Source: an optimization exercise on an open RTL-to-GDS flow (aim: a short achievable clock period and few clock cycles). Production flows keep margins and buffers that such runs may drop. Only simulation tests tie the RTL to the original design; equivalence was not proved. Some runs may be left out. An edit can pass the tests and still lose a function that they never use.

==> run_1/final_clocks.png <==
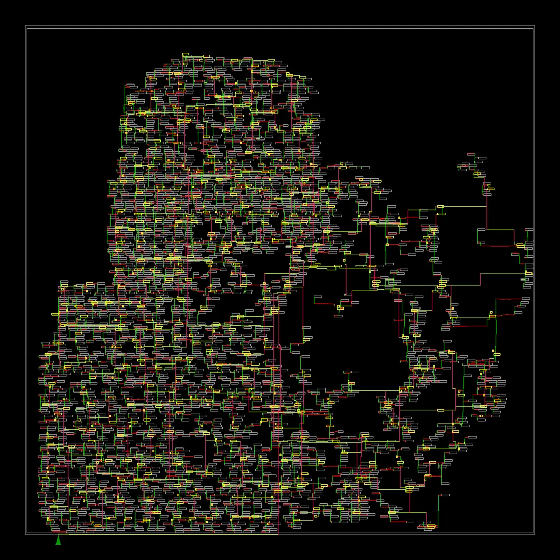
==> run_1/met2.png <==
Bar = 200 um.
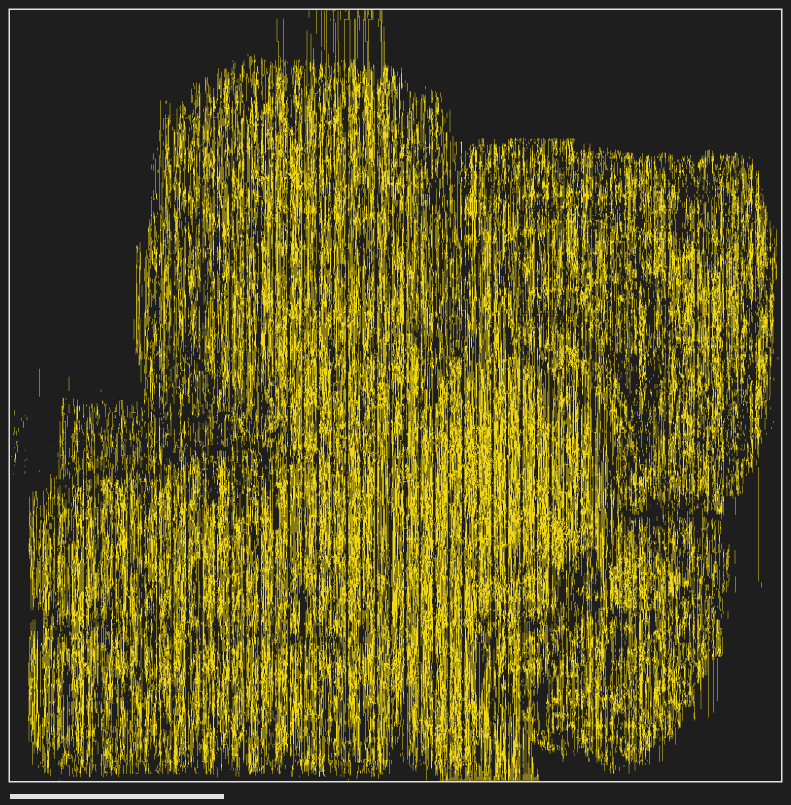
==> run_1/met4.png <==
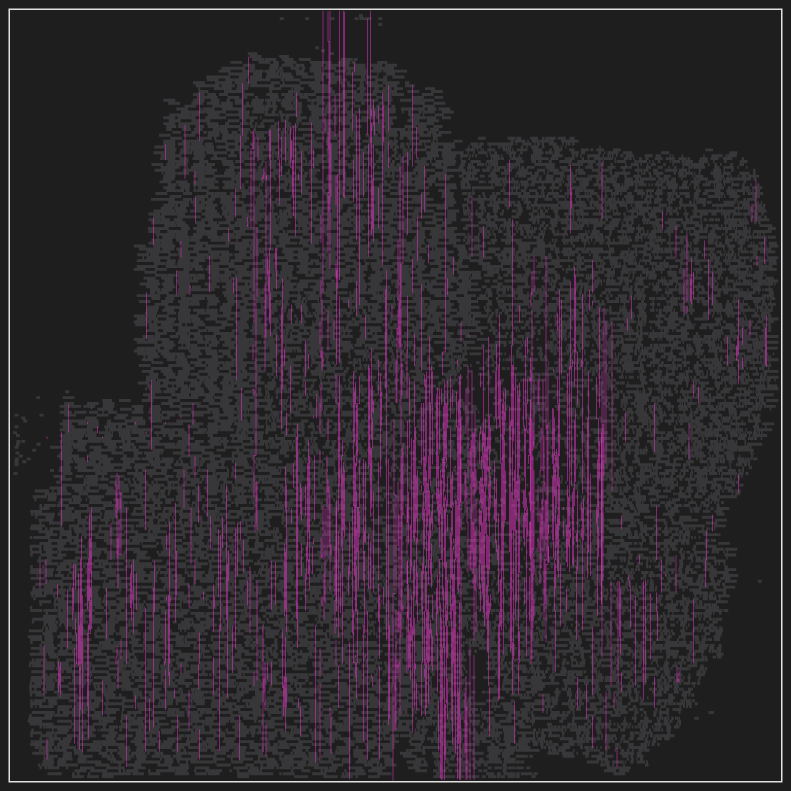
==> run_1/final_worst_path.png <==
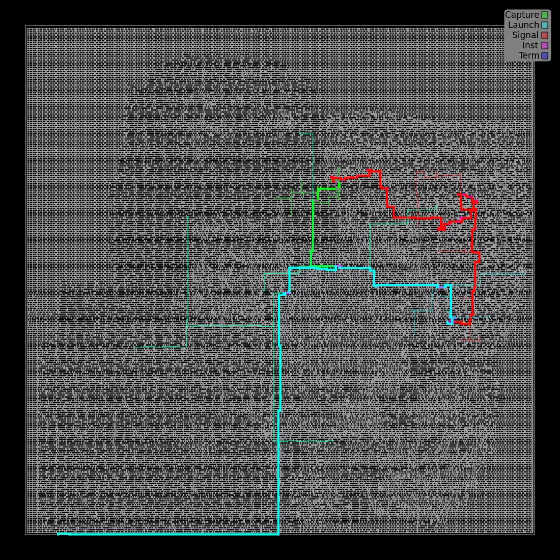
==> design.v <==
module muldiv (
    input  logic        clk,
    input  logic        rst,
    input  logic        start,    
    input  logic        hold,     
    input  logic [2:0]  f3,
    input  logic [31:0] a,
    input  logic [31:0] b,
    output logic        idle,
    output logic        done,
    output logic [31:0] res
);
localparam logic [2:0] S_IDLE = 3'd0, S_M2 = 3'd1, S_M3 = 3'd2,
                       S_DN = 3'd3, S_DI = 3'd4, S_DD = 3'd5;
logic [2:0] st;
logic [31:0] ma, mb;
logic        msa, msb, mhi;
logic [47:0] p_lo, p_hi;
logic [32:0] corr;
logic        mhi2;
logic [31:0] da, db;
logic        negq, negr, bz, isrem;
logic [31:0] rr, xx, qq;
logic [33:0] db3;
logic [4:0]  cnt;
assign idle = (st == S_IDLE);
assign done = (st == S_M3) | (st == S_DD);
function automatic [5:0] clz32(input [31:0] v);
    logic [31:0] x;
    logic [4:0]  n;
    begin
        x = v;
        n = 5'd0;
        if (x[31:16] == 16'd0) begin n[4] = 1'b1; x = {x[15:0], 16'd0}; end
        if (x[31:24] == 8'd0)  begin n[3] = 1'b1; x = {x[23:0], 8'd0};  end
        if (x[31:28] == 4'd0)  begin n[2] = 1'b1; x = {x[27:0], 4'd0};  end
        if (x[31:30] == 2'd0)  begin n[1] = 1'b1; x = {x[29:0], 2'd0};  end
        if (x[31] == 1'b0)     n[0] = 1'b1;
        clz32 = (v == 32'd0) ? 6'd32 : {1'b0, n};
    end
endfunction
logic [5:0] ca, cb;
logic       nega;
logic [6:0] nq;
logic       nq_le0;
logic [5:0] n2;
assign nq     = {1'b0, cb} - {1'b0, ca} + 7'd1 + {6'd0, nega};
assign nq_le0 = nq[6] | (nq == 7'd0);
assign n2     = (nq[6:5] != 2'b00) ? 6'd32 : (nq[5:0] + {5'd0, nq[0]});    
logic [33:0] r4;
logic [34:0] t1, t2, t3;
assign r4 = {rr, xx[31:30]};
assign t1 = {1'b0, r4} - {1'b0, {2'b00, db}};
assign t2 = {1'b0, r4} - {1'b0, {1'b0, db, 1'b0}};
assign t3 = {1'b0, r4} - {1'b0, db3};
logic [63:0] prod;
assign prod = {16'd0, p_lo} + {p_hi, 16'd0} - {corr[31:0], 32'd0};
always_comb begin
    if (st == S_M3)
        res = mhi2 ? prod[63:32] : prod[31:0];
    else if (isrem)
        res = negr ? (32'd0 - rr) : rr;
    else if (bz)
        res = 32'hffffffff;
    else
        res = negq ? (32'd0 - qq) : qq;
end
always_ff @(posedge clk) begin
    if (rst) begin
        st <= S_IDLE;
    end else begin
        case (st)
            S_IDLE: if (start) st <= f3[2] ? S_DN : S_M2;
            S_M2:   st <= S_M3;
            S_M3:   if (!hold) st <= S_IDLE;
            S_DN: begin
                if (bz || nq_le0) st <= S_DD;
                else st <= S_DI;
            end
            S_DI:   if (cnt == 5'd1) st <= S_DD;
            S_DD:   if (!hold) st <= S_IDLE;
            default: st <= S_IDLE;
        endcase
    end
end
always_ff @(posedge clk) begin
    case (st)
        S_IDLE: begin
            ma  <= a;
            mb  <= b;
            msa <= (f3[1:0] == 2'b01) | (f3[1:0] == 2'b10);
            msb <= (f3[1:0] == 2'b01);
            mhi <= (f3[1:0] != 2'b00);
            da    <= (!f3[0] && a[31]) ? (32'd0 - a) : a;
            db    <= (!f3[0] && b[31]) ? (32'd0 - b) : b;
            negq  <= !f3[0] && (a[31] ^ b[31]);
            negr  <= !f3[0] && a[31];
            bz    <= (b == 32'd0);
            ca    <= clz32(a ^ {32{!f3[0] & a[31]}});
            cb    <= clz32(b ^ {32{!f3[0] & b[31]}});
            nega  <= !f3[0] & a[31];
            isrem <= f3[1] & f3[2];
        end
        S_M2: begin
            p_lo <= ma * mb[15:0];
            p_hi <= ma * mb[31:16];
            corr <= ((msa & ma[31]) ? {1'b0, mb} : 33'd0) + ((msb & mb[31]) ? {1'b0, ma} : 33'd0);
            mhi2 <= mhi;
        end
        S_DN: begin
            db3 <= {2'b00, db} + {1'b0, db, 1'b0};
            qq  <= 32'd0;
            cnt <= n2[5:1];
            if (bz || nq_le0) begin
                rr <= da;
            end else begin
                rr <= da >> n2;
                xx <= da << (6'd32 - n2);
            end
        end
        S_DI: begin
            xx  <= {xx[29:0], 2'b00};
            cnt <= cnt - 5'd1;
            if (!t3[34]) begin
                rr <= t3[31:0];
                qq <= {qq[29:0], 2'b11};
            end else if (!t2[34]) begin
                rr <= t2[31:0];
                qq <= {qq[29:0], 2'b10};
            end else if (!t1[34]) begin
                rr <= t1[31:0];
                qq <= {qq[29:0], 2'b01};
            end else begin
                rr <= r4[31:0];
                qq <= {qq[29:0], 2'b00};
            end
        end
        default: ;
    endcase
end
endmodule
module rv_core (
    input  logic        clk,
    input  logic        rst,
    output logic [31:0] imem_addr,
    input  logic [31:0] imem_rdata,
    input  logic        imem_resp,
    output logic [31:0] dmem_addr,
    output logic        dmem_read,
    output logic        dmem_write,
    output logic [3:0]  dmem_wmask,
    output logic [31:0] dmem_wdata,
    input  logic [31:0] dmem_rdata,
    input  logic        dmem_resp
);
logic [31:0] fa;               
logic        pv;               
logic [31:0] ppc;              
logic        pp_hit, pp_tk;    
logic [31:0] q_ins [0:3];
logic [31:0] q_pc  [0:3];
logic [3:0]  q_hit, q_tk;
logic [1:0]  q_head, q_tail;
logic [2:0]  q_cnt;
logic        d_redone;         
logic        btb_v   [0:15];
logic [25:0] btb_tag [0:15];
logic [31:0] btb_tgt [0:15];
logic [1:0]  btb_ctr [0:15];
logic        bu_v, bu_tk, bu_jal;
logic [31:0] bu_pc, bu_tgt;
logic        e_v;
logic [31:0] e_pc, e_pc4, e_tgt, e_a, e_b, e_c;
logic [4:0]  e_rd;
logic        e_wen, e_load, e_store, e_br, e_jal, e_jalr, e_md, e_pred;
logic [2:0]  e_f3;
logic        e_fam, e_faw, e_fbm, e_fbw, e_fcm, e_fcw;
logic        e_sub, e_sra;
logic [9:0]  e_rsel;           
logic        m_v, m_wen, m_load, m_store;
logic [4:0]  m_rd;
logic [31:0] m_res, m_wdata;
logic [3:0]  m_wmask;
logic [3:0]  m_bsel, m_ssel;
logic        m_b1hi, m_isb, m_isw;
logic        w_wen;
logic [4:0]  w_rd;
logic [31:0] w_res;
logic [31:0] rf [1:31];
logic md_idle, md_done;
logic [31:0] md_res;
logic mem_wait, md_stall, stall;
assign mem_wait = (m_load | m_store) & ~dmem_resp;
assign md_stall = e_v & e_md & ~md_done;
assign stall    = mem_wait | md_stall;
logic [31:0] xa, xb, xc;
assign xa = e_fam ? m_res : (e_faw ? w_res : e_a);
assign xb = e_fbm ? m_res : (e_fbw ? w_res : e_b);
assign xc = e_fcm ? m_res : (e_fcw ? w_res : e_c);
logic [31:0] sum, sll_r, sr_r;
logic        eq, lt, ltu;
assign sum   = xa + (xb ^ {32{e_sub}}) + {31'd0, e_sub};
assign eq    = (xa == xb);
assign ltu   = (xa < xb);
assign lt    = (xa[31] ^ xb[31]) ? xa[31] : ltu;
assign sll_r = xa << xb[4:0];
logic [32:0] sr_tmp;
assign sr_tmp = $signed({e_sra & xa[31], xa}) >>> xb[4:0];
assign sr_r  = sr_tmp[31:0];
logic [31:0] e_res;
assign e_res = ({32{e_rsel[0]}} & sum)
             | ({32{e_rsel[1]}} & {31'd0, lt})
             | ({32{e_rsel[2]}} & {31'd0, ltu})
             | ({32{e_rsel[3]}} & sll_r)
             | ({32{e_rsel[4]}} & sr_r)
             | ({32{e_rsel[5]}} & (xa ^ xb))
             | ({32{e_rsel[6]}} & (xa | xb))
             | ({32{e_rsel[7]}} & (xa & xb))
             | ({32{e_rsel[8]}} & e_pc4)
             | ({32{e_rsel[9]}} & md_res);
logic taken;
always_comb begin
    case (e_f3)
        3'b000:  taken = eq;
        3'b001:  taken = ~eq;
        3'b100:  taken = lt;
        3'b101:  taken = ~lt;
        3'b110:  taken = ltu;
        default: taken = ~ltu;
    endcase
end
logic        e_red;
logic [31:0] e_rtgt;
assign e_red  = e_v & (e_jalr | (e_br & (taken ^ e_pred)));
assign e_rtgt = e_jalr ? {sum[31:1], 1'b0} : (taken ? e_tgt : e_pc4);
muldiv MD (
    .clk   (clk),
    .rst   (rst),
    .start (e_v & e_md & md_idle),
    .hold  (mem_wait),
    .f3    (e_f3),
    .a     (xa),
    .b     (xb),
    .idle  (md_idle),
    .done  (md_done),
    .res   (md_res)
);
logic [1:0]  lo2;
logic [3:0]  lo_oh;
assign lo2   = xa[1:0] + xb[1:0];
assign lo_oh = 4'b0001 << lo2;
logic [31:0] ins, dpc;
logic        dv, dhit, dtk;
assign ins  = q_ins[q_head];
assign dpc  = q_pc[q_head];
assign dhit = q_hit[q_head];
assign dtk  = q_tk[q_head];
assign dv   = (q_cnt != 3'd0);
logic [6:0] op;
logic [2:0] f3;
logic [4:0] rs1, rs2, rd;
assign op  = ins[6:0];
assign f3  = ins[14:12];
assign rs1 = ins[19:15];
assign rs2 = ins[24:20];
assign rd  = ins[11:7];
logic is_lui, is_auipc, is_jal, is_jalr, is_br, is_load, is_store, is_opi, is_op, is_md, is_alu;
assign is_lui   = (op == 7'b0110111);
assign is_auipc = (op == 7'b0010111);
assign is_jal   = (op == 7'b1101111);
assign is_jalr  = (op == 7'b1100111);
assign is_br    = (op == 7'b1100011);
assign is_load  = (op == 7'b0000011);
assign is_store = (op == 7'b0100011);
assign is_opi   = (op == 7'b0010011);
assign is_op    = (op == 7'b0110011);
assign is_md    = is_op & ins[25];
assign is_alu   = is_opi | (is_op & ~ins[25]);
logic [31:0] imm_i, imm_s, imm_b, imm_u, imm_j;
assign imm_i = {{20{ins[31]}}, ins[31:20]};
assign imm_s = {{20{ins[31]}}, ins[31:25], ins[11:7]};
assign imm_b = {{19{ins[31]}}, ins[31], ins[7], ins[30:25], ins[11:8], 1'b0};
assign imm_u = {ins[31:12], 12'd0};
assign imm_j = {{11{ins[31]}}, ins[31], ins[19:12], ins[20], ins[30:21], 1'b0};
logic use1, use2, d_wen;
assign use1  = ~(is_lui | is_auipc | is_jal) & (rs1 != 5'd0);
assign use2  = (is_op | is_br | is_store) & (rs2 != 5'd0);
assign d_wen = (is_lui | is_auipc | is_jal | is_jalr | is_load | is_opi | is_op) & (rd != 5'd0);
logic [31:0] rv1, rv2;
always_comb begin
    if (w_wen && w_rd == rs1) rv1 = w_res;
    else if (rs1 == 5'd0)     rv1 = 32'd0;
    else                      rv1 = rf[rs1];
    if (w_wen && w_rd == rs2) rv2 = w_res;
    else if (rs2 == 5'd0)     rv2 = 32'd0;
    else                      rv2 = rf[rs2];
end
logic h1e, h1m, h2e, h2m;
assign h1e = e_v & e_wen & (e_rd == rs1);
assign h1m = m_v & m_wen & (m_rd == rs1);
assign h2e = e_v & e_wen & (e_rd == rs2);
assign h2m = m_v & m_wen & (m_rd == rs2);
logic luse;
assign luse = e_v & e_load & e_wen & ((use1 & (e_rd == rs1)) | (use2 & (e_rd == rs2)));
logic        st_tk, fin_pred, d_need, d_red, d_go;
logic [31:0] d_tgt, d_pc4, d_rtgt;
assign st_tk    = ins[31] | (f3 == 3'b001);
assign fin_pred = is_jal | (is_br & (dhit ? dtk : st_tk));
assign d_need   = (is_jal & ~dtk) | (is_br & ~dhit & st_tk) | (~is_jal & ~is_br & dtk);
assign d_tgt    = dpc + (is_jal ? imm_j : imm_b);
assign d_pc4    = dpc + 32'd4;
assign d_rtgt   = (is_jal | is_br) ? d_tgt : d_pc4;
assign d_red    = dv & d_need & ~d_redone & ~e_red;
assign d_go     = dv & ~stall & ~luse & ~e_red;
logic [9:0] d_rsel;
always_comb begin
    d_rsel = 10'd0;
    if (is_md)                 d_rsel[9] = 1'b1;
    else if (is_jal | is_jalr) d_rsel[8] = 1'b1;
    else if (is_alu) begin
        case (f3)
            3'b000: d_rsel[0] = 1'b1;
            3'b010: d_rsel[1] = 1'b1;
            3'b011: d_rsel[2] = 1'b1;
            3'b001: d_rsel[3] = 1'b1;
            3'b101: d_rsel[4] = 1'b1;
            3'b100: d_rsel[5] = 1'b1;
            3'b110: d_rsel[6] = 1'b1;
            default: d_rsel[7] = 1'b1;
        endcase
    end else                   d_rsel[0] = 1'b1;
end
logic [3:0]  f_idx;
logic        f_hit, f_tk;
logic [31:0] f_pred;
assign f_idx  = fa[5:2];
assign f_hit  = btb_v[f_idx] & (btb_tag[f_idx] == fa[31:6]);
assign f_tk   = f_hit & btb_ctr[f_idx][1];
assign f_pred = f_tk ? btb_tgt[f_idx] : fa + 32'd4;
logic enq, refetch, issue;
assign enq     = pv & imem_resp & ~e_red & ~d_red;
assign refetch = pv & ~imem_resp & ~e_red & ~d_red;
assign issue   = ({1'b0, q_cnt} + {3'd0, pv}) <= 4'd2;
assign imem_addr = fa;
always_ff @(posedge clk) begin
    if (rst) begin
        fa <= 32'h40000000;
        pv <= 1'b0;
    end else begin
        if (e_red)        fa <= e_rtgt;
        else if (d_red)   fa <= d_rtgt;
        else if (refetch) fa <= ppc;
        else if (issue)   fa <= f_pred;
        pv <= issue & ~e_red & ~d_red & ~refetch;
    end
    ppc    <= fa;
    pp_hit <= f_hit;
    pp_tk  <= f_tk;
end
always_ff @(posedge clk) begin
    if (rst) begin
        q_cnt    <= 3'd0;
        q_head   <= 2'd0;
        q_tail   <= 2'd0;
        d_redone <= 1'b0;
    end else begin
        if (e_red) begin
            q_cnt  <= 3'd0;
            q_tail <= q_head;
        end else if (d_red) begin
            if (d_go) begin
                q_cnt  <= 3'd0;
                q_head <= q_head + 2'd1;
                q_tail <= q_head + 2'd1;
            end else begin
                q_cnt  <= 3'd1;
                q_tail <= q_head + 2'd1;
            end
        end else begin
            q_cnt  <= q_cnt + {2'd0, enq} - {2'd0, d_go};
            q_head <= q_head + {1'b0, d_go};
            q_tail <= q_tail + {1'b0, enq};
        end
        if (e_red | d_go)  d_redone <= 1'b0;
        else if (d_red)    d_redone <= 1'b1;
    end
end
always_ff @(posedge clk) begin
    if (enq) begin
        q_ins[q_tail] <= imem_rdata;
        q_pc[q_tail]  <= ppc;
        q_hit[q_tail] <= pp_hit;
        q_tk[q_tail]  <= pp_tk;
    end
end
logic [3:0] bu_idx;
logic       bu_hit;
assign bu_idx = bu_pc[5:2];
assign bu_hit = btb_v[bu_idx] & (btb_tag[bu_idx] == bu_pc[31:6]);
always_ff @(posedge clk) begin
    if (rst) begin
        bu_v <= 1'b0;
        for (int k = 0; k < 16; k++) btb_v[k] <= 1'b0;
    end else begin
        bu_v <= e_v & ~stall & (e_br | e_jal);
        if (bu_v) begin
            if (bu_hit) begin
                if (bu_tk) begin
                    if (btb_ctr[bu_idx] != 2'b11) btb_ctr[bu_idx] <= btb_ctr[bu_idx] + 2'd1;
                end else begin
                    if (btb_ctr[bu_idx] != 2'b00) btb_ctr[bu_idx] <= btb_ctr[bu_idx] - 2'd1;
                end
            end else if (bu_tk) begin
                btb_v[bu_idx]   <= 1'b1;
                btb_tag[bu_idx] <= bu_pc[31:6];
                btb_tgt[bu_idx] <= bu_tgt;
                btb_ctr[bu_idx] <= bu_jal ? 2'b11 : 2'b10;
            end
        end
    end
    bu_pc  <= e_pc;
    bu_tgt <= e_tgt;
    bu_tk  <= e_jal | taken;
    bu_jal <= e_jal;
end
always_ff @(posedge clk) begin
    if (rst) begin
        e_v <= 1'b0;
    end else if (!stall) begin
        e_v <= d_go;
    end
    if (!stall) begin
        e_pc    <= dpc;
        e_pc4   <= d_pc4;
        e_tgt   <= d_tgt;
        e_a     <= is_auipc ? dpc : (is_lui ? 32'd0 : rv1);
        e_b     <= (is_op | is_br) ? rv2 :
                   is_store ? imm_s :
                   (is_lui | is_auipc) ? imm_u : imm_i;
        e_c     <= rv2;
        e_rd    <= rd;
        e_wen   <= d_wen;
        e_load  <= is_load;
        e_store <= is_store;
        e_br    <= is_br;
        e_jal   <= is_jal;
        e_jalr  <= is_jalr;
        e_md    <= is_md;
        e_pred  <= fin_pred;
        e_f3    <= f3;
        e_sub   <= is_op & ~ins[25] & ins[30] & (f3 == 3'b000);
        e_sra   <= ins[30];
        e_rsel  <= d_rsel;
        e_fam   <= use1 & h1e;
        e_faw   <= use1 & ~h1e & h1m;
        e_fbm   <= (is_op | is_br) & use2 & h2e;
        e_fbw   <= (is_op | is_br) & use2 & ~h2e & h2m;
        e_fcm   <= is_store & use2 & h2e;
        e_fcw   <= is_store & use2 & ~h2e & h2m;
    end
end
always_ff @(posedge clk) begin
    if (rst) begin
        m_v     <= 1'b0;
        m_load  <= 1'b0;
        m_store <= 1'b0;
    end else if (!stall) begin
        m_v     <= e_v;
        m_load  <= e_v & e_load;
        m_store <= e_v & e_store;
    end
    if (!stall) begin
        m_wen   <= e_wen;
        m_rd    <= e_rd;
        m_res   <= e_res;
        m_wdata <= xc << {lo2, 3'b000};
        case (e_f3[1:0])
            2'b00:   m_wmask <= lo_oh;
            2'b01:   m_wmask <= lo2[1] ? 4'b1100 : 4'b0011;
            default: m_wmask <= 4'b1111;
        endcase
        case (e_f3[1:0])
            2'b00:   m_bsel <= lo_oh;
            2'b01:   m_bsel <= lo2[1] ? 4'b0100 : 4'b0001;
            default: m_bsel <= 4'b0001;
        endcase
        m_b1hi <= (e_f3[1:0] == 2'b01) & lo2[1];
        m_isb  <= (e_f3[1:0] == 2'b00);
        m_isw  <= (e_f3[1:0] == 2'b10);
        if (e_f3[2] || e_f3[1])    m_ssel <= 4'b0000;
        else if (e_f3[0])          m_ssel <= lo2[1] ? 4'b1000 : 4'b0010;
        else                       m_ssel <= lo_oh;
    end
end
assign dmem_addr  = m_res;
assign dmem_read  = m_load;
assign dmem_write = m_store;
assign dmem_wmask = m_wmask;
assign dmem_wdata = m_wdata;
logic [31:0] ld;
logic        lsign;
logic [7:0]  lb0, lb1;
assign lsign = |(m_ssel & {dmem_rdata[31], dmem_rdata[23], dmem_rdata[15], dmem_rdata[7]});
assign lb0   = ({8{m_bsel[0]}} & dmem_rdata[7:0])   | ({8{m_bsel[1]}} & dmem_rdata[15:8])
             | ({8{m_bsel[2]}} & dmem_rdata[23:16]) | ({8{m_bsel[3]}} & dmem_rdata[31:24]);
assign lb1   = m_isb ? {8{lsign}} : (m_b1hi ? dmem_rdata[31:24] : dmem_rdata[15:8]);
assign ld    = {m_isw ? dmem_rdata[31:16] : {16{lsign}}, lb1, lb0};
always_ff @(posedge clk) begin
    if (rst) begin
        w_wen <= 1'b0;
    end else if (!stall) begin
        w_wen <= m_v & m_wen;
    end
    if (!stall) begin
        w_rd  <= m_rd;
        w_res <= m_load ? ld : m_res;
    end
end
always_ff @(posedge clk) begin
    if (rst) begin
        for (int k = 1; k < 32; k++) rf[k] <= 32'd0;
    end else if (w_wen) begin
        rf[w_rd] <= w_res;
    end
end
endmodule
==> run.sh <==
#!/bin/bash
# synth_recipe.tcl (not shown) runs the flow's synth.tcl, then flattens the netlist and writes it again
# the make line also repeats each setting of config.mk as NAME=value (left out here)
make -C /OpenROAD-flow-scripts/flow DESIGN_CONFIG=/design/flow/config.mk WORK_HOME=/design/flow/orfs CLKGATE_MAP_FILE= SYNTH_SCRIPT=/design/flow/synth_recipe.tcl finish
==> config.mk <==
export PLATFORM = sky130hd
export DESIGN_NAME = rv_core
export DESIGN_NICKNAME = rv_core
export VERILOG_FILES = /design/flow/design.v
export SDC_FILE = /design/flow/constraint.sdc
export NUM_CORES = 4
export LEC_CHECK = 0
export CAP_MARGIN = 30
export CORE_MARGIN = 2
export CORE_UTILIZATION = 40
export SLEW_MARGIN = 30
==> constraint.sdc <==
create_clock -name core_clock -period 14.5 [get_ports {clk}]
set_input_delay 2.9000 -clock core_clock [delete_from_list [all_inputs] [get_ports {clk}]]
set_output_delay 2.9000 -clock core_clock [all_outputs]
set_load 0.01 [all_outputs]
==> results by group, run 1 <==
Run status
  • Run status: finished clean

Timing
  • Relative slew slack: 22.25%
  • Setup repair after global routing missed its margin: false
  • F_max: roughly 130 MHz
  • Hold Fails Final Rpt: 0

Drt
  • Residual DRC count: 0
  • Via-to-Cell Ratio: 6.107
  • Antenna-violating nets left: 0

Clock tree
  • Clk buf depth: 4
  • Post-CTS Hold Fix Bufs: 0
  • CTS root buf: clkbuf_16

Cells and area
  • Nets: 18210

Synth
  • Unique masters post-synth: 97
  • Post-synth top flop: edfxtp_1
  • Post-synth EDFFs: 3000
  • Synth area leader: edfxtp_1
  • Most common library cells after synthesis: 3000 x edfxtp_1, 1500 x and2_1, 1463 x nand2_1
  • Avg Synthesized Cell Area: 12.22 um^2
  • Synthesized Nets: 18370

Critical path
  • Crit path cell chain: buf_4 -> nand2_1 -> fa_1 -> inv_1 -> fa_1 -> inv_1 -> fa_1 -> inv_1 -> fa_1 -> fa_1 -> inv_1 -> fa_1 -> inv_1 -> ha_1 -> o21a_1 -> o211ai_1 -> nor2_1 -> o2bb2ai_1 -> a21oi_1 -> a31oi_1 -> a41oi_1 -> o41ai_1 -> a221oi_1 -> xnor2_1
  • CP endpoint kind: register
  • CP required: around 15000 ps
  • Crit Path Class: register to register

Floorplanning
  • I/O pins: 170
  • Die Y: 719.4 um

Placement
  • Placer Congestion: 1.074
  • Port bufs: 169
  • DP Worst Slack: 6296 ps

Flow run
  • Max-cap violation count: 0
Testbench counts for the RTL of run 1, summed over its fixed seeds: cycles 9,046.
Back to the opening pictures, final_clocks.png:
TritonCTS Buffers: 354
Clock Latency Late Sink: 1030 ps
CTS sink cnt: 3170
clkbuf count: 479

Back to the opening pictures, met2.png:
The layer carries 331 mm of wire. The layer holds 45% of the routed length.

Back to the opening pictures, met4.png:
The longest straight run is 267 um. 562 nets have wire on it.

Back to the opening pictures, final_worst_path.png:
fin crit period: 7945 ps
fin cells: 23650
Final Util: 44.46%
setup tns final: 0 ps

## run 1: cells by family (layout without fill, tap and decap cells)
logic type      count (synthesis)  count (layout)  synth area share [%]
simple gates                 4682            4682                 11.57
flops                        3170            3170                 45.67
compound gates               2617            2617                 8.384
buf+inv                      2528            2669                 4.818
mux                          1582            1582                 14.27
fa+ha+maj                    1552            1552                 12.65
xor+xnor                      617             617                 2.644
other cells                     0              25                     0
## run 1: state kept, by name, indices dropped and copies added (netlist names), 34 cells and up, named ones only
name     count
MD.db3      34
MD.p_hi     48
MD.p_lo     48
btb_tag    416
btb_tgt    512
q_ins      128
q_pc       128
rf        1024
## run 1: cells in the final DEF, fill, tap and decap left out, types with 94 or more instances in the layout
cell type	instances
edfxtp_1	3000
and2_1	1495
nand2_1	1463
inv_1	1343
mux4_2	1055
fa_1	862
ha_1	689
a21oi_1	653
nor2_1	599
o21ai_0	498
buf_4	440
mux2i_1	423
xnor2_1	419
clkbuf_16	360
nand3_1	262
a21o_1	213
xor2_1	191
clkdlybuf4s50_1	168
and3_1	160
dfxtp_1	159
nor3_1	146
a211oi_1	137
o211ai_1	119
o21a_1	116
a31oi_1	95
nand4_1	94
## run 1: through the flow
stage	hold slack (ps)	instances
6_report	345.6	23650
3_3_place_gp	328.8	22950
4_1_cts	342.5	23610
5_1_grt	362.3	23620
2_1_floorplan	323.3	16750
3_5_place_dp	332.9	22960
## run 1: worst paths after layout
check / start / end / slack [ps] / depth (start not counted)
setup / recovery: MD.ma[7] / MD.p_hi[47] / 6550 / 24
hold / removal: e_pc[4] / bu_pc[4] / 350 / 0
setup reg to reg: MD.ma[7] / MD.p_hi[47] / 6550 / 24
hold reg to reg: e_pc[4] / bu_pc[4] / 350 / 0
## run 1: layout make-up
cell class,count,area [um^2]
Antenna cell,25,62.56
Clock buffer,479,9756
Clock inverter,176,1625
Fill cell,46310,282900
Inverter,1374,5169
Multi-Input combinational cell,11050,102500
Sequential cell,3170,93520
Tap cell,6732,8423
Timing Repair Buffer,640,5434
## run 1: routing by layer
layer	up-vias	track usage [%]	wire, um
met5	-	0	329
met4	54	15.17	47900
met3	1885	6.593	76860
met2	8213	42.87	331300
met1	73710	37.20	286700
li1	60550	-	-
==> run 2, diff against run 1 <==
--- a/design.v
+++ b/design.v
@@ -16,6 +16,5 @@
 logic [31:0] ma, mb;
 logic        msa, msb, mhi;
-logic [47:0] p_lo, p_hi;
-logic [32:0] corr;
+logic [63:0] mq [0:3];      
 logic        mhi2;
 logic [31:0] da, db;
@@ -54,6 +53,123 @@
 assign t2 = {1'b0, r4} - {1'b0, {1'b0, db, 1'b0}};
 assign t3 = {1'b0, r4} - {1'b0, db3};
+logic [63:0] pp [0:34];
+logic [31:0] cx, cy;
+assign cx = (msa & ma[31]) ? mb : 32'd0;
+assign cy = (msb & mb[31]) ? ma : 32'd0;
+always_comb begin
+    for (int i = 0; i < 32; i++) pp[i] = mb[i] ? ({32'd0, ma} << i) : 64'd0;
+    pp[32] = {~cx, 32'd0};
+    pp[33] = {~cy, 32'd0};
+    pp[34] = 64'h0000_0002_0000_0000;
+end
+logic [63:0] m2_o [0:3];
+logic [63:0] m2_l0_s0, m2_l0_c0;
+logic [63:0] m2_l0_s1, m2_l0_c1;
+logic [63:0] m2_l0_s2, m2_l0_c2;
+logic [63:0] m2_l0_s3, m2_l0_c3;
+logic [63:0] m2_l0_s4, m2_l0_c4;
+logic [63:0] m2_l0_s5, m2_l0_c5;
+logic [63:0] m2_l0_s6, m2_l0_c6;
+logic [63:0] m2_l0_s7, m2_l0_c7;
+logic [63:0] m2_l0_s8, m2_l0_c8;
+logic [63:0] m2_l0_s9, m2_l0_c9;
+logic [63:0] m2_l0_s10, m2_l0_c10;
+logic [63:0] m2_l1_s0, m2_l1_c0;
+logic [63:0] m2_l1_s1, m2_l1_c1;
+logic [63:0] m2_l1_s2, m2_l1_c2;
+logic [63:0] m2_l1_s3, m2_l1_c3;
+logic [63:0] m2_l1_s4, m2_l1_c4;
+logic [63:0] m2_l1_s5, m2_l1_c5;
+logic [63:0] m2_l1_s6, m2_l1_c6;
+logic [63:0] m2_l1_s7, m2_l1_c7;
+logic [63:0] m2_l2_s0, m2_l2_c0;
+logic [63:0] m2_l2_s1, m2_l2_c1;
+logic [63:0] m2_l2_s2, m2_l2_c2;
+logic [63:0] m2_l2_s3, m2_l2_c3;
+logic [63:0] m2_l2_s4, m2_l2_c4;
+logic [63:0] m2_l3_s0, m2_l3_c0;
+logic [63:0] m2_l3_s1, m2_l3_c1;
+logic [63:0] m2_l3_s2, m2_l3_c2;
+logic [63:0] m2_l4_s0, m2_l4_c0;
+logic [63:0] m2_l4_s1, m2_l4_c1;
+logic [63:0] m2_l5_s0, m2_l5_c0;
+logic [63:0] m2_l5_s1, m2_l5_c1;
+assign m2_l0_s0 = pp[0] ^ pp[1] ^ pp[2];
+assign m2_l0_c0 = ((pp[0] & pp[1]) | (pp[0] & pp[2]) | (pp[1] & pp[2])) << 1;
+assign m2_l0_s1 = pp[3] ^ pp[4] ^ pp[5];
+assign m2_l0_c1 = ((pp[3] & pp[4]) | (pp[3] & pp[5]) | (pp[4] & pp[5])) << 1;
+assign m2_l0_s2 = pp[6] ^ pp[7] ^ pp[8];
+assign m2_l0_c2 = ((pp[6] & pp[7]) | (pp[6] & pp[8]) | (pp[7] & pp[8])) << 1;
+assign m2_l0_s3 = pp[9] ^ pp[10] ^ pp[11];
+assign m2_l0_c3 = ((pp[9] & pp[10]) | (pp[9] & pp[11]) | (pp[10] & pp[11])) << 1;
+assign m2_l0_s4 = pp[12] ^ pp[13] ^ pp[14];
+assign m2_l0_c4 = ((pp[12] & pp[13]) | (pp[12] & pp[14]) | (pp[13] & pp[14])) << 1;
+assign m2_l0_s5 = pp[15] ^ pp[16] ^ pp[17];
+assign m2_l0_c5 = ((pp[15] & pp[16]) | (pp[15] & pp[17]) | (pp[16] & pp[17])) << 1;
+assign m2_l0_s6 = pp[18] ^ pp[19] ^ pp[20];
+assign m2_l0_c6 = ((pp[18] & pp[19]) | (pp[18] & pp[20]) | (pp[19] & pp[20])) << 1;
+assign m2_l0_s7 = pp[21] ^ pp[22] ^ pp[23];
+assign m2_l0_c7 = ((pp[21] & pp[22]) | (pp[21] & pp[23]) | (pp[22] & pp[23])) << 1;
+assign m2_l0_s8 = pp[24] ^ pp[25] ^ pp[26];
+assign m2_l0_c8 = ((pp[24] & pp[25]) | (pp[24] & pp[26]) | (pp[25] & pp[26])) << 1;
+assign m2_l0_s9 = pp[27] ^ pp[28] ^ pp[29];
+assign m2_l0_c9 = ((pp[27] & pp[28]) | (pp[27] & pp[29]) | (pp[28] & pp[29])) << 1;
+assign m2_l0_s10 = pp[30] ^ pp[31] ^ pp[32];
+assign m2_l0_c10 = ((pp[30] & pp[31]) | (pp[30] & pp[32]) | (pp[31] & pp[32])) << 1;
+assign m2_l1_s0 = m2_l0_s0 ^ m2_l0_c0 ^ m2_l0_s1;
+assign m2_l1_c0 = ((m2_l0_s0 & m2_l0_c0) | (m2_l0_s0 & m2_l0_s1) | (m2_l0_c0 & m2_l0_s1)) << 1;
+assign m2_l1_s1 = m2_l0_c1 ^ m2_l0_s2 ^ m2_l0_c2;
+assign m2_l1_c1 = ((m2_l0_c1 & m2_l0_s2) | (m2_l0_c1 & m2_l0_c2) | (m2_l0_s2 & m2_l0_c2)) << 1;
+assign m2_l1_s2 = m2_l0_s3 ^ m2_l0_c3 ^ m2_l0_s4;
+assign m2_l1_c2 = ((m2_l0_s3 & m2_l0_c3) | (m2_l0_s3 & m2_l0_s4) | (m2_l0_c3 & m2_l0_s4)) << 1;
+assign m2_l1_s3 = m2_l0_c4 ^ m2_l0_s5 ^ m2_l0_c5;
+assign m2_l1_c3 = ((m2_l0_c4 & m2_l0_s5) | (m2_l0_c4 & m2_l0_c5) | (m2_l0_s5 & m2_l0_c5)) << 1;
+assign m2_l1_s4 = m2_l0_s6 ^ m2_l0_c6 ^ m2_l0_s7;
+assign m2_l1_c4 = ((m2_l0_s6 & m2_l0_c6) | (m2_l0_s6 & m2_l0_s7) | (m2_l0_c6 & m2_l0_s7)) << 1;
+assign m2_l1_s5 = m2_l0_c7 ^ m2_l0_s8 ^ m2_l0_c8;
+assign m2_l1_c5 = ((m2_l0_c7 & m2_l0_s8) | (m2_l0_c7 & m2_l0_c8) | (m2_l0_s8 & m2_l0_c8)) << 1;
+assign m2_l1_s6 = m2_l0_s9 ^ m2_l0_c9 ^ m2_l0_s10;
+assign m2_l1_c6 = ((m2_l0_s9 & m2_l0_c9) | (m2_l0_s9 & m2_l0_s10) | (m2_l0_c9 & m2_l0_s10)) << 1;
+assign m2_l1_s7 = m2_l0_c10 ^ pp[33] ^ pp[34];
+assign m2_l1_c7 = ((m2_l0_c10 & pp[33]) | (m2_l0_c10 & pp[34]) | (pp[33] & pp[34])) << 1;
+assign m2_l2_s0 = m2_l1_s0 ^ m2_l1_c0 ^ m2_l1_s1;
+assign m2_l2_c0 = ((m2_l1_s0 & m2_l1_c0) | (m2_l1_s0 & m2_l1_s1) | (m2_l1_c0 & m2_l1_s1)) << 1;
+assign m2_l2_s1 = m2_l1_c1 ^ m2_l1_s2 ^ m2_l1_c2;
+assign m2_l2_c1 = ((m2_l1_c1 & m2_l1_s2) | (m2_l1_c1 & m2_l1_c2) | (m2_l1_s2 & m2_l1_c2)) << 1;
+assign m2_l2_s2 = m2_l1_s3 ^ m2_l1_c3 ^ m2_l1_s4;
+assign m2_l2_c2 = ((m2_l1_s3 & m2_l1_c3) | (m2_l1_s3 & m2_l1_s4) | (m2_l1_c3 & m2_l1_s4)) << 1;
+assign m2_l2_s3 = m2_l1_c4 ^ m2_l1_s5 ^ m2_l1_c5;
+assign m2_l2_c3 = ((m2_l1_c4 & m2_l1_s5) | (m2_l1_c4 & m2_l1_c5) | (m2_l1_s5 & m2_l1_c5)) << 1;
+assign m2_l2_s4 = m2_l1_s6 ^ m2_l1_c6 ^ m2_l1_s7;
+assign m2_l2_c4 = ((m2_l1_s6 & m2_l1_c6) | (m2_l1_s6 & m2_l1_s7) | (m2_l1_c6 & m2_l1_s7)) << 1;
+assign m2_l3_s0 = m2_l2_s0 ^ m2_l2_c0 ^ m2_l2_s1;
+assign m2_l3_c0 = ((m2_l2_s0 & m2_l2_c0) | (m2_l2_s0 & m2_l2_s1) | (m2_l2_c0 & m2_l2_s1)) << 1;
+assign m2_l3_s1 = m2_l2_c1 ^ m2_l2_s2 ^ m2_l2_c2;
+assign m2_l3_c1 = ((m2_l2_c1 & m2_l2_s2) | (m2_l2_c1 & m2_l2_c2) | (m2_l2_s2 & m2_l2_c2)) << 1;
+assign m2_l3_s2 = m2_l2_s3 ^ m2_l2_c3 ^ m2_l2_s4;
+assign m2_l3_c2 = ((m2_l2_s3 & m2_l2_c3) | (m2_l2_s3 & m2_l2_s4) | (m2_l2_c3 & m2_l2_s4)) << 1;
+assign m2_l4_s0 = m2_l3_s0 ^ m2_l3_c0 ^ m2_l3_s1;
+assign m2_l4_c0 = ((m2_l3_s0 & m2_l3_c0) | (m2_l3_s0 & m2_l3_s1) | (m2_l3_c0 & m2_l3_s1)) << 1;
+assign m2_l4_s1 = m2_l3_c1 ^ m2_l3_s2 ^ m2_l3_c2;
+assign m2_l4_c1 = ((m2_l3_c1 & m2_l3_s2) | (m2_l3_c1 & m2_l3_c2) | (m2_l3_s2 & m2_l3_c2)) << 1;
+assign m2_l5_s0 = m2_l4_s0 ^ m2_l4_c0 ^ m2_l4_s1;
+assign m2_l5_c0 = ((m2_l4_s0 & m2_l4_c0) | (m2_l4_s0 & m2_l4_s1) | (m2_l4_c0 & m2_l4_s1)) << 1;
+assign m2_l5_s1 = m2_l4_c1 ^ m2_l2_c4 ^ m2_l1_c7;
+assign m2_l5_c1 = ((m2_l4_c1 & m2_l2_c4) | (m2_l4_c1 & m2_l1_c7) | (m2_l2_c4 & m2_l1_c7)) << 1;
+assign m2_o[0] = m2_l5_s0;
+assign m2_o[1] = m2_l5_c0;
+assign m2_o[2] = m2_l5_s1;
+assign m2_o[3] = m2_l5_c1;
+logic [63:0] m3_o [0:1];
+logic [63:0] m3_l0_s0, m3_l0_c0;
+logic [63:0] m3_l1_s0, m3_l1_c0;
+assign m3_l0_s0 = mq[0] ^ mq[1] ^ mq[2];
+assign m3_l0_c0 = ((mq[0] & mq[1]) | (mq[0] & mq[2]) | (mq[1] & mq[2])) << 1;
+assign m3_l1_s0 = m3_l0_s0 ^ m3_l0_c0 ^ mq[3];
+assign m3_l1_c0 = ((m3_l0_s0 & m3_l0_c0) | (m3_l0_s0 & mq[3]) | (m3_l0_c0 & mq[3])) << 1;
+assign m3_o[0] = m3_l1_s0;
+assign m3_o[1] = m3_l1_c0;
 logic [63:0] prod;
-assign prod = {16'd0, p_lo} + {p_hi, 16'd0} - {corr[31:0], 32'd0};
+assign prod = m3_o[0] + m3_o[1];
 always_comb begin
     if (st == S_M3)
@@ -103,7 +219,5 @@
         end
         S_M2: begin
-            p_lo <= ma * mb[15:0];
-            p_hi <= ma * mb[31:16];
-            corr <= ((msa & ma[31]) ? {1'b0, mb} : 33'd0) + ((msb & mb[31]) ? {1'b0, ma} : 33'd0);
+            for (int i = 0; i < 4; i++) mq[i] <= m2_o[i];
             mhi2 <= mhi;
         end
@@ -387,5 +501,5 @@
 end
 always_ff @(posedge clk) begin
-    if (enq) begin
+    if (pv & imem_resp) begin
         q_ins[q_tail] <= imem_rdata;
         q_pc[q_tail]  <= ppc;
==> flow/run.sh (new file) <==
#!/bin/bash
# Standard ORFS layout (standard.sh, unchanged synthesis), with the
# timing repair steps asked to leave 10 ns of setup slack at the design's
# 14.5 ns clock, so that the layout is optimised for speed.
set -uo pipefail
bash standard.sh SETUP_SLACK_MARGIN=10 finish > make_finish.log 2>&1
status=$?
tail -5 make_finish.log
exit $status
==> standard.sh (new file) <==
#!/bin/bash
# synth_recipe.tcl (not shown) runs the flow's synth.tcl, then flattens the netlist and writes it again
# the make line also repeats each setting of config.mk as NAME=value (left out here)
make -C /OpenROAD-flow-scripts/flow DESIGN_CONFIG=/design/flow/config.mk WORK_HOME=/design/flow/orfs CLKGATE_MAP_FILE= SYNTH_SCRIPT=/design/flow/synth_recipe.tcl "${@:-finish}"
--- a/config.mk
+++ b/config.mk
@@ -6,4 +6,5 @@
 export NUM_CORES = 4
 export LEC_CHECK = 0
+export ABC_CLOCK_PERIOD_IN_PS = 4500
 export CAP_MARGIN = 30
 export CORE_MARGIN = 2
removed: run.sh
==> run_2/met2.png <==
Bar = 200 um.
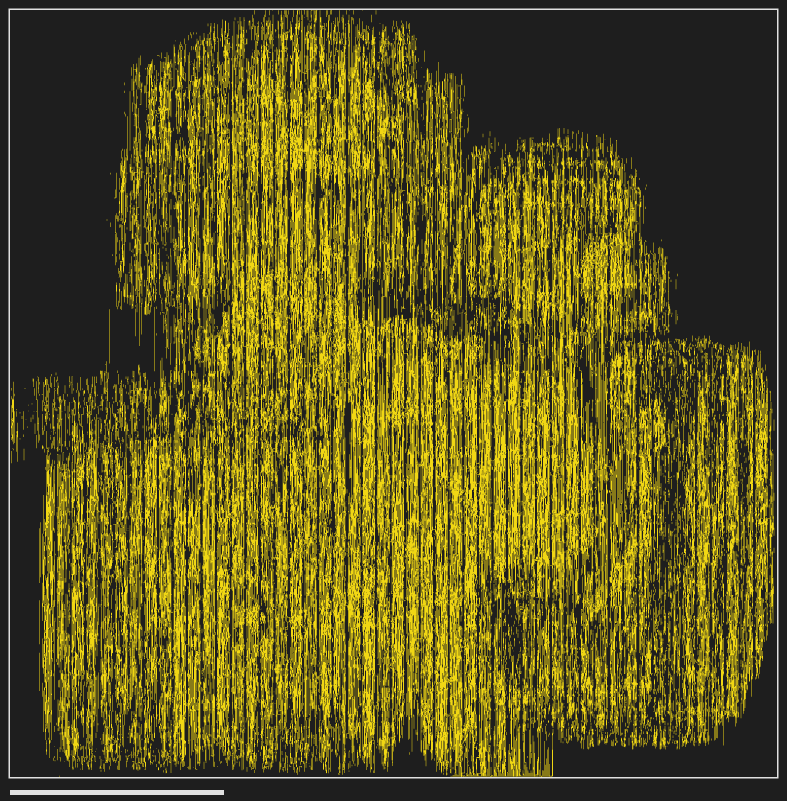
The longest straight run is 230 um. 15542 nets have wire on it. The wires run mostly vertical. The layer holds 45% of the routed length. The layer carries 358 mm of wire.

==> results by group, run 2 <==
Synth
  • Post-synth top flop: edfxtp_1
  • Avg Synthesized Cell Area: 12.60 um^2 (+3.1%)
  • Compound-gate portion of the synthesized area: 7.648% (-0.74 points)
  • Synthesized Nets: 17700 (-3.7%)
  • Unique masters post-synth: 107 (+10%)
  • Most common library cells after synthesis: 3059 x edfxtp_1, 1859 x and2_1, 1372 x inv_1
  • Simple-gate share of the synthesized area: 11.22% (-0.35 points)
  • Post-synth EDFFs: 3059 (+2.0%)
  • Synth Area in Adders: 13.21% (+0.57 points)
  • Main combinational cell family by area after synthesis: multiplexers
  • Synth Area in XOR/XNOR: 2.270% (-0.37 points)

Critical path
  • Reg2reg end: q_cnt[1]
  • Reg-to-reg slack, setup: 9150 ps (+2590 ps)
  • Worst R2R Path Depth: 21 (-13%)
  • CP required: 15450 ps (+250 ps)

Drt
  • Antenna-violating nets left: 0 (unchanged)
  • Via-to-Cell Ratio: 6.079 (-0.46%)

Flow run
  • Max-cap violation count: 0 (unchanged)

Placement
  • DP Cell Count: 22220 (-3.2%)
  • DP Worst Slack: 7714 ps (+1418 ps)

Worst hold path
  • Hold Crit Depth: 0 (unchanged)
  • Hold Path Origin: e_pc[19]
  • Hold Path End: bu_pc[19]

Cells and area
  • Fin cells: 23570 (-0.32%)
  • Largest Register: rf
  • Max FFs per register: 1024 (unchanged)
  • Commonest non-fill, non-tap cell in the layout: edfxtp_1

Clock tree
  • TritonCTS Buffers: 353 (-0.28%)
  • CTS sink cnt: 3229 (+1.9%)
  • CTS root buf: clkbuf_16

Run status
  • Run status: finished clean

Timing
  • Relative slew slack: 23.20% (+0.95 points)
Testbench counts for the RTL of run 2, summed over its fixed seeds: cycles 9,046.
==> run_2/zoom.png <==
Bar = 5 um. Region (348, 348) to (368, 368) um. Cells in grey, sequential cells in the stronger grey; small squares are vias.
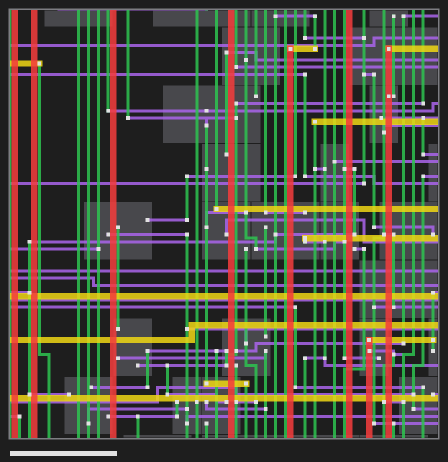
met2: shown in green. met1: shown in purple. met4: shown in red. met3: shown in yellow.
16 logic cells have their middle in the window. Sequential cells in the window: 0.

-- run 2: timing repair --
item,4_1_cts,5_1_grt
buffers inserted,381,204
gates cloned,56,21
pin swaps,250,350
setup endpoints to repair,2809,936
resized for setup,1552,681
-- run 2: through the flow --
step	cell area [um^2]	hold slack (ps)
3_3_place_gp	212500	326.9
5_1_grt	238100	340.8
4_1_cts	233400	337.7
6_report	238200	337.9
3_5_place_dp	212700	328.6
2_1_floorplan	204000	323.3
-- run 2: kinds of logic (layout without fill, tap and decap cells) --
| logic type | count (synthesis) | in the layout |
|---|---|---|
| and+or+nand+nor | 4385 | 4394 |
| DFF | 3229 | 3229 |
| buffers and inverters | 2540 | 3288 |
| AOI/OAI and AO/OA | 2409 | 2411 |
| adders and majority gates | 1554 | 1554 |
| muxes | 1432 | 1438 |
| xor gates and xnor gates | 525 | 525 |
| other | 0 | 26 |
-- run 2: routing by layer --
layer  wire [um]  GRT usage (%)  up-vias  part of all wire [%]
met1      292200          38.12    74180                    37
li1            -              -    58870                     -
met3       77720          6.303     2049                   9.9
met2      357500          46.94     8158                    45
met5         238              0        -                 0.030
met4       60970          18.60       36                   7.7
-- run 2: worst max-delay path, stage by stage, from the launching register on --
cell,delay (ps)
edfxtp_1,350
buf_6,170
buf_12,140
mux2_2,360
mux2i_2,170
buf_6,170
ha_4,210
nor4_4,330
nand3_2,200
nor4_4,450
mux2_4,340
o32a_1,370
o211a_1,170
or3_4,350
buf_12,160
nor2_4,130
nand2_4,80
ha_4,300
inv_2,40
ha_4,140
fa_2,500
and3_1,140
-- run 2: final cells by class --
type,count,area [um^2]
Multi-Input combinational cell,10320,103400
Fill cell,44580,266700
Sequential cell,3229,95380
Antenna cell,26,65.06
Inverter,1398,5375
Clock buffer,447,9500
Tap cell,6706,8391
Timing Repair Buffer,1232,13840
Clock inverter,211,2231
-- run 2: worst max path at each step --
stage                     endpoint  slack, ps  cells after the start
after detailed placement    fa[28]       7710                     17
after CTS                 q_cnt[1]       9210                     21
after floorplan             e_a[0]       5740                      3
after global routing      q_cnt[2]       9060                     25
after global placement      fa[28]       7640                     15
final                     q_cnt[1]       9150                     21
## Run 3: files that changed since run 2, shown whole
==> design.v <==
module muldiv (
    input  logic        clk,
    input  logic        rst,
    input  logic        start,    
    input  logic        hold,     
    input  logic [2:0]  f3,
    input  logic [31:0] a,
    input  logic [31:0] b,
    output logic        idle,
    output logic        done,
    output logic [31:0] res
);
localparam logic [2:0] S_IDLE = 3'd0, S_M3 = 3'd1, S_DN = 3'd2, S_DI = 3'd3, S_DD = 3'd4;
logic [2:0] st;
logic        sa_m, sb_m;
logic [31:0] cx, cy;
assign sa_m = (f3[1:0] == 2'b01) | (f3[1:0] == 2'b10);
assign sb_m = (f3[1:0] == 2'b01);
assign cx = (sa_m & a[31]) ? b : 32'd0;
assign cy = (sb_m & b[31]) ? a : 32'd0;
logic [63:0] pp [0:34];
always_comb begin
    for (int i = 0; i < 32; i++) pp[i] = b[i] ? ({32'd0, a} << i) : 64'd0;
    pp[32] = {~cx, 32'd0};
    pp[33] = {~cy, 32'd0};
    pp[34] = 64'h0000_0002_0000_0000;
end
logic [63:0] m2_o [0:5];
logic [63:0] m2_l0_s0, m2_l0_c0;
logic [63:0] m2_l0_s1, m2_l0_c1;
logic [63:0] m2_l0_s2, m2_l0_c2;
logic [63:0] m2_l0_s3, m2_l0_c3;
logic [63:0] m2_l0_s4, m2_l0_c4;
logic [63:0] m2_l0_s5, m2_l0_c5;
logic [63:0] m2_l0_s6, m2_l0_c6;
logic [63:0] m2_l0_s7, m2_l0_c7;
logic [63:0] m2_l0_s8, m2_l0_c8;
logic [63:0] m2_l0_s9, m2_l0_c9;
logic [63:0] m2_l0_s10, m2_l0_c10;
logic [63:0] m2_l1_s0, m2_l1_c0;
logic [63:0] m2_l1_s1, m2_l1_c1;
logic [63:0] m2_l1_s2, m2_l1_c2;
logic [63:0] m2_l1_s3, m2_l1_c3;
logic [63:0] m2_l1_s4, m2_l1_c4;
logic [63:0] m2_l1_s5, m2_l1_c5;
logic [63:0] m2_l1_s6, m2_l1_c6;
logic [63:0] m2_l1_s7, m2_l1_c7;
logic [63:0] m2_l2_s0, m2_l2_c0;
logic [63:0] m2_l2_s1, m2_l2_c1;
logic [63:0] m2_l2_s2, m2_l2_c2;
logic [63:0] m2_l2_s3, m2_l2_c3;
logic [63:0] m2_l2_s4, m2_l2_c4;
logic [63:0] m2_l3_s0, m2_l3_c0;
logic [63:0] m2_l3_s1, m2_l3_c1;
logic [63:0] m2_l3_s2, m2_l3_c2;
logic [63:0] m2_l4_s0, m2_l4_c0;
logic [63:0] m2_l4_s1, m2_l4_c1;
assign m2_l0_s0 = pp[0] ^ pp[1] ^ pp[2];
assign m2_l0_c0 = ((pp[0] & pp[1]) | (pp[0] & pp[2]) | (pp[1] & pp[2])) << 1;
assign m2_l0_s1 = pp[3] ^ pp[4] ^ pp[5];
assign m2_l0_c1 = ((pp[3] & pp[4]) | (pp[3] & pp[5]) | (pp[4] & pp[5])) << 1;
assign m2_l0_s2 = pp[6] ^ pp[7] ^ pp[8];
assign m2_l0_c2 = ((pp[6] & pp[7]) | (pp[6] & pp[8]) | (pp[7] & pp[8])) << 1;
assign m2_l0_s3 = pp[9] ^ pp[10] ^ pp[11];
assign m2_l0_c3 = ((pp[9] & pp[10]) | (pp[9] & pp[11]) | (pp[10] & pp[11])) << 1;
assign m2_l0_s4 = pp[12] ^ pp[13] ^ pp[14];
assign m2_l0_c4 = ((pp[12] & pp[13]) | (pp[12] & pp[14]) | (pp[13] & pp[14])) << 1;
assign m2_l0_s5 = pp[15] ^ pp[16] ^ pp[17];
assign m2_l0_c5 = ((pp[15] & pp[16]) | (pp[15] & pp[17]) | (pp[16] & pp[17])) << 1;
assign m2_l0_s6 = pp[18] ^ pp[19] ^ pp[20];
assign m2_l0_c6 = ((pp[18] & pp[19]) | (pp[18] & pp[20]) | (pp[19] & pp[20])) << 1;
assign m2_l0_s7 = pp[21] ^ pp[22] ^ pp[23];
assign m2_l0_c7 = ((pp[21] & pp[22]) | (pp[21] & pp[23]) | (pp[22] & pp[23])) << 1;
assign m2_l0_s8 = pp[24] ^ pp[25] ^ pp[26];
assign m2_l0_c8 = ((pp[24] & pp[25]) | (pp[24] & pp[26]) | (pp[25] & pp[26])) << 1;
assign m2_l0_s9 = pp[27] ^ pp[28] ^ pp[29];
assign m2_l0_c9 = ((pp[27] & pp[28]) | (pp[27] & pp[29]) | (pp[28] & pp[29])) << 1;
assign m2_l0_s10 = pp[30] ^ pp[31] ^ pp[32];
assign m2_l0_c10 = ((pp[30] & pp[31]) | (pp[30] & pp[32]) | (pp[31] & pp[32])) << 1;
assign m2_l1_s0 = m2_l0_s0 ^ m2_l0_c0 ^ m2_l0_s1;
assign m2_l1_c0 = ((m2_l0_s0 & m2_l0_c0) | (m2_l0_s0 & m2_l0_s1) | (m2_l0_c0 & m2_l0_s1)) << 1;
assign m2_l1_s1 = m2_l0_c1 ^ m2_l0_s2 ^ m2_l0_c2;
assign m2_l1_c1 = ((m2_l0_c1 & m2_l0_s2) | (m2_l0_c1 & m2_l0_c2) | (m2_l0_s2 & m2_l0_c2)) << 1;
assign m2_l1_s2 = m2_l0_s3 ^ m2_l0_c3 ^ m2_l0_s4;
assign m2_l1_c2 = ((m2_l0_s3 & m2_l0_c3) | (m2_l0_s3 & m2_l0_s4) | (m2_l0_c3 & m2_l0_s4)) << 1;
assign m2_l1_s3 = m2_l0_c4 ^ m2_l0_s5 ^ m2_l0_c5;
assign m2_l1_c3 = ((m2_l0_c4 & m2_l0_s5) | (m2_l0_c4 & m2_l0_c5) | (m2_l0_s5 & m2_l0_c5)) << 1;
assign m2_l1_s4 = m2_l0_s6 ^ m2_l0_c6 ^ m2_l0_s7;
assign m2_l1_c4 = ((m2_l0_s6 & m2_l0_c6) | (m2_l0_s6 & m2_l0_s7) | (m2_l0_c6 & m2_l0_s7)) << 1;
assign m2_l1_s5 = m2_l0_c7 ^ m2_l0_s8 ^ m2_l0_c8;
assign m2_l1_c5 = ((m2_l0_c7 & m2_l0_s8) | (m2_l0_c7 & m2_l0_c8) | (m2_l0_s8 & m2_l0_c8)) << 1;
assign m2_l1_s6 = m2_l0_s9 ^ m2_l0_c9 ^ m2_l0_s10;
assign m2_l1_c6 = ((m2_l0_s9 & m2_l0_c9) | (m2_l0_s9 & m2_l0_s10) | (m2_l0_c9 & m2_l0_s10)) << 1;
assign m2_l1_s7 = m2_l0_c10 ^ pp[33] ^ pp[34];
assign m2_l1_c7 = ((m2_l0_c10 & pp[33]) | (m2_l0_c10 & pp[34]) | (pp[33] & pp[34])) << 1;
assign m2_l2_s0 = m2_l1_s0 ^ m2_l1_c0 ^ m2_l1_s1;
assign m2_l2_c0 = ((m2_l1_s0 & m2_l1_c0) | (m2_l1_s0 & m2_l1_s1) | (m2_l1_c0 & m2_l1_s1)) << 1;
assign m2_l2_s1 = m2_l1_c1 ^ m2_l1_s2 ^ m2_l1_c2;
assign m2_l2_c1 = ((m2_l1_c1 & m2_l1_s2) | (m2_l1_c1 & m2_l1_c2) | (m2_l1_s2 & m2_l1_c2)) << 1;
assign m2_l2_s2 = m2_l1_s3 ^ m2_l1_c3 ^ m2_l1_s4;
assign m2_l2_c2 = ((m2_l1_s3 & m2_l1_c3) | (m2_l1_s3 & m2_l1_s4) | (m2_l1_c3 & m2_l1_s4)) << 1;
assign m2_l2_s3 = m2_l1_c4 ^ m2_l1_s5 ^ m2_l1_c5;
assign m2_l2_c3 = ((m2_l1_c4 & m2_l1_s5) | (m2_l1_c4 & m2_l1_c5) | (m2_l1_s5 & m2_l1_c5)) << 1;
assign m2_l2_s4 = m2_l1_s6 ^ m2_l1_c6 ^ m2_l1_s7;
assign m2_l2_c4 = ((m2_l1_s6 & m2_l1_c6) | (m2_l1_s6 & m2_l1_s7) | (m2_l1_c6 & m2_l1_s7)) << 1;
assign m2_l3_s0 = m2_l2_s0 ^ m2_l2_c0 ^ m2_l2_s1;
assign m2_l3_c0 = ((m2_l2_s0 & m2_l2_c0) | (m2_l2_s0 & m2_l2_s1) | (m2_l2_c0 & m2_l2_s1)) << 1;
assign m2_l3_s1 = m2_l2_c1 ^ m2_l2_s2 ^ m2_l2_c2;
assign m2_l3_c1 = ((m2_l2_c1 & m2_l2_s2) | (m2_l2_c1 & m2_l2_c2) | (m2_l2_s2 & m2_l2_c2)) << 1;
assign m2_l3_s2 = m2_l2_s3 ^ m2_l2_c3 ^ m2_l2_s4;
assign m2_l3_c2 = ((m2_l2_s3 & m2_l2_c3) | (m2_l2_s3 & m2_l2_s4) | (m2_l2_c3 & m2_l2_s4)) << 1;
assign m2_l4_s0 = m2_l3_s0 ^ m2_l3_c0 ^ m2_l3_s1;
assign m2_l4_c0 = ((m2_l3_s0 & m2_l3_c0) | (m2_l3_s0 & m2_l3_s1) | (m2_l3_c0 & m2_l3_s1)) << 1;
assign m2_l4_s1 = m2_l3_c1 ^ m2_l3_s2 ^ m2_l3_c2;
assign m2_l4_c1 = ((m2_l3_c1 & m2_l3_s2) | (m2_l3_c1 & m2_l3_c2) | (m2_l3_s2 & m2_l3_c2)) << 1;
assign m2_o[0] = m2_l4_s0;
assign m2_o[1] = m2_l4_c0;
assign m2_o[2] = m2_l4_s1;
assign m2_o[3] = m2_l4_c1;
assign m2_o[4] = m2_l2_c4;
assign m2_o[5] = m2_l1_c7;
logic [63:0] mq [0:5];      
logic        mhi;
logic [63:0] m3_o [0:1];
logic [63:0] m3_l0_s0, m3_l0_c0;
logic [63:0] m3_l0_s1, m3_l0_c1;
logic [63:0] m3_l1_s0, m3_l1_c0;
logic [63:0] m3_l2_s0, m3_l2_c0;
assign m3_l0_s0 = mq[0] ^ mq[1] ^ mq[2];
assign m3_l0_c0 = ((mq[0] & mq[1]) | (mq[0] & mq[2]) | (mq[1] & mq[2])) << 1;
assign m3_l0_s1 = mq[3] ^ mq[4] ^ mq[5];
assign m3_l0_c1 = ((mq[3] & mq[4]) | (mq[3] & mq[5]) | (mq[4] & mq[5])) << 1;
assign m3_l1_s0 = m3_l0_s0 ^ m3_l0_c0 ^ m3_l0_s1;
assign m3_l1_c0 = ((m3_l0_s0 & m3_l0_c0) | (m3_l0_s0 & m3_l0_s1) | (m3_l0_c0 & m3_l0_s1)) << 1;
assign m3_l2_s0 = m3_l1_s0 ^ m3_l1_c0 ^ m3_l0_c1;
assign m3_l2_c0 = ((m3_l1_s0 & m3_l1_c0) | (m3_l1_s0 & m3_l0_c1) | (m3_l1_c0 & m3_l0_c1)) << 1;
assign m3_o[0] = m3_l2_s0;
assign m3_o[1] = m3_l2_c0;
logic [63:0] prod;
assign prod = m3_o[0] + m3_o[1];
logic [31:0] ma;            
logic [31:0] da, db;
logic        negq, negr, bz, isrem;
logic [31:0] rr, xx, qq;
logic [33:0] db3;
logic [4:0]  cnt;
function automatic [5:0] clz32(input [31:0] v);
    logic [31:0] x;
    logic [4:0]  n;
    begin
        x = v;
        n = 5'd0;
        if (x[31:16] == 16'd0) begin n[4] = 1'b1; x = {x[15:0], 16'd0}; end
        if (x[31:24] == 8'd0)  begin n[3] = 1'b1; x = {x[23:0], 8'd0};  end
        if (x[31:28] == 4'd0)  begin n[2] = 1'b1; x = {x[27:0], 4'd0};  end
        if (x[31:30] == 2'd0)  begin n[1] = 1'b1; x = {x[29:0], 2'd0};  end
        if (x[31] == 1'b0)     n[0] = 1'b1;
        clz32 = (v == 32'd0) ? 6'd32 : {1'b0, n};
    end
endfunction
logic [5:0] ca, cb;
logic       nega;
logic [6:0] nq;
logic       nq_le0, dtriv;
logic [5:0] n2;
assign nq     = {1'b0, cb} - {1'b0, ca} + 7'd1 + {6'd0, nega};
assign nq_le0 = nq[6] | (nq == 7'd0);
assign dtriv  = bz | nq_le0;
assign n2     = (nq[6:5] != 2'b00) ? 6'd32 : (nq[5:0] + {5'd0, nq[0]});    
logic [33:0] r4;
logic [34:0] t1, t2, t3;
assign r4 = {rr, xx[31:30]};
assign t1 = {1'b0, r4} - {1'b0, {2'b00, db}};
assign t2 = {1'b0, r4} - {1'b0, {1'b0, db, 1'b0}};
assign t3 = {1'b0, r4} - {1'b0, db3};
logic [31:0] r_n, q_n;
always_comb begin
    if (!t3[34]) begin
        r_n = t3[31:0];
        q_n = {qq[29:0], 2'b11};
    end else if (!t2[34]) begin
        r_n = t2[31:0];
        q_n = {qq[29:0], 2'b10};
    end else if (!t1[34]) begin
        r_n = t1[31:0];
        q_n = {qq[29:0], 2'b01};
    end else begin
        r_n = r4[31:0];
        q_n = {qq[29:0], 2'b00};
    end
end
assign idle = (st == S_IDLE);
assign done = (st == S_M3) | (st == S_DN & dtriv) | (st == S_DD);
always_comb begin
    if (st == S_M3)
        res = mhi ? prod[63:32] : prod[31:0];
    else if (st == S_DN)
        res = isrem ? ma : {32{bz}};
    else if (isrem)
        res = negr ? (32'd0 - rr) : rr;
    else
        res = negq ? (32'd0 - qq) : qq;
end
always_ff @(posedge clk) begin
    if (rst) begin
        st <= S_IDLE;
    end else begin
        case (st)
            S_IDLE: if (start) st <= f3[2] ? S_DN : S_M3;
            S_M3:   if (!hold) st <= S_IDLE;
            S_DN: begin
                if (!dtriv) st <= S_DI;
                else if (!hold) st <= S_IDLE;
            end
            S_DI:   if (cnt == 5'd1) st <= S_DD;
            default: if (!hold) st <= S_IDLE;
        endcase
    end
end
always_ff @(posedge clk) begin
    case (st)
        S_IDLE: begin
            for (int i = 0; i < 6; i++) mq[i] <= m2_o[i];
            mhi   <= (f3[1:0] != 2'b00);
            ma    <= a;
            da    <= (!f3[0] && a[31]) ? (32'd0 - a) : a;
            db    <= (!f3[0] && b[31]) ? (32'd0 - b) : b;
            negq  <= !f3[0] && (a[31] ^ b[31]);
            negr  <= !f3[0] && a[31];
            bz    <= (b == 32'd0);
            isrem <= f3[1];
            ca    <= clz32(a ^ {32{!f3[0] & a[31]}});
            cb    <= clz32(b ^ {32{!f3[0] & b[31]}});
            nega  <= !f3[0] & a[31];
        end
        S_DN: begin
            db3 <= {2'b00, db} + {1'b0, db, 1'b0};
            qq  <= 32'd0;
            cnt <= n2[5:1];
            {rr, xx} <= {da, 32'd0} >> n2;
        end
        S_DI: begin
            xx  <= {xx[29:0], 2'b00};
            cnt <= cnt - 5'd1;
            rr  <= r_n;
            qq  <= q_n;
        end
        default: ;
    endcase
end
endmodule
module rv_core (
    input  logic        clk,
    input  logic        rst,
    output logic [31:0] imem_addr,
    input  logic [31:0] imem_rdata,
    input  logic        imem_resp,
    output logic [31:0] dmem_addr,
    output logic        dmem_read,
    output logic        dmem_write,
    output logic [3:0]  dmem_wmask,
    output logic [31:0] dmem_wdata,
    input  logic [31:0] dmem_rdata,
    input  logic        dmem_resp
);
logic [31:0] fa;               
logic        pv;               
logic [31:0] ppc;              
logic        pp_hit, pp_tk;    
logic [18:0] pp13p, pp13m;     
logic [31:0] q_ins [0:3];
logic [31:0] q_pc  [0:3];
logic [3:0]  q_hit, q_tk;
logic [1:0]  q_head, q_tail;
logic [2:0]  q_cnt;
logic        d_redone;         
logic        btb_v   [0:15];
logic [25:0] btb_tag [0:15];
logic [31:0] btb_tgt [0:15];
logic [1:0]  btb_ctr [0:15];
logic        bu_v, bu_tk, bu_jal;
logic [31:0] bu_pc, bu_tgt;
logic        e_v;
logic [31:0] e_pc, e_pc4, e_a, e_b, e_c;
logic [4:0]  e_rd;
logic        e_wen, e_load, e_store, e_br, e_jal, e_jalr, e_md, e_pred;
logic [2:0]  e_f3;
logic        e_fam, e_fbm, e_fcm;
logic [31:0] e_ma, e_mb;       
logic        e_fma, e_fmb;
logic [31:0] e_imm;
logic        e_sub, e_sra;
logic [9:0]  e_rsel;           
logic        m_v, m_wen, m_load, m_store;
logic [4:0]  m_rd;
logic [31:0] m_res, m_wdata;
logic [3:0]  m_wmask;
logic [3:0]  m_bsel, m_ssel;
logic        m_b1hi, m_isb, m_isw;
logic        w_wen;
logic [4:0]  w_rd;
logic [31:0] w_res;
logic [31:0] rf [1:31];
logic rst_r;
always_ff @(posedge clk) rst_r <= rst;
logic md_idle, md_done;
logic [31:0] md_res;
logic mem_wait, md_stall, stall;
assign mem_wait = (m_load | m_store) & ~dmem_resp;
assign md_stall = e_v & e_md & ~md_done;
assign stall    = mem_wait | md_stall;
logic [31:0] xa, xb, xc;
assign xa = e_fam ? m_res : e_a;
assign xb = e_fbm ? m_res : e_b;
assign xc = e_fcm ? m_res : e_c;
logic [31:0] xa_m, xb_m;
assign xa_m = e_fma ? m_res : e_ma;
assign xb_m = e_fmb ? m_res : e_mb;
logic [31:0] sum, sll_r, sr_r;
logic        eq, lt, ltu;
assign sum   = xa + (xb ^ {32{e_sub}}) + {31'd0, e_sub};
assign eq    = (xa == xb);
assign ltu   = (xa < xb);
assign lt    = (xa[31] ^ xb[31]) ? xa[31] : ltu;
assign sll_r = xa << xb[4:0];
logic [32:0] sr_tmp;
assign sr_tmp = $signed({e_sra & xa[31], xa}) >>> xb[4:0];
assign sr_r  = sr_tmp[31:0];
logic [31:0] e_res;
assign e_res = ({32{e_rsel[0]}} & sum)
             | ({32{e_rsel[1]}} & {31'd0, lt})
             | ({32{e_rsel[2]}} & {31'd0, ltu})
             | ({32{e_rsel[3]}} & sll_r)
             | ({32{e_rsel[4]}} & sr_r)
             | ({32{e_rsel[5]}} & (xa ^ xb))
             | ({32{e_rsel[6]}} & (xa | xb))
             | ({32{e_rsel[7]}} & (xa & xb))
             | ({32{e_rsel[8]}} & e_pc4)
             | ({32{e_rsel[9]}} & md_res);
logic taken;
always_comb begin
    case (e_f3)
        3'b000:  taken = eq;
        3'b001:  taken = ~eq;
        3'b100:  taken = lt;
        3'b101:  taken = ~lt;
        3'b110:  taken = ltu;
        default: taken = ~ltu;
    endcase
end
logic        e_red;
logic [31:0] e_rtgt, e_tgt;
assign e_tgt  = e_pc + e_imm;
logic tk;
assign tk     = e_jal | taken;
assign e_red  = e_v & (e_jalr | ((e_br | e_jal) & (tk ^ e_pred)));
assign e_rtgt = e_jalr ? {sum[31:1], 1'b0} : (tk ? e_tgt : e_pc4);
muldiv MD (
    .clk   (clk),
    .rst   (rst),
    .start (e_v & e_md & md_idle),
    .hold  (mem_wait),
    .f3    (e_f3),
    .a     (xa_m),
    .b     (xb_m),
    .idle  (md_idle),
    .done  (md_done),
    .res   (md_res)
);
logic [1:0]  lo2;
logic [3:0]  lo_oh;
assign lo2   = xa[1:0] + xb[1:0];
assign lo_oh = 4'b0001 << lo2;
logic [31:0] ins, dpc;
logic        dv, dhit, dtk;
logic qe, arr;
assign qe   = (q_cnt == 3'd0);
assign arr  = pv & imem_resp;
assign ins  = qe ? imem_rdata : q_ins[q_head];
assign dpc  = qe ? ppc        : q_pc[q_head];
assign dhit = qe ? pp_hit     : q_hit[q_head];
assign dtk  = qe ? pp_tk      : q_tk[q_head];
assign dv   = ~qe | arr;
logic [6:0] op;
logic [2:0] f3;
logic [4:0] rs1, rs2, rd;
assign op  = ins[6:0];
assign f3  = ins[14:12];
assign rs1 = ins[19:15];
assign rs2 = ins[24:20];
assign rd  = ins[11:7];
logic is_lui, is_auipc, is_jal, is_jalr, is_br, is_load, is_store, is_opi, is_op, is_md, is_alu;
assign is_lui   = (op == 7'b0110111);
assign is_auipc = (op == 7'b0010111);
assign is_jal   = (op == 7'b1101111);
assign is_jalr  = (op == 7'b1100111);
assign is_br    = (op == 7'b1100011);
assign is_load  = (op == 7'b0000011);
assign is_store = (op == 7'b0100011);
assign is_opi   = (op == 7'b0010011);
assign is_op    = (op == 7'b0110011);
assign is_md    = is_op & ins[25];
assign is_alu   = is_opi | (is_op & ~ins[25]);
logic [31:0] imm_i, imm_s, imm_b, imm_u, imm_j;
assign imm_i = {{20{ins[31]}}, ins[31:20]};
assign imm_s = {{20{ins[31]}}, ins[31:25], ins[11:7]};
assign imm_b = {{19{ins[31]}}, ins[31], ins[7], ins[30:25], ins[11:8], 1'b0};
assign imm_u = {ins[31:12], 12'd0};
assign imm_j = {{11{ins[31]}}, ins[31], ins[19:12], ins[20], ins[30:21], 1'b0};
logic use1, use2, d_wen;
assign use1  = ~(is_lui | is_auipc | is_jal) & (rs1 != 5'd0);
assign use2  = (is_op | is_br | is_store) & (rs2 != 5'd0);
assign d_wen = (is_lui | is_auipc | is_jal | is_jalr | is_load | is_opi | is_op) & (rd != 5'd0);
logic h1e, h1m, h2e, h2m;
assign h1e = e_v & e_wen & (e_rd == rs1);
assign h1m = m_v & m_wen & (m_rd == rs1);
assign h2e = e_v & e_wen & (e_rd == rs2);
assign h2m = m_v & m_wen & (m_rd == rs2);
logic [31:0] m_fin;
logic [31:0] rv1, rv2;
always_comb begin
    if (h1m)                  rv1 = m_fin;
    else if (w_wen && w_rd == rs1) rv1 = w_res;
    else if (rs1 == 5'd0)     rv1 = 32'd0;
    else                      rv1 = rf[rs1];
    if (h2m)                  rv2 = m_fin;
    else if (w_wen && w_rd == rs2) rv2 = w_res;
    else if (rs2 == 5'd0)     rv2 = 32'd0;
    else                      rv2 = rf[rs2];
end
logic luse;
assign luse = e_v & e_load & e_wen & ((use1 & (e_rd == rs1)) | (use2 & (e_rd == rs2)));
logic        st_tk, fin_pred, d_need, d_red, d_go;
logic [31:0] d_tgt, d_pc4, d_rtgt;
assign st_tk    = ins[31] | (f3 == 3'b001);
assign fin_pred = is_jal ? dtk : (is_br & (dhit ? dtk : st_tk));
assign d_need   = (is_br & ~dhit & st_tk) | (~is_jal & ~is_br & dtk);
logic [18:0] dh13p, dh13m, qh13p, qh13m;
logic [31:0] qhpc;
assign qhpc  = q_pc[q_head];
assign qh13p = qhpc[31:13] + 19'd1;
assign qh13m = qhpc[31:13] - 19'd1;
assign dh13p = qe ? pp13p : qh13p;
assign dh13m = qe ? pp13m : qh13m;
logic [13:0] lo_b;
logic [18:0] hi_b;
assign lo_b = {1'b0, dpc[12:0]} + {1'b0, imm_b[12:0]};
assign hi_b = (lo_b[13] & ~ins[31]) ? dh13p : (~lo_b[13] & ins[31]) ? dh13m : dpc[31:13];
assign d_tgt    = {hi_b, lo_b[12:0]};
assign d_pc4    = dpc + 32'd4;
assign d_rtgt   = is_br ? d_tgt : d_pc4;
assign d_red    = dv & d_need & ~d_redone & ~e_red;
assign d_go     = dv & ~stall & ~luse & ~e_red;
logic [9:0] d_rsel;
always_comb begin
    d_rsel = 10'd0;
    if (is_md)                 d_rsel[9] = 1'b1;
    else if (is_jal | is_jalr) d_rsel[8] = 1'b1;
    else if (is_alu) begin
        case (f3)
            3'b000: d_rsel[0] = 1'b1;
            3'b010: d_rsel[1] = 1'b1;
            3'b011: d_rsel[2] = 1'b1;
            3'b001: d_rsel[3] = 1'b1;
            3'b101: d_rsel[4] = 1'b1;
            3'b100: d_rsel[5] = 1'b1;
            3'b110: d_rsel[6] = 1'b1;
            default: d_rsel[7] = 1'b1;
        endcase
    end else                   d_rsel[0] = 1'b1;
end
logic [3:0]  f_idx;
logic        f_hit, f_tk;
logic [31:0] f_pred;
assign f_idx  = fa[5:2];
assign f_hit  = btb_v[f_idx] & (btb_tag[f_idx] == fa[31:6]);
assign f_tk   = f_hit & btb_ctr[f_idx][1];
assign f_pred = f_tk ? btb_tgt[f_idx] : fa + 32'd4;
logic enq, refetch, issue;
assign enq     = arr & ~e_red & ~d_red;
assign refetch = pv & ~imem_resp & ~e_red & ~d_red;
assign issue   = ({1'b0, q_cnt} + {3'd0, pv}) <= 4'd2;
assign imem_addr = fa;
always_ff @(posedge clk) begin
    if (rst) begin
        fa <= 32'h40000000;
        pv <= 1'b0;
    end else begin
        if (e_red)        fa <= e_rtgt;
        else if (d_red)   fa <= d_rtgt;
        else if (refetch) fa <= ppc;
        else if (issue)   fa <= f_pred;
        pv <= issue & ~e_red & ~d_red & ~refetch;
    end
    ppc    <= fa;
    pp13p  <= fa[31:13] + 19'd1;
    pp13m  <= fa[31:13] - 19'd1;
    pp_hit <= f_hit;
    pp_tk  <= f_tk;
end
always_ff @(posedge clk) begin
    if (rst) begin
        q_cnt    <= 3'd0;
        q_head   <= 2'd0;
        q_tail   <= 2'd0;
        d_redone <= 1'b0;
    end else begin
        if (e_red) begin
            q_cnt  <= 3'd0;
            q_tail <= q_head;
        end else if (d_red) begin
            if (qe) begin
                q_cnt <= d_go ? 3'd0 : 3'd1;
                if (!d_go) q_tail <= q_tail + 2'd1;
            end else if (d_go) begin
                q_cnt  <= 3'd0;
                q_head <= q_head + 2'd1;
                q_tail <= q_head + 2'd1;
            end else begin
                q_cnt  <= 3'd1;
                q_tail <= q_head + 2'd1;
            end
        end else begin
            if (enq & ~d_go)      q_cnt <= q_cnt + 3'd1;
            else if (~enq & d_go) q_cnt <= q_cnt - 3'd1;
            q_head <= q_head + {1'b0, d_go & ~qe};
            q_tail <= q_tail + {1'b0, enq & ~(qe & d_go)};
        end
        if (e_red | d_go)  d_redone <= 1'b0;
        else if (d_red)    d_redone <= 1'b1;
    end
end
always_ff @(posedge clk) begin
    if (pv & imem_resp) begin
        q_ins[q_tail] <= imem_rdata;
        q_pc[q_tail]  <= ppc;
        q_hit[q_tail] <= pp_hit;
        q_tk[q_tail]  <= pp_tk;
    end
end
logic [3:0] bu_idx;
logic       bu_hit;
assign bu_idx = bu_pc[5:2];
assign bu_hit = btb_v[bu_idx] & (btb_tag[bu_idx] == bu_pc[31:6]);
always_ff @(posedge clk) begin
    if (rst) bu_v <= 1'b0;
    else     bu_v <= e_v & ~stall & (e_br | e_jal);
end
always_ff @(posedge clk) begin
    if (rst_r) begin
        for (int k = 0; k < 16; k++) btb_v[k] <= 1'b0;
    end else if (bu_v & ~bu_hit & bu_tk) begin
        btb_v[bu_idx] <= 1'b1;
    end
end
always_ff @(posedge clk) begin
    begin
        if (bu_v) begin
            if (bu_hit) begin
                if (bu_tk) begin
                    if (btb_ctr[bu_idx] != 2'b11) btb_ctr[bu_idx] <= btb_ctr[bu_idx] + 2'd1;
                end else begin
                    if (btb_ctr[bu_idx] != 2'b00) btb_ctr[bu_idx] <= btb_ctr[bu_idx] - 2'd1;
                end
            end else if (bu_tk) begin
                btb_tag[bu_idx] <= bu_pc[31:6];
                btb_tgt[bu_idx] <= bu_tgt;
                btb_ctr[bu_idx] <= bu_jal ? 2'b11 : 2'b10;
            end
        end
    end
    bu_pc  <= e_pc;
    bu_tgt <= e_tgt;    
    bu_tk  <= tk;
    bu_jal <= e_jal;
end
always_ff @(posedge clk) begin
    if (rst) begin
        e_v <= 1'b0;
    end else if (!stall) begin
        e_v <= d_go;
    end
    if (!stall) begin
        e_pc    <= dpc;
        e_pc4   <= d_pc4;
        e_a     <= is_auipc ? dpc : (is_lui ? 32'd0 : rv1);
        e_b     <= (is_op | is_br) ? rv2 :
                   is_store ? imm_s :
                   (is_lui | is_auipc) ? imm_u : imm_i;
        e_c     <= rv2;
        e_rd    <= rd;
        e_wen   <= d_wen;
        e_load  <= is_load;
        e_store <= is_store;
        e_br    <= is_br;
        e_jal   <= is_jal;
        e_jalr  <= is_jalr;
        e_md    <= is_md;
        e_pred  <= fin_pred;
        e_f3    <= f3;
        e_sub   <= is_op & ~ins[25] & ins[30] & (f3 == 3'b000);
        e_sra   <= ins[30];
        e_rsel  <= d_rsel;
        e_fam   <= use1 & h1e;
        e_fbm   <= (is_op | is_br) & use2 & h2e;
        e_fcm   <= is_store & use2 & h2e;
        e_imm   <= is_jal ? imm_j : imm_b;
    end
    if (!stall && is_md) begin
        e_ma    <= rv1;
        e_mb    <= rv2;
        e_fma   <= use1 & h1e;
        e_fmb   <= use2 & h2e;
    end
end
always_ff @(posedge clk) begin
    if (rst) begin
        m_v     <= 1'b0;
        m_load  <= 1'b0;
        m_store <= 1'b0;
    end else if (!stall) begin
        m_v     <= e_v;
        m_load  <= e_v & e_load;
        m_store <= e_v & e_store;
    end
    if (!stall) begin
        m_wen   <= e_wen;
        m_rd    <= e_rd;
        m_res   <= e_res;
        m_wdata <= xc << {lo2, 3'b000};
        case (e_f3[1:0])
            2'b00:   m_wmask <= lo_oh;
            2'b01:   m_wmask <= lo2[1] ? 4'b1100 : 4'b0011;
            default: m_wmask <= 4'b1111;
        endcase
        case (e_f3[1:0])
            2'b00:   m_bsel <= lo_oh;
            2'b01:   m_bsel <= lo2[1] ? 4'b0100 : 4'b0001;
            default: m_bsel <= 4'b0001;
        endcase
        m_b1hi <= (e_f3[1:0] == 2'b01) & lo2[1];
        m_isb  <= (e_f3[1:0] == 2'b00);
        m_isw  <= (e_f3[1:0] == 2'b10);
        if (e_f3[2] || e_f3[1])    m_ssel <= 4'b0000;
        else if (e_f3[0])          m_ssel <= lo2[1] ? 4'b1000 : 4'b0010;
        else                       m_ssel <= lo_oh;
    end
end
assign dmem_addr  = m_res;
assign dmem_read  = m_load;
assign dmem_write = m_store;
assign dmem_wmask = m_wmask;
assign dmem_wdata = m_wdata;
logic [31:0] ld;
logic        lsign;
logic [7:0]  lb0, lb1;
assign lsign = |(m_ssel & {dmem_rdata[31], dmem_rdata[23], dmem_rdata[15], dmem_rdata[7]});
assign lb0   = ({8{m_bsel[0]}} & dmem_rdata[7:0])   | ({8{m_bsel[1]}} & dmem_rdata[15:8])
             | ({8{m_bsel[2]}} & dmem_rdata[23:16]) | ({8{m_bsel[3]}} & dmem_rdata[31:24]);
assign lb1   = m_isb ? {8{lsign}} : (m_b1hi ? dmem_rdata[31:24] : dmem_rdata[15:8]);
assign ld    = {m_isw ? dmem_rdata[31:16] : {16{lsign}}, lb1, lb0};
assign m_fin = m_load ? ld : m_res;
always_ff @(posedge clk) begin
    if (rst) begin
        w_wen <= 1'b0;
    end else if (!stall) begin
        w_wen <= m_v & m_wen;
    end
    if (!stall) begin
        w_rd  <= m_rd;
        w_res <= m_fin;
    end
end
always_ff @(posedge clk) begin
    if (rst_r) begin
        for (int k = 1; k < 32; k++) rf[k] <= 32'd0;
    end else if (w_wen) begin
        rf[w_rd] <= w_res;
    end
end
endmodule
==> run_3/met4.png <==
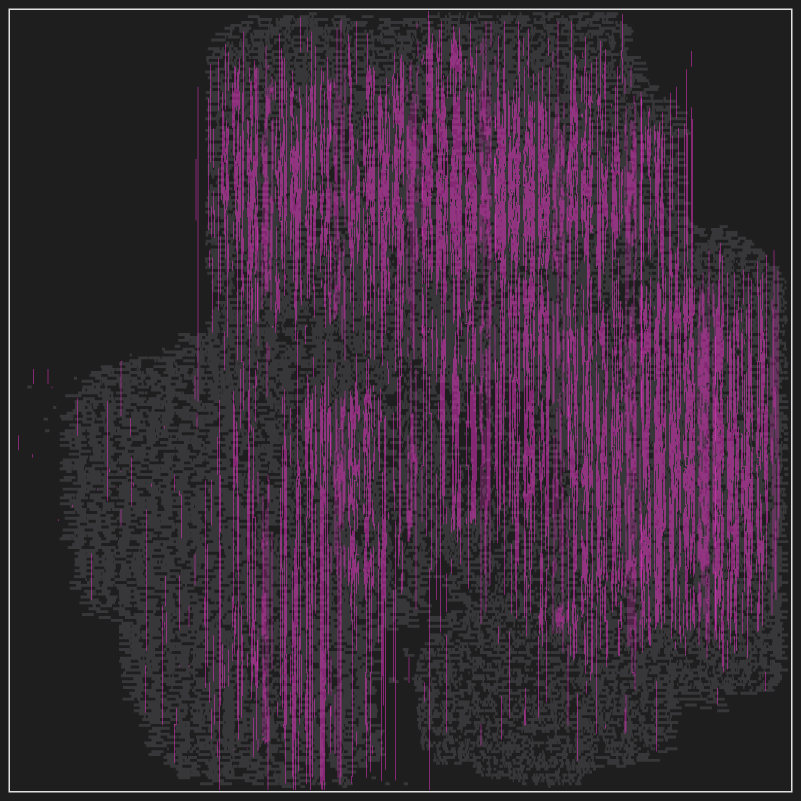
The longest straight run is 364 um. The layer holds 11% of the routed length. The wires run mostly vertical. The layer carries 118 mm of wire. 1467 nets have wire on it.

==> run_3/final_clocks.png <==
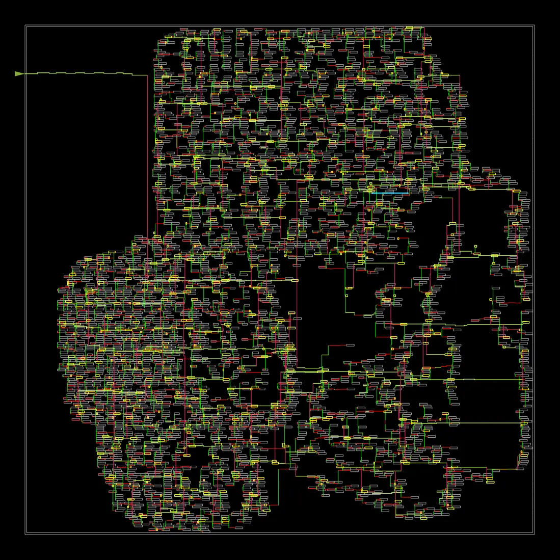
clkbuf count: 494
TritonCTS Buffers: 372

==> results by group, run 3 <==
Cells and area
  • Commonest non-fill, non-tap cell in the layout: edfxtp_1
  • Register area: 98490 um^2 (+3.3%)
  • Largest regs: rf: 1024 flops, btb_tgt: 512 flops, btb_tag: 416 flops
  • Fin cells: 28270 (+20%)
  • Area of the multi-input gates: 115300 um^2 (+12%)
  • Largest Register: rf
  • Max FFs per register: 1024 (unchanged)

Run status
  • Run status: finished clean

Drt
  • Starting DRC count in detailed routing: 35480
  • Per-cell routed wire length: 37.83 um
  • Via-to-Cell Ratio: 6.679 (+9.9%)
  • Antenna-violating nets left: 0 (unchanged)
  • Total Routed Length: ~1100000 um

Placement
  • DP Worst Slack: 6103 ps (-1611 ps)
  • DP Cell Count: 25770 (+16%)
  • Hpwl dp: 561400 um

Synth
  • Share of the synthesized area in the top cell type: between 40% and 50%
  • Post-synth top flop: edfxtp_1
  • Synth Instances: between 15000 and 20000
  • Synthesized Nets: 21160 (+20%)
  • Post-synth EDFFs: 3137 (+2.5%)
  • Avg Synthesized Cell Area: 10.75 um^2 (-15%)
  • Unique masters post-synth: 98 (-8.4%)

Worst hold path
  • Hold Crit Depth: 0 (unchanged)
  • Hold Path Origin: fa[0]
  • Hold Path End: ppc[0]

Critical path
  • Reg-to-reg slack, setup: 9220 ps (+70 ps)
  • Startpoint Class: register
  • Worst R2R Path Depth: 22 (+4.8%)
  • Reg2reg end: q_tail[1]
  • CP required: 15430 ps (-20 ps)

Timing
  • Relative slew slack: 11.73% (-11 points)
  • F_max: about 190 MHz
  • Fin crit period: 5281 ps

Clock tree
  • CTS sink cnt: 3345 (+3.6%)
  • CTS root buf: clkbuf_16

Flow run
  • Max-cap violation count: 0 (unchanged)
Testbench counts for the RTL of run 3, summed over its fixed seeds: cycles 8,428.
## run 3: worst max-delay path by stage
stage,cells after the start,slack [ps],endpoint
floorplan,3,4460,MD.st[0]
CTS,18,9570,q_cnt[1]
global route,17,9270,m_res[30]
global placement,15,6120,e_a[13]
finish,22,9220,q_tail[1]
detailed placement,15,6100,e_a[13]
## run 3: timing repair
| action | 4_1_cts | 5_1_grt |
|---|---|---|
| pin swaps | 941 | 941 |
| setup endpoints to repair | 2119 | 990 |
| gates cloned | 317 | 84 |
| buffers inserted | 886 | 435 |
| gates resized for setup | 3422 | 1557 |
## run 3: per-stage QoR
| step | hold WS (ps) | instance area, um^2 | utilization [%] |
|---|---|---|---|
| after floorplan | 354.6 | 210100 | - |
| after global placement | 366.4 | 220200 | 42.06 |
| after detailed placement | 361.8 | 220600 | 42.14 |
| after CTS | 378.9 | 262100 | 50.06 |
| after global routing | 385.9 | 274800 | 52.49 |
| final | 379.7 | 274900 | 52.52 |
## run 3: critical path, cell delays in order (launching register included)
cell and delay, ps:
edfxtp_1 660, mux2i_4 600, ha_1 360, nor2_1 120
nand4_1 170, or4b_4 560, nor4_4 240, nor3_2 80
o211a_1 150, or3_4 420, mux2i_4 210, buf_4 160
buf_6 110, buf_6 110, buf_6 120, nand2_8 80
buf_12 120, buf_4 100, buf_4 110, buf_6 140
nor3_1 60, o311ai_1 280, o31ai_1 120
## run 3: layer usage
layer	global-route usage, %	up-vias	part of all wire, %
li1	-	72130	-
met1	44.30	92350	32
met2	51.34	18430	39
met3	18.30	5727	18
met4	30.11	146	11
met5	1.306	-	0.29
## run 3: area by class of cell
| cell class | count | area share (%) |
|---|---|---|
| well taps | 6968 | 3.171 |
| inverters | 1238 | 1.761 |
| diodes | 79 | 0.07190 |
| flip-flops and latches | 3345 | 35.82 |
| clock buffers | 494 | 3.708 |
| clock inverters | 195 | 0.7377 |
| repair inverters | 4 | 0.01638 |
| repair buffers | 2381 | 12.78 |
| multi-input cells | 13560 | 41.94 |
## run 3: kinds of logic after synthesis
group | Yosys count | synth area share [%]
AOI/OAI and AO/OA | 2847 | 9.078
muxes | 960 | 7.404
buffers and inverters | 2633 | 4.818
DFF | 3345 | 46.87
adders and majority gates | 1569 | 12.84
and+or+nand+nor | 7596 | 16.59
xor gates and xnor gates | 575 | 2.400
==> run 4, diff against run 3 <==
--- a/design.v
+++ b/design.v
@@ -11,5 +11,6 @@
     output logic [31:0] res
 );
-localparam logic [2:0] S_IDLE = 3'd0, S_M3 = 3'd1, S_DN = 3'd2, S_DI = 3'd3, S_DD = 3'd4;
+localparam logic [2:0] S_IDLE = 3'd0, S_M3 = 3'd1, S_DN = 3'd2, S_DI = 3'd3, S_DD = 3'd4,
+                       S_M2 = 3'd5;
 logic [2:0] st;
 logic        sa_m, sb_m;
@@ -26,5 +27,5 @@
     pp[34] = 64'h0000_0002_0000_0000;
 end
-logic [63:0] m2_o [0:5];
+logic [63:0] m2_o [0:7];
 logic [63:0] m2_l0_s0, m2_l0_c0;
 logic [63:0] m2_l0_s1, m2_l0_c1;
@@ -54,6 +55,4 @@
 logic [63:0] m2_l3_s1, m2_l3_c1;
 logic [63:0] m2_l3_s2, m2_l3_c2;
-logic [63:0] m2_l4_s0, m2_l4_c0;
-logic [63:0] m2_l4_s1, m2_l4_c1;
 assign m2_l0_s0 = pp[0] ^ pp[1] ^ pp[2];
 assign m2_l0_c0 = ((pp[0] & pp[1]) | (pp[0] & pp[2]) | (pp[1] & pp[2])) << 1;
@@ -110,15 +109,13 @@
 assign m2_l3_s2 = m2_l2_s3 ^ m2_l2_c3 ^ m2_l2_s4;
 assign m2_l3_c2 = ((m2_l2_s3 & m2_l2_c3) | (m2_l2_s3 & m2_l2_s4) | (m2_l2_c3 & m2_l2_s4)) << 1;
-assign m2_l4_s0 = m2_l3_s0 ^ m2_l3_c0 ^ m2_l3_s1;
-assign m2_l4_c0 = ((m2_l3_s0 & m2_l3_c0) | (m2_l3_s0 & m2_l3_s1) | (m2_l3_c0 & m2_l3_s1)) << 1;
-assign m2_l4_s1 = m2_l3_c1 ^ m2_l3_s2 ^ m2_l3_c2;
-assign m2_l4_c1 = ((m2_l3_c1 & m2_l3_s2) | (m2_l3_c1 & m2_l3_c2) | (m2_l3_s2 & m2_l3_c2)) << 1;
-assign m2_o[0] = m2_l4_s0;
-assign m2_o[1] = m2_l4_c0;
-assign m2_o[2] = m2_l4_s1;
-assign m2_o[3] = m2_l4_c1;
-assign m2_o[4] = m2_l2_c4;
-assign m2_o[5] = m2_l1_c7;
-logic [63:0] mq [0:5];      
+assign m2_o[0] = m2_l3_s0;
+assign m2_o[1] = m2_l3_c0;
+assign m2_o[2] = m2_l3_s1;
+assign m2_o[3] = m2_l3_c1;
+assign m2_o[4] = m2_l3_s2;
+assign m2_o[5] = m2_l3_c2;
+assign m2_o[6] = m2_l2_c4;
+assign m2_o[7] = m2_l1_c7;
+logic [63:0] mq [0:7];      
 logic        mhi;
 logic [63:0] m3_o [0:1];
@@ -126,5 +123,7 @@
 logic [63:0] m3_l0_s1, m3_l0_c1;
 logic [63:0] m3_l1_s0, m3_l1_c0;
+logic [63:0] m3_l1_s1, m3_l1_c1;
 logic [63:0] m3_l2_s0, m3_l2_c0;
+logic [63:0] m3_l3_s0, m3_l3_c0;
 assign m3_l0_s0 = mq[0] ^ mq[1] ^ mq[2];
 assign m3_l0_c0 = ((mq[0] & mq[1]) | (mq[0] & mq[2]) | (mq[1] & mq[2])) << 1;
@@ -133,10 +132,15 @@
 assign m3_l1_s0 = m3_l0_s0 ^ m3_l0_c0 ^ m3_l0_s1;
 assign m3_l1_c0 = ((m3_l0_s0 & m3_l0_c0) | (m3_l0_s0 & m3_l0_s1) | (m3_l0_c0 & m3_l0_s1)) << 1;
-assign m3_l2_s0 = m3_l1_s0 ^ m3_l1_c0 ^ m3_l0_c1;
-assign m3_l2_c0 = ((m3_l1_s0 & m3_l1_c0) | (m3_l1_s0 & m3_l0_c1) | (m3_l1_c0 & m3_l0_c1)) << 1;
-assign m3_o[0] = m3_l2_s0;
-assign m3_o[1] = m3_l2_c0;
+assign m3_l1_s1 = m3_l0_c1 ^ mq[6] ^ mq[7];
+assign m3_l1_c1 = ((m3_l0_c1 & mq[6]) | (m3_l0_c1 & mq[7]) | (mq[6] & mq[7])) << 1;
+assign m3_l2_s0 = m3_l1_s0 ^ m3_l1_c0 ^ m3_l1_s1;
+assign m3_l2_c0 = ((m3_l1_s0 & m3_l1_c0) | (m3_l1_s0 & m3_l1_s1) | (m3_l1_c0 & m3_l1_s1)) << 1;
+assign m3_l3_s0 = m3_l2_s0 ^ m3_l2_c0 ^ m3_l1_c1;
+assign m3_l3_c0 = ((m3_l2_s0 & m3_l2_c0) | (m3_l2_s0 & m3_l1_c1) | (m3_l2_c0 & m3_l1_c1)) << 1;
+assign m3_o[0] = m3_l3_s0;
+assign m3_o[1] = m3_l3_c0;
+logic [63:0] ms, mc;        
 logic [63:0] prod;
-assign prod = m3_o[0] + m3_o[1];
+assign prod = ms + mc;
 logic [31:0] ma;            
 logic [31:0] da, db;
@@ -207,5 +211,6 @@
     end else begin
         case (st)
-            S_IDLE: if (start) st <= f3[2] ? S_DN : S_M3;
+            S_IDLE: if (start) st <= f3[2] ? S_DN : S_M2;
+            S_M2:   st <= S_M3;
             S_M3:   if (!hold) st <= S_IDLE;
             S_DN: begin
@@ -221,5 +226,5 @@
     case (st)
         S_IDLE: begin
-            for (int i = 0; i < 6; i++) mq[i] <= m2_o[i];
+            for (int i = 0; i < 8; i++) mq[i] <= m2_o[i];
             mhi   <= (f3[1:0] != 2'b00);
             ma    <= a;
@@ -234,4 +239,8 @@
             nega  <= !f3[0] & a[31];
         end
+        S_M2: begin
+            ms <= m3_o[0];
+            mc <= m3_o[1];
+        end
         S_DN: begin
             db3 <= {2'b00, db} + {1'b0, db, 1'b0};
@@ -295,4 +304,5 @@
 logic [4:0]  m_rd;
 logic [31:0] m_res, m_wdata;
+logic [31:0] m_addr;           
 logic [3:0]  m_wmask;
 logic [3:0]  m_bsel, m_ssel;
@@ -499,36 +509,26 @@
     pp_tk  <= f_tk;
 end
+logic       q_adv;
+assign q_adv = dv & ~stall & ~luse & ~qe;       
 always_ff @(posedge clk) begin
     if (rst) begin
         q_cnt    <= 3'd0;
         q_head   <= 2'd0;
-        q_tail   <= 2'd0;
         d_redone <= 1'b0;
     end else begin
-        if (e_red) begin
-            q_cnt  <= 3'd0;
-            q_tail <= q_head;
-        end else if (d_red) begin
-            if (qe) begin
-                q_cnt <= d_go ? 3'd0 : 3'd1;
-                if (!d_go) q_tail <= q_tail + 2'd1;
-            end else if (d_go) begin
-                q_cnt  <= 3'd0;
-                q_head <= q_head + 2'd1;
-                q_tail <= q_head + 2'd1;
-            end else begin
-                q_cnt  <= 3'd1;
-                q_tail <= q_head + 2'd1;
-            end
-        end else begin
-            if (enq & ~d_go)      q_cnt <= q_cnt + 3'd1;
-            else if (~enq & d_go) q_cnt <= q_cnt - 3'd1;
-            q_head <= q_head + {1'b0, d_go & ~qe};
-            q_tail <= q_tail + {1'b0, enq & ~(qe & d_go)};
-        end
+        if (q_adv) q_head <= q_head + 2'd1;
+        if (e_red)
+            q_cnt <= 3'd0;
+        else if (d_red)
+            q_cnt <= d_go ? 3'd0 : 3'd1;        
+        else if (enq & ~d_go)
+            q_cnt <= q_cnt + 3'd1;
+        else if (~enq & d_go)
+            q_cnt <= q_cnt - 3'd1;
         if (e_red | d_go)  d_redone <= 1'b0;
         else if (d_red)    d_redone <= 1'b1;
     end
 end
+assign q_tail = q_head + q_cnt[1:0];
 always_ff @(posedge clk) begin
     if (pv & imem_resp) begin
@@ -624,4 +624,5 @@
         m_store <= e_v & e_store;
     end
+    if (!stall && e_v && (e_load || e_store)) m_addr <= sum;
     if (!stall) begin
         m_wen   <= e_wen;
@@ -647,5 +648,5 @@
     end
 end
-assign dmem_addr  = m_res;
+assign dmem_addr  = m_addr;
 assign dmem_read  = m_load;
 assign dmem_write = m_store;
==> flow/run.sh (replaced) <==
#!/bin/bash
# Standard ORFS layout (standard.sh, unchanged synthesis), with the
# timing repair steps asked to leave 10 ns of setup slack at the design's
# 14.5 ns clock, so that the layout is optimised for speed, and free to
# resize cells across footprints.
set -uo pipefail
bash standard.sh SETUP_SLACK_MARGIN=10 MATCH_CELL_FOOTPRINT=0 finish > make_finish.log 2>&1
status=$?
tail -5 make_finish.log
exit $status
==> run_4/final_worst_path.png <==
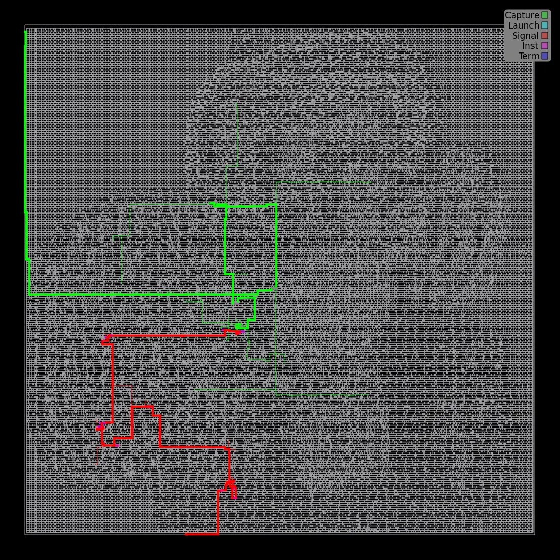
Final Util: 48.91%
fin cells: 27690
fin crit period: 5148 ps

==> run_4/met4.png <==
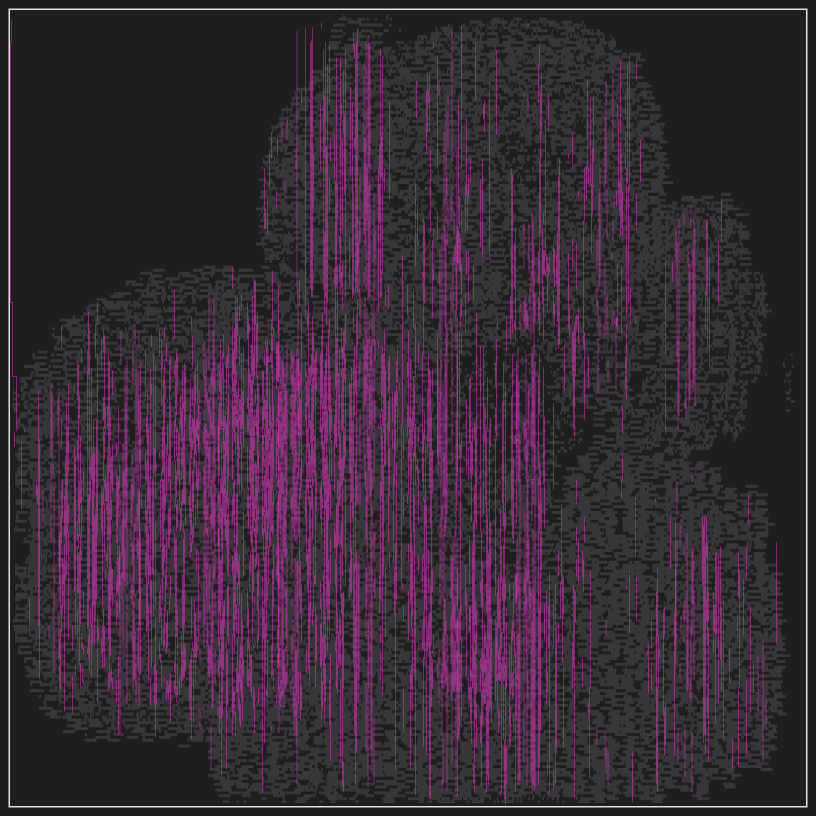
1113 nets have wire on it. The longest straight run is 318 um. The layer holds 9.7% of the routed length. The layer carries 96.4 mm of wire. The wires run mostly vertical.

==> results by group, run 4 <==
Global route
  • Met1 Use GR: 43.56% (-0.73 points)
  • Busiest grt layer: met2
  • Met3 usage: 13.26% (-5.0 points)
  • GR Layer Usage met2: 48.12% (-3.2 points)
  • Overall Global Routing Usage: a little over a third

Synth
  • Post-synth top flop: edfxtp_1
  • Register area share after synthesis: 48.07%
  • Post-synth EDFFs: 3346 (+6.7%)
  • Synthesized Nets: 20960 (-0.98%)
  • Synth Instances: 19320 (-1.1%)
  • Most common library cells after synthesis: 3346 x edfxtp_1, 2588 x nand2_1, 1462 x nor2_1
  • Share of the synthesized area in the top cell type: 46.18% (+1.3 points)
  • Unique masters post-synth: 100 (+2.0%)
  • Avg Synthesized Cell Area: 11.26 um^2 (+4.8%)

Drt
  • Starting DRC count in detailed routing: 30210 (-15%)
  • Total Routed Length: 992100 um (-7.2%)
  • Per-cell routed wire length: 35.83 um (-5.3%)
  • Residual DRC count: 0
  • Via-to-Cell Ratio: 6.403 (-4.1%)
  • Antenna-violating nets left: 0 (unchanged)

Critical path
  • Crit path cell chain: buf_8 -> nor4b_4 -> a21oi_4 -> buf_12 -> clkbuf_16 -> buf_16 -> nand2_2 -> and3_4 -> a311oi_4 -> o311ai_4 -> buf_4 -> o31ai_2 -> a22oi_2 -> mux2i_2 -> a221o_1
  • CP bufs+invs: 5 (-3)
  • Slowest cell on the critical path: a22oi_2
  • Top delay family on crit path: compound AO/OA/AOI/OAI gates
  • Startpoint Class: primary input
  • CP max stage delay: 490 ps (-170 ps)
  • CP required: 15290 ps (-140 ps)

Timing
  • F_max: 194.2 MHz (+2.6%)
  • Relative slew slack: 11.30% (-0.43 points)

Run status
  • Run status: finished clean

Cells and area
  • Max FFs per register: 1024 (unchanged)
  • Largest Register: rf
  • Commonest non-fill, non-tap cell in the layout: edfxtp_1
  • Largest regs: rf: 1024 flops, btb_tgt: 512 flops, btb_tag: 416 flops
  • Final instance area: 264700 um^2 (-3.7%)

Clock tree
  • CTS root buf: clkbuf_16
  • H-Tree Depth: 5
  • TritonCTS Buffers: 396 (+6.5%)
  • CTS sink cnt: 3552 (+6.2%)

Placement
  • Hpwl dp: 579200 um (+3.2%)

Floorplanning
  • Die area: 549900 um^2

Flow run
  • Max-cap violation count: 0 (unchanged)
Testbench counts for the RTL of run 4, summed over its fixed seeds: cycles 8,551.
## run 4: cell types whose count changed after synthesis, sizes merged, moves of 34 or more
cell	previous run	this run
a21oi	709	581
mux4	462	550
nor2	1536	1462
inv	1223	1437
o21ai	567	516
edfxtp	3137	3346
nand3	709	607
a311oi	427	350
nand2	3114	2588
mux2i	400	677
o311ai	17	89
nor3	287	172
a31oi	142	108
and3	425	326
## run 4: layout make-up
class	instances	area [um^2]	area share, %
multi-input combinational	12990	111000	41.93
sequential	3552	104700	39.56
inverter	1457	5690	2.150
timing repair buffer	1698	20780	7.849
timing repair inverter	2	16.27	0.006145
tap	7208	9019	3.407
clock inverter	235	2663	1.006
antenna	53	132.6	0.05010
clock buffer	497	10680	4.033
## run 4: final timing paths
path                       start  endpoint  slack (ps)  depth (start not counted)
setup / recovery  imem_rdata[20]   e_b[14]        9350                         15
hold / removal             fa[0]    ppc[0]         370                          0
setup reg to reg           e_fbm    fa[24]        9540                         20
hold reg to reg            fa[0]    ppc[0]         370                          0
## run 4: kinds of logic after synthesis
| group | Yosys count | share of synthesized area [%] |
|---|---|---|
| buffers and inverters | 2816 | 4.940 |
| AO/OA/AOI/OAI | 2753 | 8.679 |
| AND/OR/NAND/NOR | 6744 | 14.37 |
| flip-flops | 3552 | 48.07 |
| adder cells (fa/ha/maj) | 1568 | 12.38 |
| XOR/XNOR | 581 | 2.339 |
| multiplexers | 1305 | 9.215 |
## run 4: stage by stage
step           hold WS (ps)  util [%]  instances  setup WS [ps]
2_1_floorplan         354.6         -      19320           7267
3_3_place_gp          377.1     42.24      25820           5846
3_5_place_dp          389.0     42.33      25830           6119
4_1_cts               370.6     47.81      27390           9578
5_1_grt               379.1     48.89      27650           9375
6_report              366.2     48.91      27690           9352
## run 4: metal layers
layer | vias up | part of all wire [%] | wire length [um]
met2 | 14740 | 40 | 396200
li1 | 70450 | - | -
met4 | 66 | 9.7 | 96370
met3 | 3906 | 15 | 149100
met5 | - | 0.21 | 2053
met1 | 88140 | 35 | 348300
## run 4: timing repair
item                                    in CTS  in global routing
gates cloned                               225                 30
setup buffers                              595                221
gates resized for setup                   1957                678
pin swaps                                  347                281
endpoints found under the setup margin    2171               1091
==> run 5, diff against run 4 <==
--- a/design.v
+++ b/design.v
@@ -308,7 +308,4 @@
 logic [3:0]  m_bsel, m_ssel;
 logic        m_b1hi, m_isb, m_isw;
-logic        w_wen;
-logic [4:0]  w_rd;
-logic [31:0] w_res;
 logic [31:0] rf [1:31];
 logic rst_r;
@@ -360,10 +357,9 @@
 end
 logic        e_red;
-logic [31:0] e_rtgt, e_tgt;
+logic [31:0] e_tgt;
 assign e_tgt  = e_pc + e_imm;
 logic tk;
 assign tk     = e_jal | taken;
 assign e_red  = e_v & (e_jalr | ((e_br | e_jal) & (tk ^ e_pred)));
-assign e_rtgt = e_jalr ? {sum[31:1], 1'b0} : (tk ? e_tgt : e_pc4);
 muldiv MD (
     .clk   (clk),
@@ -431,9 +427,7 @@
 always_comb begin
     if (h1m)                  rv1 = m_fin;
-    else if (w_wen && w_rd == rs1) rv1 = w_res;
     else if (rs1 == 5'd0)     rv1 = 32'd0;
     else                      rv1 = rf[rs1];
     if (h2m)                  rv2 = m_fin;
-    else if (w_wen && w_rd == rs2) rv2 = w_res;
     else if (rs2 == 5'd0)     rv2 = 32'd0;
     else                      rv2 = rf[rs2];
@@ -442,5 +436,5 @@
 assign luse = e_v & e_load & e_wen & ((use1 & (e_rd == rs1)) | (use2 & (e_rd == rs2)));
 logic        st_tk, fin_pred, d_need, d_red, d_go;
-logic [31:0] d_tgt, d_pc4, d_rtgt;
+logic [31:0] d_tgt, d_pc4;
 assign st_tk    = ins[31] | (f3 == 3'b001);
 assign fin_pred = is_jal ? dtk : (is_br & (dhit ? dtk : st_tk));
@@ -459,5 +453,4 @@
 assign d_tgt    = {hi_b, lo_b[12:0]};
 assign d_pc4    = dpc + 32'd4;
-assign d_rtgt   = is_br ? d_tgt : d_pc4;
 assign d_red    = dv & d_need & ~d_redone & ~e_red;
 assign d_go     = dv & ~stall & ~luse & ~e_red;
@@ -492,4 +485,22 @@
 assign issue   = ({1'b0, q_cnt} + {3'd0, pv}) <= 4'd2;
 assign imem_addr = fa;
+logic s_ej, s_et, s_ep, s_db, s_dp, s_rf, s_is, s_hd;
+assign s_ej = e_red & e_jalr;
+assign s_et = e_red & ~e_jalr & tk;
+assign s_ep = e_red & ~e_jalr & ~tk;
+assign s_db = ~e_red & d_red & is_br;
+assign s_dp = ~e_red & d_red & ~is_br;
+assign s_rf = refetch;
+assign s_is = ~e_red & ~d_red & ~refetch & issue;
+assign s_hd = ~e_red & ~d_red & ~refetch & ~issue;
+logic [31:0] fa_n;
+assign fa_n = ({32{s_ej}} & {sum[31:1], 1'b0})
+            | ({32{s_et}} & e_tgt)
+            | ({32{s_ep}} & e_pc4)
+            | ({32{s_db}} & d_tgt)
+            | ({32{s_dp}} & d_pc4)
+            | ({32{s_rf}} & ppc)
+            | ({32{s_is}} & f_pred)
+            | ({32{s_hd}} & fa);
 always_ff @(posedge clk) begin
     if (rst) begin
@@ -497,8 +508,5 @@
         pv <= 1'b0;
     end else begin
-        if (e_red)        fa <= e_rtgt;
-        else if (d_red)   fa <= d_rtgt;
-        else if (refetch) fa <= ppc;
-        else if (issue)   fa <= f_pred;
+        fa <= fa_n;
         pv <= issue & ~e_red & ~d_red & ~refetch;
     end
@@ -662,20 +670,11 @@
 assign ld    = {m_isw ? dmem_rdata[31:16] : {16{lsign}}, lb1, lb0};
 assign m_fin = m_load ? ld : m_res;
-always_ff @(posedge clk) begin
-    if (rst) begin
-        w_wen <= 1'b0;
-    end else if (!stall) begin
-        w_wen <= m_v & m_wen;
-    end
-    if (!stall) begin
-        w_rd  <= m_rd;
-        w_res <= m_fin;
-    end
-end
+logic rf_we;
+assign rf_we = m_v & m_wen & ~(m_load & ~dmem_resp);
 always_ff @(posedge clk) begin
     if (rst_r) begin
         for (int k = 1; k < 32; k++) rf[k] <= 32'd0;
-    end else if (w_wen) begin
-        rf[w_rd] <= w_res;
+    end else if (rf_we) begin
+        rf[m_rd] <= m_fin;
     end
 end
==> results by group, run 5 <==
Synth
  • Post-synth EDFFs: 3309 (-1.1%)
  • Avg Synthesized Cell Area: 10.82 um^2 (-3.9%)
  • Most common library cells after synthesis: 3309 x edfxtp_1, 3091 x nand2_1, 2436 x nor2_1
  • Share of the synthesized area in the top cell type: 46.81% (+0.64 points)
  • Register area share after synthesis: 48.71% (+0.64 points)
  • Synthesized Nets: 21250 (+1.4%)
  • Synth Instances: 19610 (+1.5%)
  • Unique masters post-synth: 103 (+3.0%)
  • Post-synth top flop: edfxtp_1

Cells and area
  • Commonest non-fill, non-tap cells in the layout: 3309 x edfxtp_1, 3014 x nand2_1, 2367 x nor2_1, 1439 x inv_1, 971 x fa_1
  • Max FFs per register: 1024 (unchanged)
  • Largest regs: rf: 1024 flops, btb_tgt: 512 flops, btb_tag: 416 flops
  • Area of the multi-input gates: 107000 um^2 (-3.6%)
  • Final instance area: 261500 um^2 (-1.2%)
  • Largest Register: rf
  • Commonest non-fill, non-tap cell in the layout: edfxtp_1

Worst hold path
  • Worst hold path class: register to register
  • Hold Path Origin: MD.mq[0][1]

Timing
  • Fin crit period: 5174 ps (+25.65 ps)
  • Post-route setup slack: 9326 ps (-25.65 ps)
  • F_max: 193.3 MHz (-0.50%)
  • Hold_ws: 421.7 ps (+55.51 ps)
  • Relative slew slack: 17.60% (+6.3 points)
  • Final period util: 35.68%

Critical path
  • CP max stage delay: 800 ps (+310 ps)
  • Slowest cell on the critical path: a222oi_1
  • Top delay family on crit path: compound AO/OA/AOI/OAI gates
  • CP bufs+invs: 2 (-3)
  • Startpoint Class: register
  • Crit. Startpoint: m_res[10]
  • Crit path cell chain: mux2i_1 -> buf_4 -> ha_1 -> nor4_2 -> nand4_1 -> nor3_2 -> mux2i_1 -> nand2_2 -> a2bb2oi_4 -> a2111oi_4 -> buf_4 -> o31a_4 -> a222oi_1 -> and3_1 -> a31oi_1
  • CP required: 15410 ps (+120 ps)
  • Reg2reg start: m_res[10]

Placement
  • Placer Congestion: 1.024
  • DP Worst Slack: 6676 ps (+557.2 ps)
  • Hpwl dp: 549200 um (-5.2%)

Global route
  • Overall Global Routing Usage: 33.85% (-0.82 points)

Run status
  • Run status: finished clean

Floorplanning
  • Die area: 536500 um^2 (-2.4%)

Clock tree
  • CTS root buf: clkbuf_16
  • H-Tree Depth: 5 (unchanged)
  • TritonCTS Buffers: 390 (-1.5%)
  • CTS sink cnt: 3510 (-1.2%)

Flow run
  • Max-cap violation count: 0 (unchanged)

Drt
  • Residual DRC count: 0 (unchanged)
  • Starting DRC count in detailed routing: 30380 (+0.57%)
  • Per-cell routed wire length: 35.57 um (-0.71%)
Testbench counts for the RTL of run 5, summed over its fixed seeds: cycles 8,551.
==> run 5: cell types whose count changed after synthesis, sizes merged, moves of 66 or more <==
cell	change
a21oi	+129
a311oi	+108
a31oi	+70
and2	-1008
and3	+154
mux2i	-336
mux4	-66
nand2	+507
nand3	-168
nor2	+976
nor3	+142
o311ai	-79
==> run 5: worst paths after layout <==
check | to | slack, ps | depth (start not counted)
setup / recovery | fa[16] | 9330 | 15
hold / removal | MD.ms[1] | 420 | 0
setup reg to reg | fa[16] | 9330 | 15
hold reg to reg | MD.ms[1] | 420 | 0
==> run 5: worst reg2reg max path, stage by stage (launching register included) <==
cell	delay (ps)
edfxtp_1	780
mux2i_1	200
buf_4	230
ha_1	340
nor4_2	350
nand4_1	280
nor3_2	260
mux2i_1	260
nand2_2	130
a2bb2oi_4	320
a2111oi_4	180
buf_4	170
o31a_4	410
a222oi_1	800
and3_1	270
a31oi_1	70
==> run 5: cell type report <==
cell class / instances / area share [%]
multi-input cells: 13270 / 40.93
flip-flops and latches: 3510 / 39.59
repair buffers: 1732 / 8.922
clock buffers: 483 / 3.955
well taps: 6994 / 3.346
inverters: 1482 / 2.174
clock inverters: 243 / 1.028
diodes: 56 / 0.05359
==> run 5: kinds of logic after synthesis <==
logic type,Yosys count,synth area share (%)
AO/OA/AOI/OAI,2918,9.305
XOR/XNOR,561,2.315
adder cells (fa/ha/maj),1568,12.69
buffers and inverters,2881,5.268
flip-flops,3510,48.71
multiplexers,881,7.084
AND/OR/NAND/NOR,7290,14.63
==> run 5: metrics by stage <==
stage	std cells	utilization, %
6_report	27770	49.48
3_3_place_gp	25850	42.17
5_1_grt	27730	49.46
2_1_floorplan	19610	-
3_5_place_dp	25860	42.23
4_1_cts	27270	47.56
==> run 5: repair_timing <==
item / CTS / global route
gates resized for setup: 1967 / 994
cloned: 237 / 121
endpoints found under the setup margin: 3765 / 1790
pin swaps: 209 / 396
buffers inserted: 450 / 316
==> run 5: metal layers <==
metal / share of wire, % / track usage (%)
met1: 34 / 42.59
met2: 41 / 48.71
met3: 15 / 11.55
met4: 9.7 / 24.14
met5: 0.051 / 0
==> run_5/met2.png <==
Bar = 200 um.
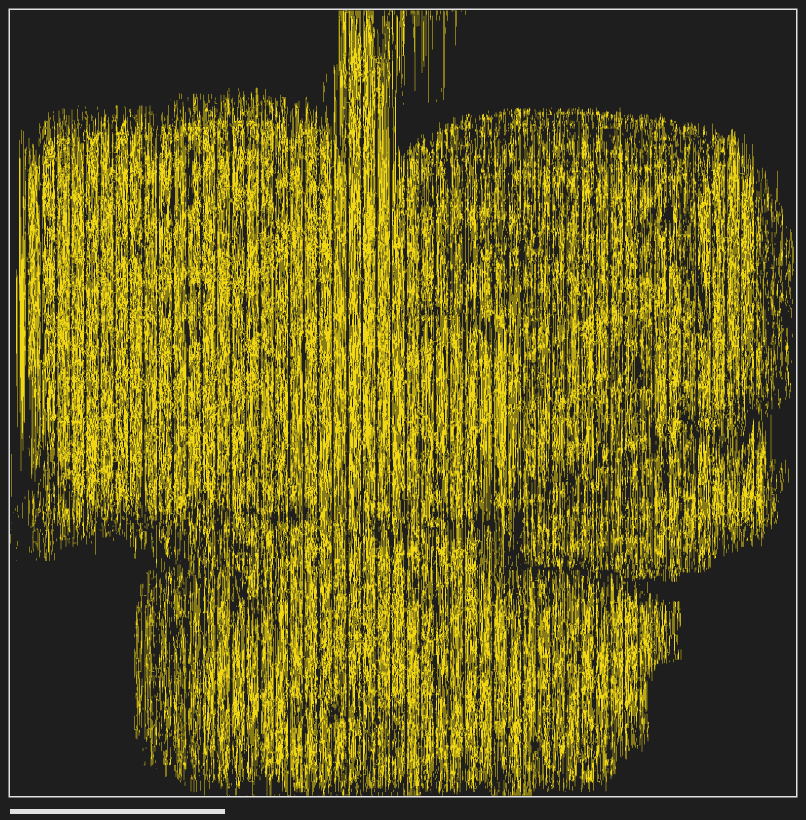
18618 nets have wire on it. The wires run mostly vertical. The longest straight run is 248 um. The layer carries 406 mm of wire.

==> run_5/met4.png <==
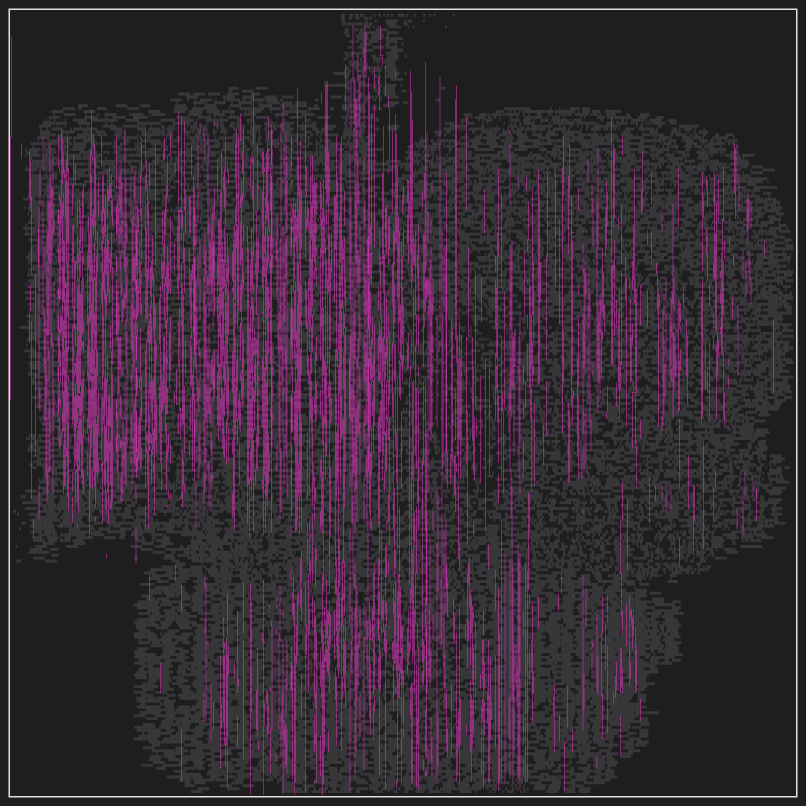
The wires run mostly vertical. 1082 nets have wire on it.

==> run 6, diff against run 5 <==
--- a/design.v
+++ b/design.v
@@ -296,4 +296,5 @@
 logic [2:0]  e_f3;
 logic        e_fam, e_fbm, e_fcm;
+logic        e_fac, e_fbc;     
 logic [31:0] e_ma, e_mb;       
 logic        e_fma, e_fmb;
@@ -327,7 +328,13 @@
 logic        eq, lt, ltu;
 assign sum   = xa + (xb ^ {32{e_sub}}) + {31'd0, e_sub};
-assign eq    = (xa == xb);
 assign ltu   = (xa < xb);
 assign lt    = (xa[31] ^ xb[31]) ? xa[31] : ltu;
+logic [31:0] xa_c, xb_c;
+logic        eq_c, lt_c, ltu_c;
+assign xa_c  = e_fac ? m_res : e_a;
+assign xb_c  = e_fbc ? m_res : e_b;
+assign eq    = (xa_c == xb_c);
+assign ltu_c = (xa_c < xb_c);
+assign lt_c  = (xa_c[31] ^ xb_c[31]) ? xa_c[31] : ltu_c;
 assign sll_r = xa << xb[4:0];
 logic [32:0] sr_tmp;
@@ -350,8 +357,8 @@
         3'b000:  taken = eq;
         3'b001:  taken = ~eq;
-        3'b100:  taken = lt;
-        3'b101:  taken = ~lt;
-        3'b110:  taken = ltu;
-        default: taken = ~ltu;
+        3'b100:  taken = lt_c;
+        3'b101:  taken = ~lt_c;
+        3'b110:  taken = ltu_c;
+        default: taken = ~ltu_c;
     endcase
 end
@@ -383,5 +390,7 @@
 assign qe   = (q_cnt == 3'd0);
 assign arr  = pv & imem_resp;
-assign ins  = qe ? imem_rdata : q_ins[q_head];
+logic [31:0] qh_ins;
+assign qh_ins = q_ins[q_head];
+assign ins  = qe ? imem_rdata : qh_ins;
 assign dpc  = qe ? ppc        : q_pc[q_head];
 assign dhit = qe ? pp_hit     : q_hit[q_head];
@@ -425,12 +434,16 @@
 logic [31:0] m_fin;
 logic [31:0] rv1, rv2;
-always_comb begin
-    if (h1m)                  rv1 = m_fin;
-    else if (rs1 == 5'd0)     rv1 = 32'd0;
-    else                      rv1 = rf[rs1];
-    if (h2m)                  rv2 = m_fin;
-    else if (rs2 == 5'd0)     rv2 = 32'd0;
-    else                      rv2 = rf[rs2];
-end
+logic [4:0]  rs1_a, rs2_a, rs1_q, rs2_q;
+logic [31:0] rf1_a, rf2_a, rf1_q, rf2_q;
+assign rs1_a  = imem_rdata[19:15];
+assign rs2_a  = imem_rdata[24:20];
+assign rs1_q  = qh_ins[19:15];
+assign rs2_q  = qh_ins[24:20];
+assign rf1_a  = (rs1_a == 5'd0) ? 32'd0 : rf[rs1_a];
+assign rf2_a  = (rs2_a == 5'd0) ? 32'd0 : rf[rs2_a];
+assign rf1_q  = (rs1_q == 5'd0) ? 32'd0 : rf[rs1_q];
+assign rf2_q  = (rs2_q == 5'd0) ? 32'd0 : rf[rs2_q];
+assign rv1 = h1m ? m_fin : (qe ? rf1_a : rf1_q);
+assign rv2 = h2m ? m_fin : (qe ? rf2_a : rf2_q);
 logic luse;
 assign luse = e_v & e_load & e_wen & ((use1 & (e_rd == rs1)) | (use2 & (e_rd == rs2)));
@@ -549,6 +562,9 @@
 logic [3:0] bu_idx;
 logic       bu_hit;
+logic [3:0] e_bidx;
+logic       e_bhit;
+assign e_bidx = e_pc[5:2];
+assign e_bhit = btb_v[e_bidx] & (btb_tag[e_bidx] == e_pc[31:6]);
 assign bu_idx = bu_pc[5:2];
-assign bu_hit = btb_v[bu_idx] & (btb_tag[bu_idx] == bu_pc[31:6]);
 always_ff @(posedge clk) begin
     if (rst) bu_v <= 1'b0;
@@ -579,4 +595,5 @@
     end
     bu_pc  <= e_pc;
+    bu_hit <= e_bhit;
     bu_tgt <= e_tgt;    
     bu_tk  <= tk;
@@ -611,4 +628,6 @@
         e_rsel  <= d_rsel;
         e_fam   <= use1 & h1e;
+        e_fac   <= is_br & use1 & h1e;
+        e_fbc   <= is_br & use2 & h2e;
         e_fbm   <= (is_op | is_br) & use2 & h2e;
         e_fcm   <= is_store & use2 & h2e;
==> results by group, run 6 <==
Run status
  • Run status: finished clean

Critical path
  • Crit path cell chain: buf_4 -> buf_12 -> mux2i_4 -> inv_1 -> ha_2 -> nand3_1 -> nor3_2 -> nand4_1 -> mux2_4 -> o31ai_4 -> a31oi_2 -> buf_6 -> mux2_4 -> nor4_4 -> buf_12 -> and3_4 -> buf_12 -> a21o_1 -> a22oi_1 -> a21oi_1
  • Slowest cell on the critical path: edfxtp_1
  • Startpoint Class: register
  • Reg-to-reg slack, setup: 9410 ps (+90 ps)
  • Crit Path Class: register to register
  • CP required: 15450 ps (+40 ps)
  • Reg2reg start: e_fac
  • CP max stage delay: 450 ps (-350 ps)
  • Worst R2R Path Depth: 20 (+5)
  • Reg2reg end: fa[18]

Timing
  • F_max: 196.5 MHz (+1.7%)
  • Hold Fails Final Rpt: 0
  • Final period util: 35.09% (-0.59 points)
  • Relative slew slack: 20.59% (+3.0 points)

Synth
  • Most common library cells after synthesis: 3311 x edfxtp_1, 2520 x nor2_1, 1559 x mux4_2
  • Post-synth top flop: edfxtp_1
  • Unique masters post-synth: 103 (unchanged)
  • Synth Instances: 18230 (-7.0%)
  • Register area share after synthesis: 45.50% (-3.2 points)
  • Synthesized Nets: 19900 (-6.3%)
  • Share of the synthesized area in the top cell type: 43.68% (-3.1 points)
  • Avg Synthesized Cell Area: 12.48 um^2 (+15%)
  • Post-synth EDFFs: 3311 (+0.060%)

Drt
  • Per-cell routed wire length: 35.83 um (+0.73%)
  • Starting DRC count in detailed routing: 29090 (-4.3%)
  • Drt pass-1 iters: 9
  • Residual DRC count: 0 (unchanged)

Cells and area
  • Max FFs per register: 1024 (unchanged)
  • Commonest non-fill, non-tap cell in the layout: edfxtp_1
  • Largest regs: rf: 1024 flops, btb_tgt: 512 flops, btb_tag: 416 flops
  • Largest Register: rf
  • Final instance area: 270200 um^2 (+3.3%)
  • Commonest non-fill, non-tap cells in the layout: 3311 x edfxtp_1, 2473 x nor2_1, 1553 x mux4_2, 1439 x inv_1, 1093 x nand2_1

Worst hold path
  • Worst hold path class: register to register
  • Hold Crit Depth: 0 (unchanged)
  • Hold Path Origin: MD.mq[0][3]

Global route
  • Initial antenna violation count: 72

Clock tree
  • H-Tree Depth: 5 (unchanged)
  • CTS sink cnt: 3517 (+0.20%)
  • TritonCTS Buffers: 399 (+2.3%)
  • CTS root buf: clkbuf_16

Placement
  • DP Worst Slack: 7213 ps (+537.7 ps)
  • Placer Congestion: 1.010 (-1.3%)
  • Hpwl dp: 597100 um (+8.7%)

Floorplanning
  • Die area: 575000 um^2 (+7.2%)

Flow run
  • Max-cap violation count: 0 (unchanged)
Testbench counts for the RTL of run 6, summed over its fixed seeds: cycles 8,551.
-- run 6: cell count changes after synthesis, moves of 80 or more --
| cell | previous run | this run |
|---|---|---|
| a311oi_1 | 458 | 13 |
| and3_1 | 480 | 109 |
| nand2_1 | 3091 | 1151 |
| mux2i_1 | 328 | 719 |
| nor3_1 | 312 | 148 |
| nor2_1 | 2436 | 2520 |
| nand3_1 | 437 | 209 |
| mux4_2 | 484 | 1559 |
| clkbuf_1 | 1075 | 967 |
| mux2_2 | 56 | 136 |
-- run 6: worst max-delay path, delay by kind of cell (launching register included) --
family | cells | cell delay (ps)
and+or+nand+nor | 5 | 1440
AOI/OAI and AO/OA | 5 | 780
DFF | 1 | 450
adders and majority gates | 1 | 430
buffers and inverters | 6 | 900
muxes | 3 | 970
-- run 6: how the worst max path moves through the flow --
| stage | from | to | slack (ps) | cells after the start |
|---|---|---|---|---|
| after floorplan | dmem_resp | e_fma | 5650 | 5 |
| after global placement | imem_rdata[15] | e_a[4] | 7200 | 11 |
| after detailed placement | imem_rdata[15] | e_a[26] | 7210 | 11 |
| after CTS | imem_rdata[8] | fa[31] | 9390 | 18 |
| after global routing | imem_rdata[11] | fa[31] | 9340 | 19 |
| final | e_fac | fa[18] | 9410 | 20 |
-- run 6: per-stage QoR --
stage          std cells  hold slack (ps)  utilization, %
3_5_place_dp       25090            405.7           42.29
4_1_cts            26390            420.8           46.65
2_1_floorplan      18230            370.2               -
6_report           26680            423.0           47.57
5_1_grt            26650            427.4           47.56
3_3_place_gp       25070            401.5           42.19
-- run 6: per-layer routing --
layer / global-route usage [%] / share of wire (%) / up-vias
met5: 0.1168 / 0.067 / -
met4: 22.79 / 9.1 / 64
met3: 10.80 / 14 / 3486
met2: 46.71 / 42 / 13880
met1: 40.04 / 34 / 88030
li1: - / - / 68330
-- run 6: timing repair --
| item | in CTS | in global routing |
|---|---|---|
| resized for setup | 1430 | 430 |
| buffers inserted | 423 | 202 |
| gates cloned | 128 | 42 |
| endpoints found under the setup margin | 3137 | 1472 |
| pin swaps | 121 | 135 |
-- run 6: cells by family (layout without fill, tap and decap cells) --
family / after synthesis / in the layout / share of synthesized area [%]
fa+ha+maj: 1601 / 1601 / 12.02
xor+xnor: 543 / 543 / 2.090
other cells: 0 / 39 / 0
buf+inv: 2834 / 3673 / 4.820
flops: 3517 / 3517 / 45.50
mux: 2416 / 2417 / 19.28
simple gates: 4692 / 4726 / 8.757
compound gates: 2627 / 2628 / 7.545
-- run 6: layout make-up --
| cell class | instances | area (um^2) | share of cell area (%) |
|---|---|---|---|
| Antenna cell | 39 | 97.59 | 0.03612 |
| Clock buffer | 476 | 10580 | 3.914 |
| Clock inverter | 272 | 3064 | 1.134 |
| Inverter | 1494 | 5787 | 2.141 |
| Multi-Input combinational cell | 11920 | 119500 | 44.22 |
| Sequential cell | 3517 | 103700 | 38.36 |
| Tap cell | 7533 | 9425 | 3.488 |
| Timing Repair Buffer | 1430 | 18110 | 6.703 |
| Timing Repair inverter | 1 | 7.507 | 0.002778 |
==> run_6/cell_classes.png <==
Bar = 200 um.
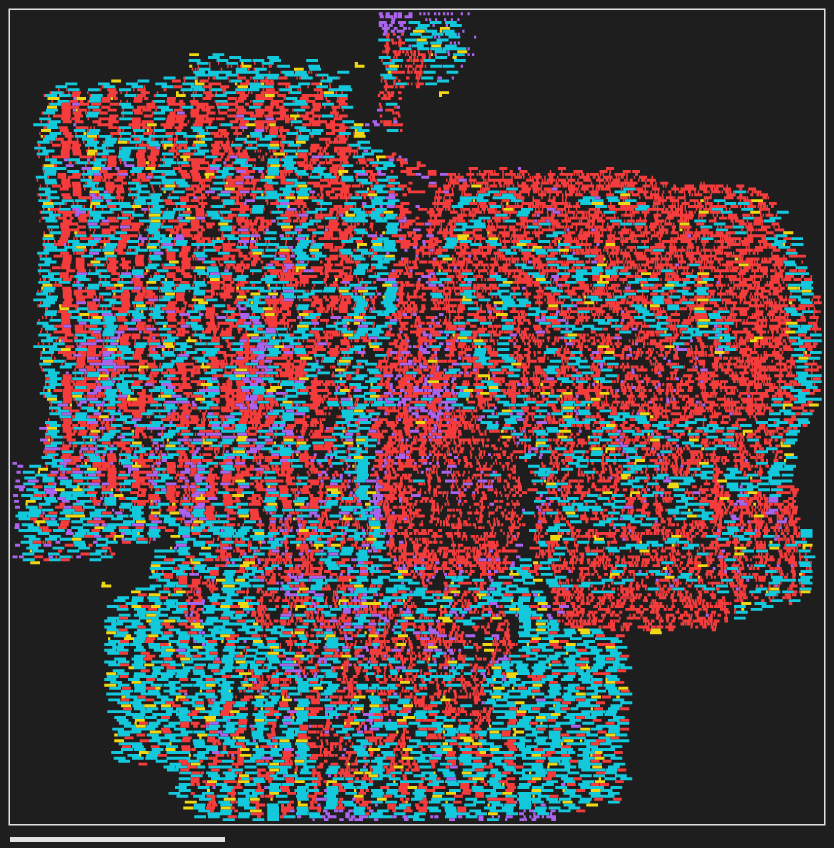
clock drivers and dummy loads: shown in yellow, cells 748, share of their area 5.2%. other buffers and delay cells: shown in purple, cells 1430, share of their area 6.9%. all other logic: shown in red, cells 13410, share of their area 48%. flip-flops: shown in cyan, cells 3517, share of their area 40%.

==> run_6/final_worst_path.png <==
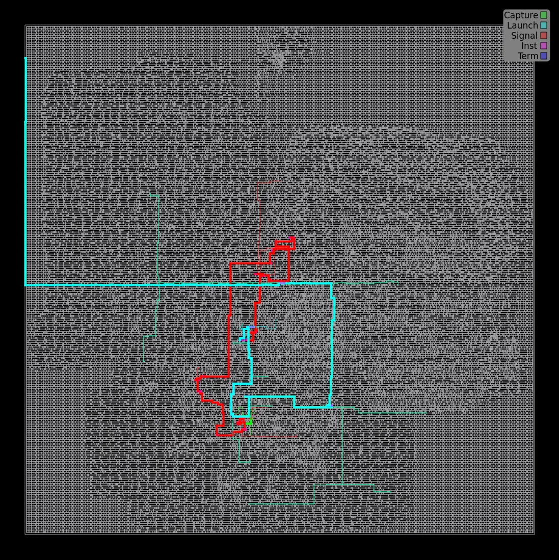
Final Util: 47.57%
fin crit period: 5089 ps
post-route setup slack: 9411 ps
fin cells: 26680

## separate check: timing with driven ports
The flow's constraints put no driver on any port. The routed layouts listed below were extracted and timed again, unchanged, in two steps. Step 1 assumes that a clkbuf_16 drives the clock port and a buf_2 every other input. Step 2, shift: input delay + t, output delay - t, t = (earliest + latest rising clock arrival at the registers) / 2. This alone moves slack from input paths to output paths. a / b / c = ideal ports / drivers / drivers and shift; a / b = the first two.
run	t, ns	slack for setup (ns)	latest minus earliest clock arrival (ns)
run 1	1.102	6.555 / 6.555 / 6.337	0.093 / 0.094
run 2	1.111	9.147 / 9.147 / 8.440	0.092 / 0.092
run 3	1.165	9.219 / 9.219 / 8.211	0.118 / 0.117
run 4	1.167	9.352 / 9.344 / 8.209	0.138 / 0.138
run 5	1.171	9.326 / 9.326 / 8.314	0.091 / 0.090
run 6	1.169	9.411 / 9.389 / 8.220	0.123 / 0.122
After both steps setup and hold are still met in every run listed. The setup slack of run 6, which loses most, moves by -0.022 ns with the drivers and by -1.191 ns with both steps.
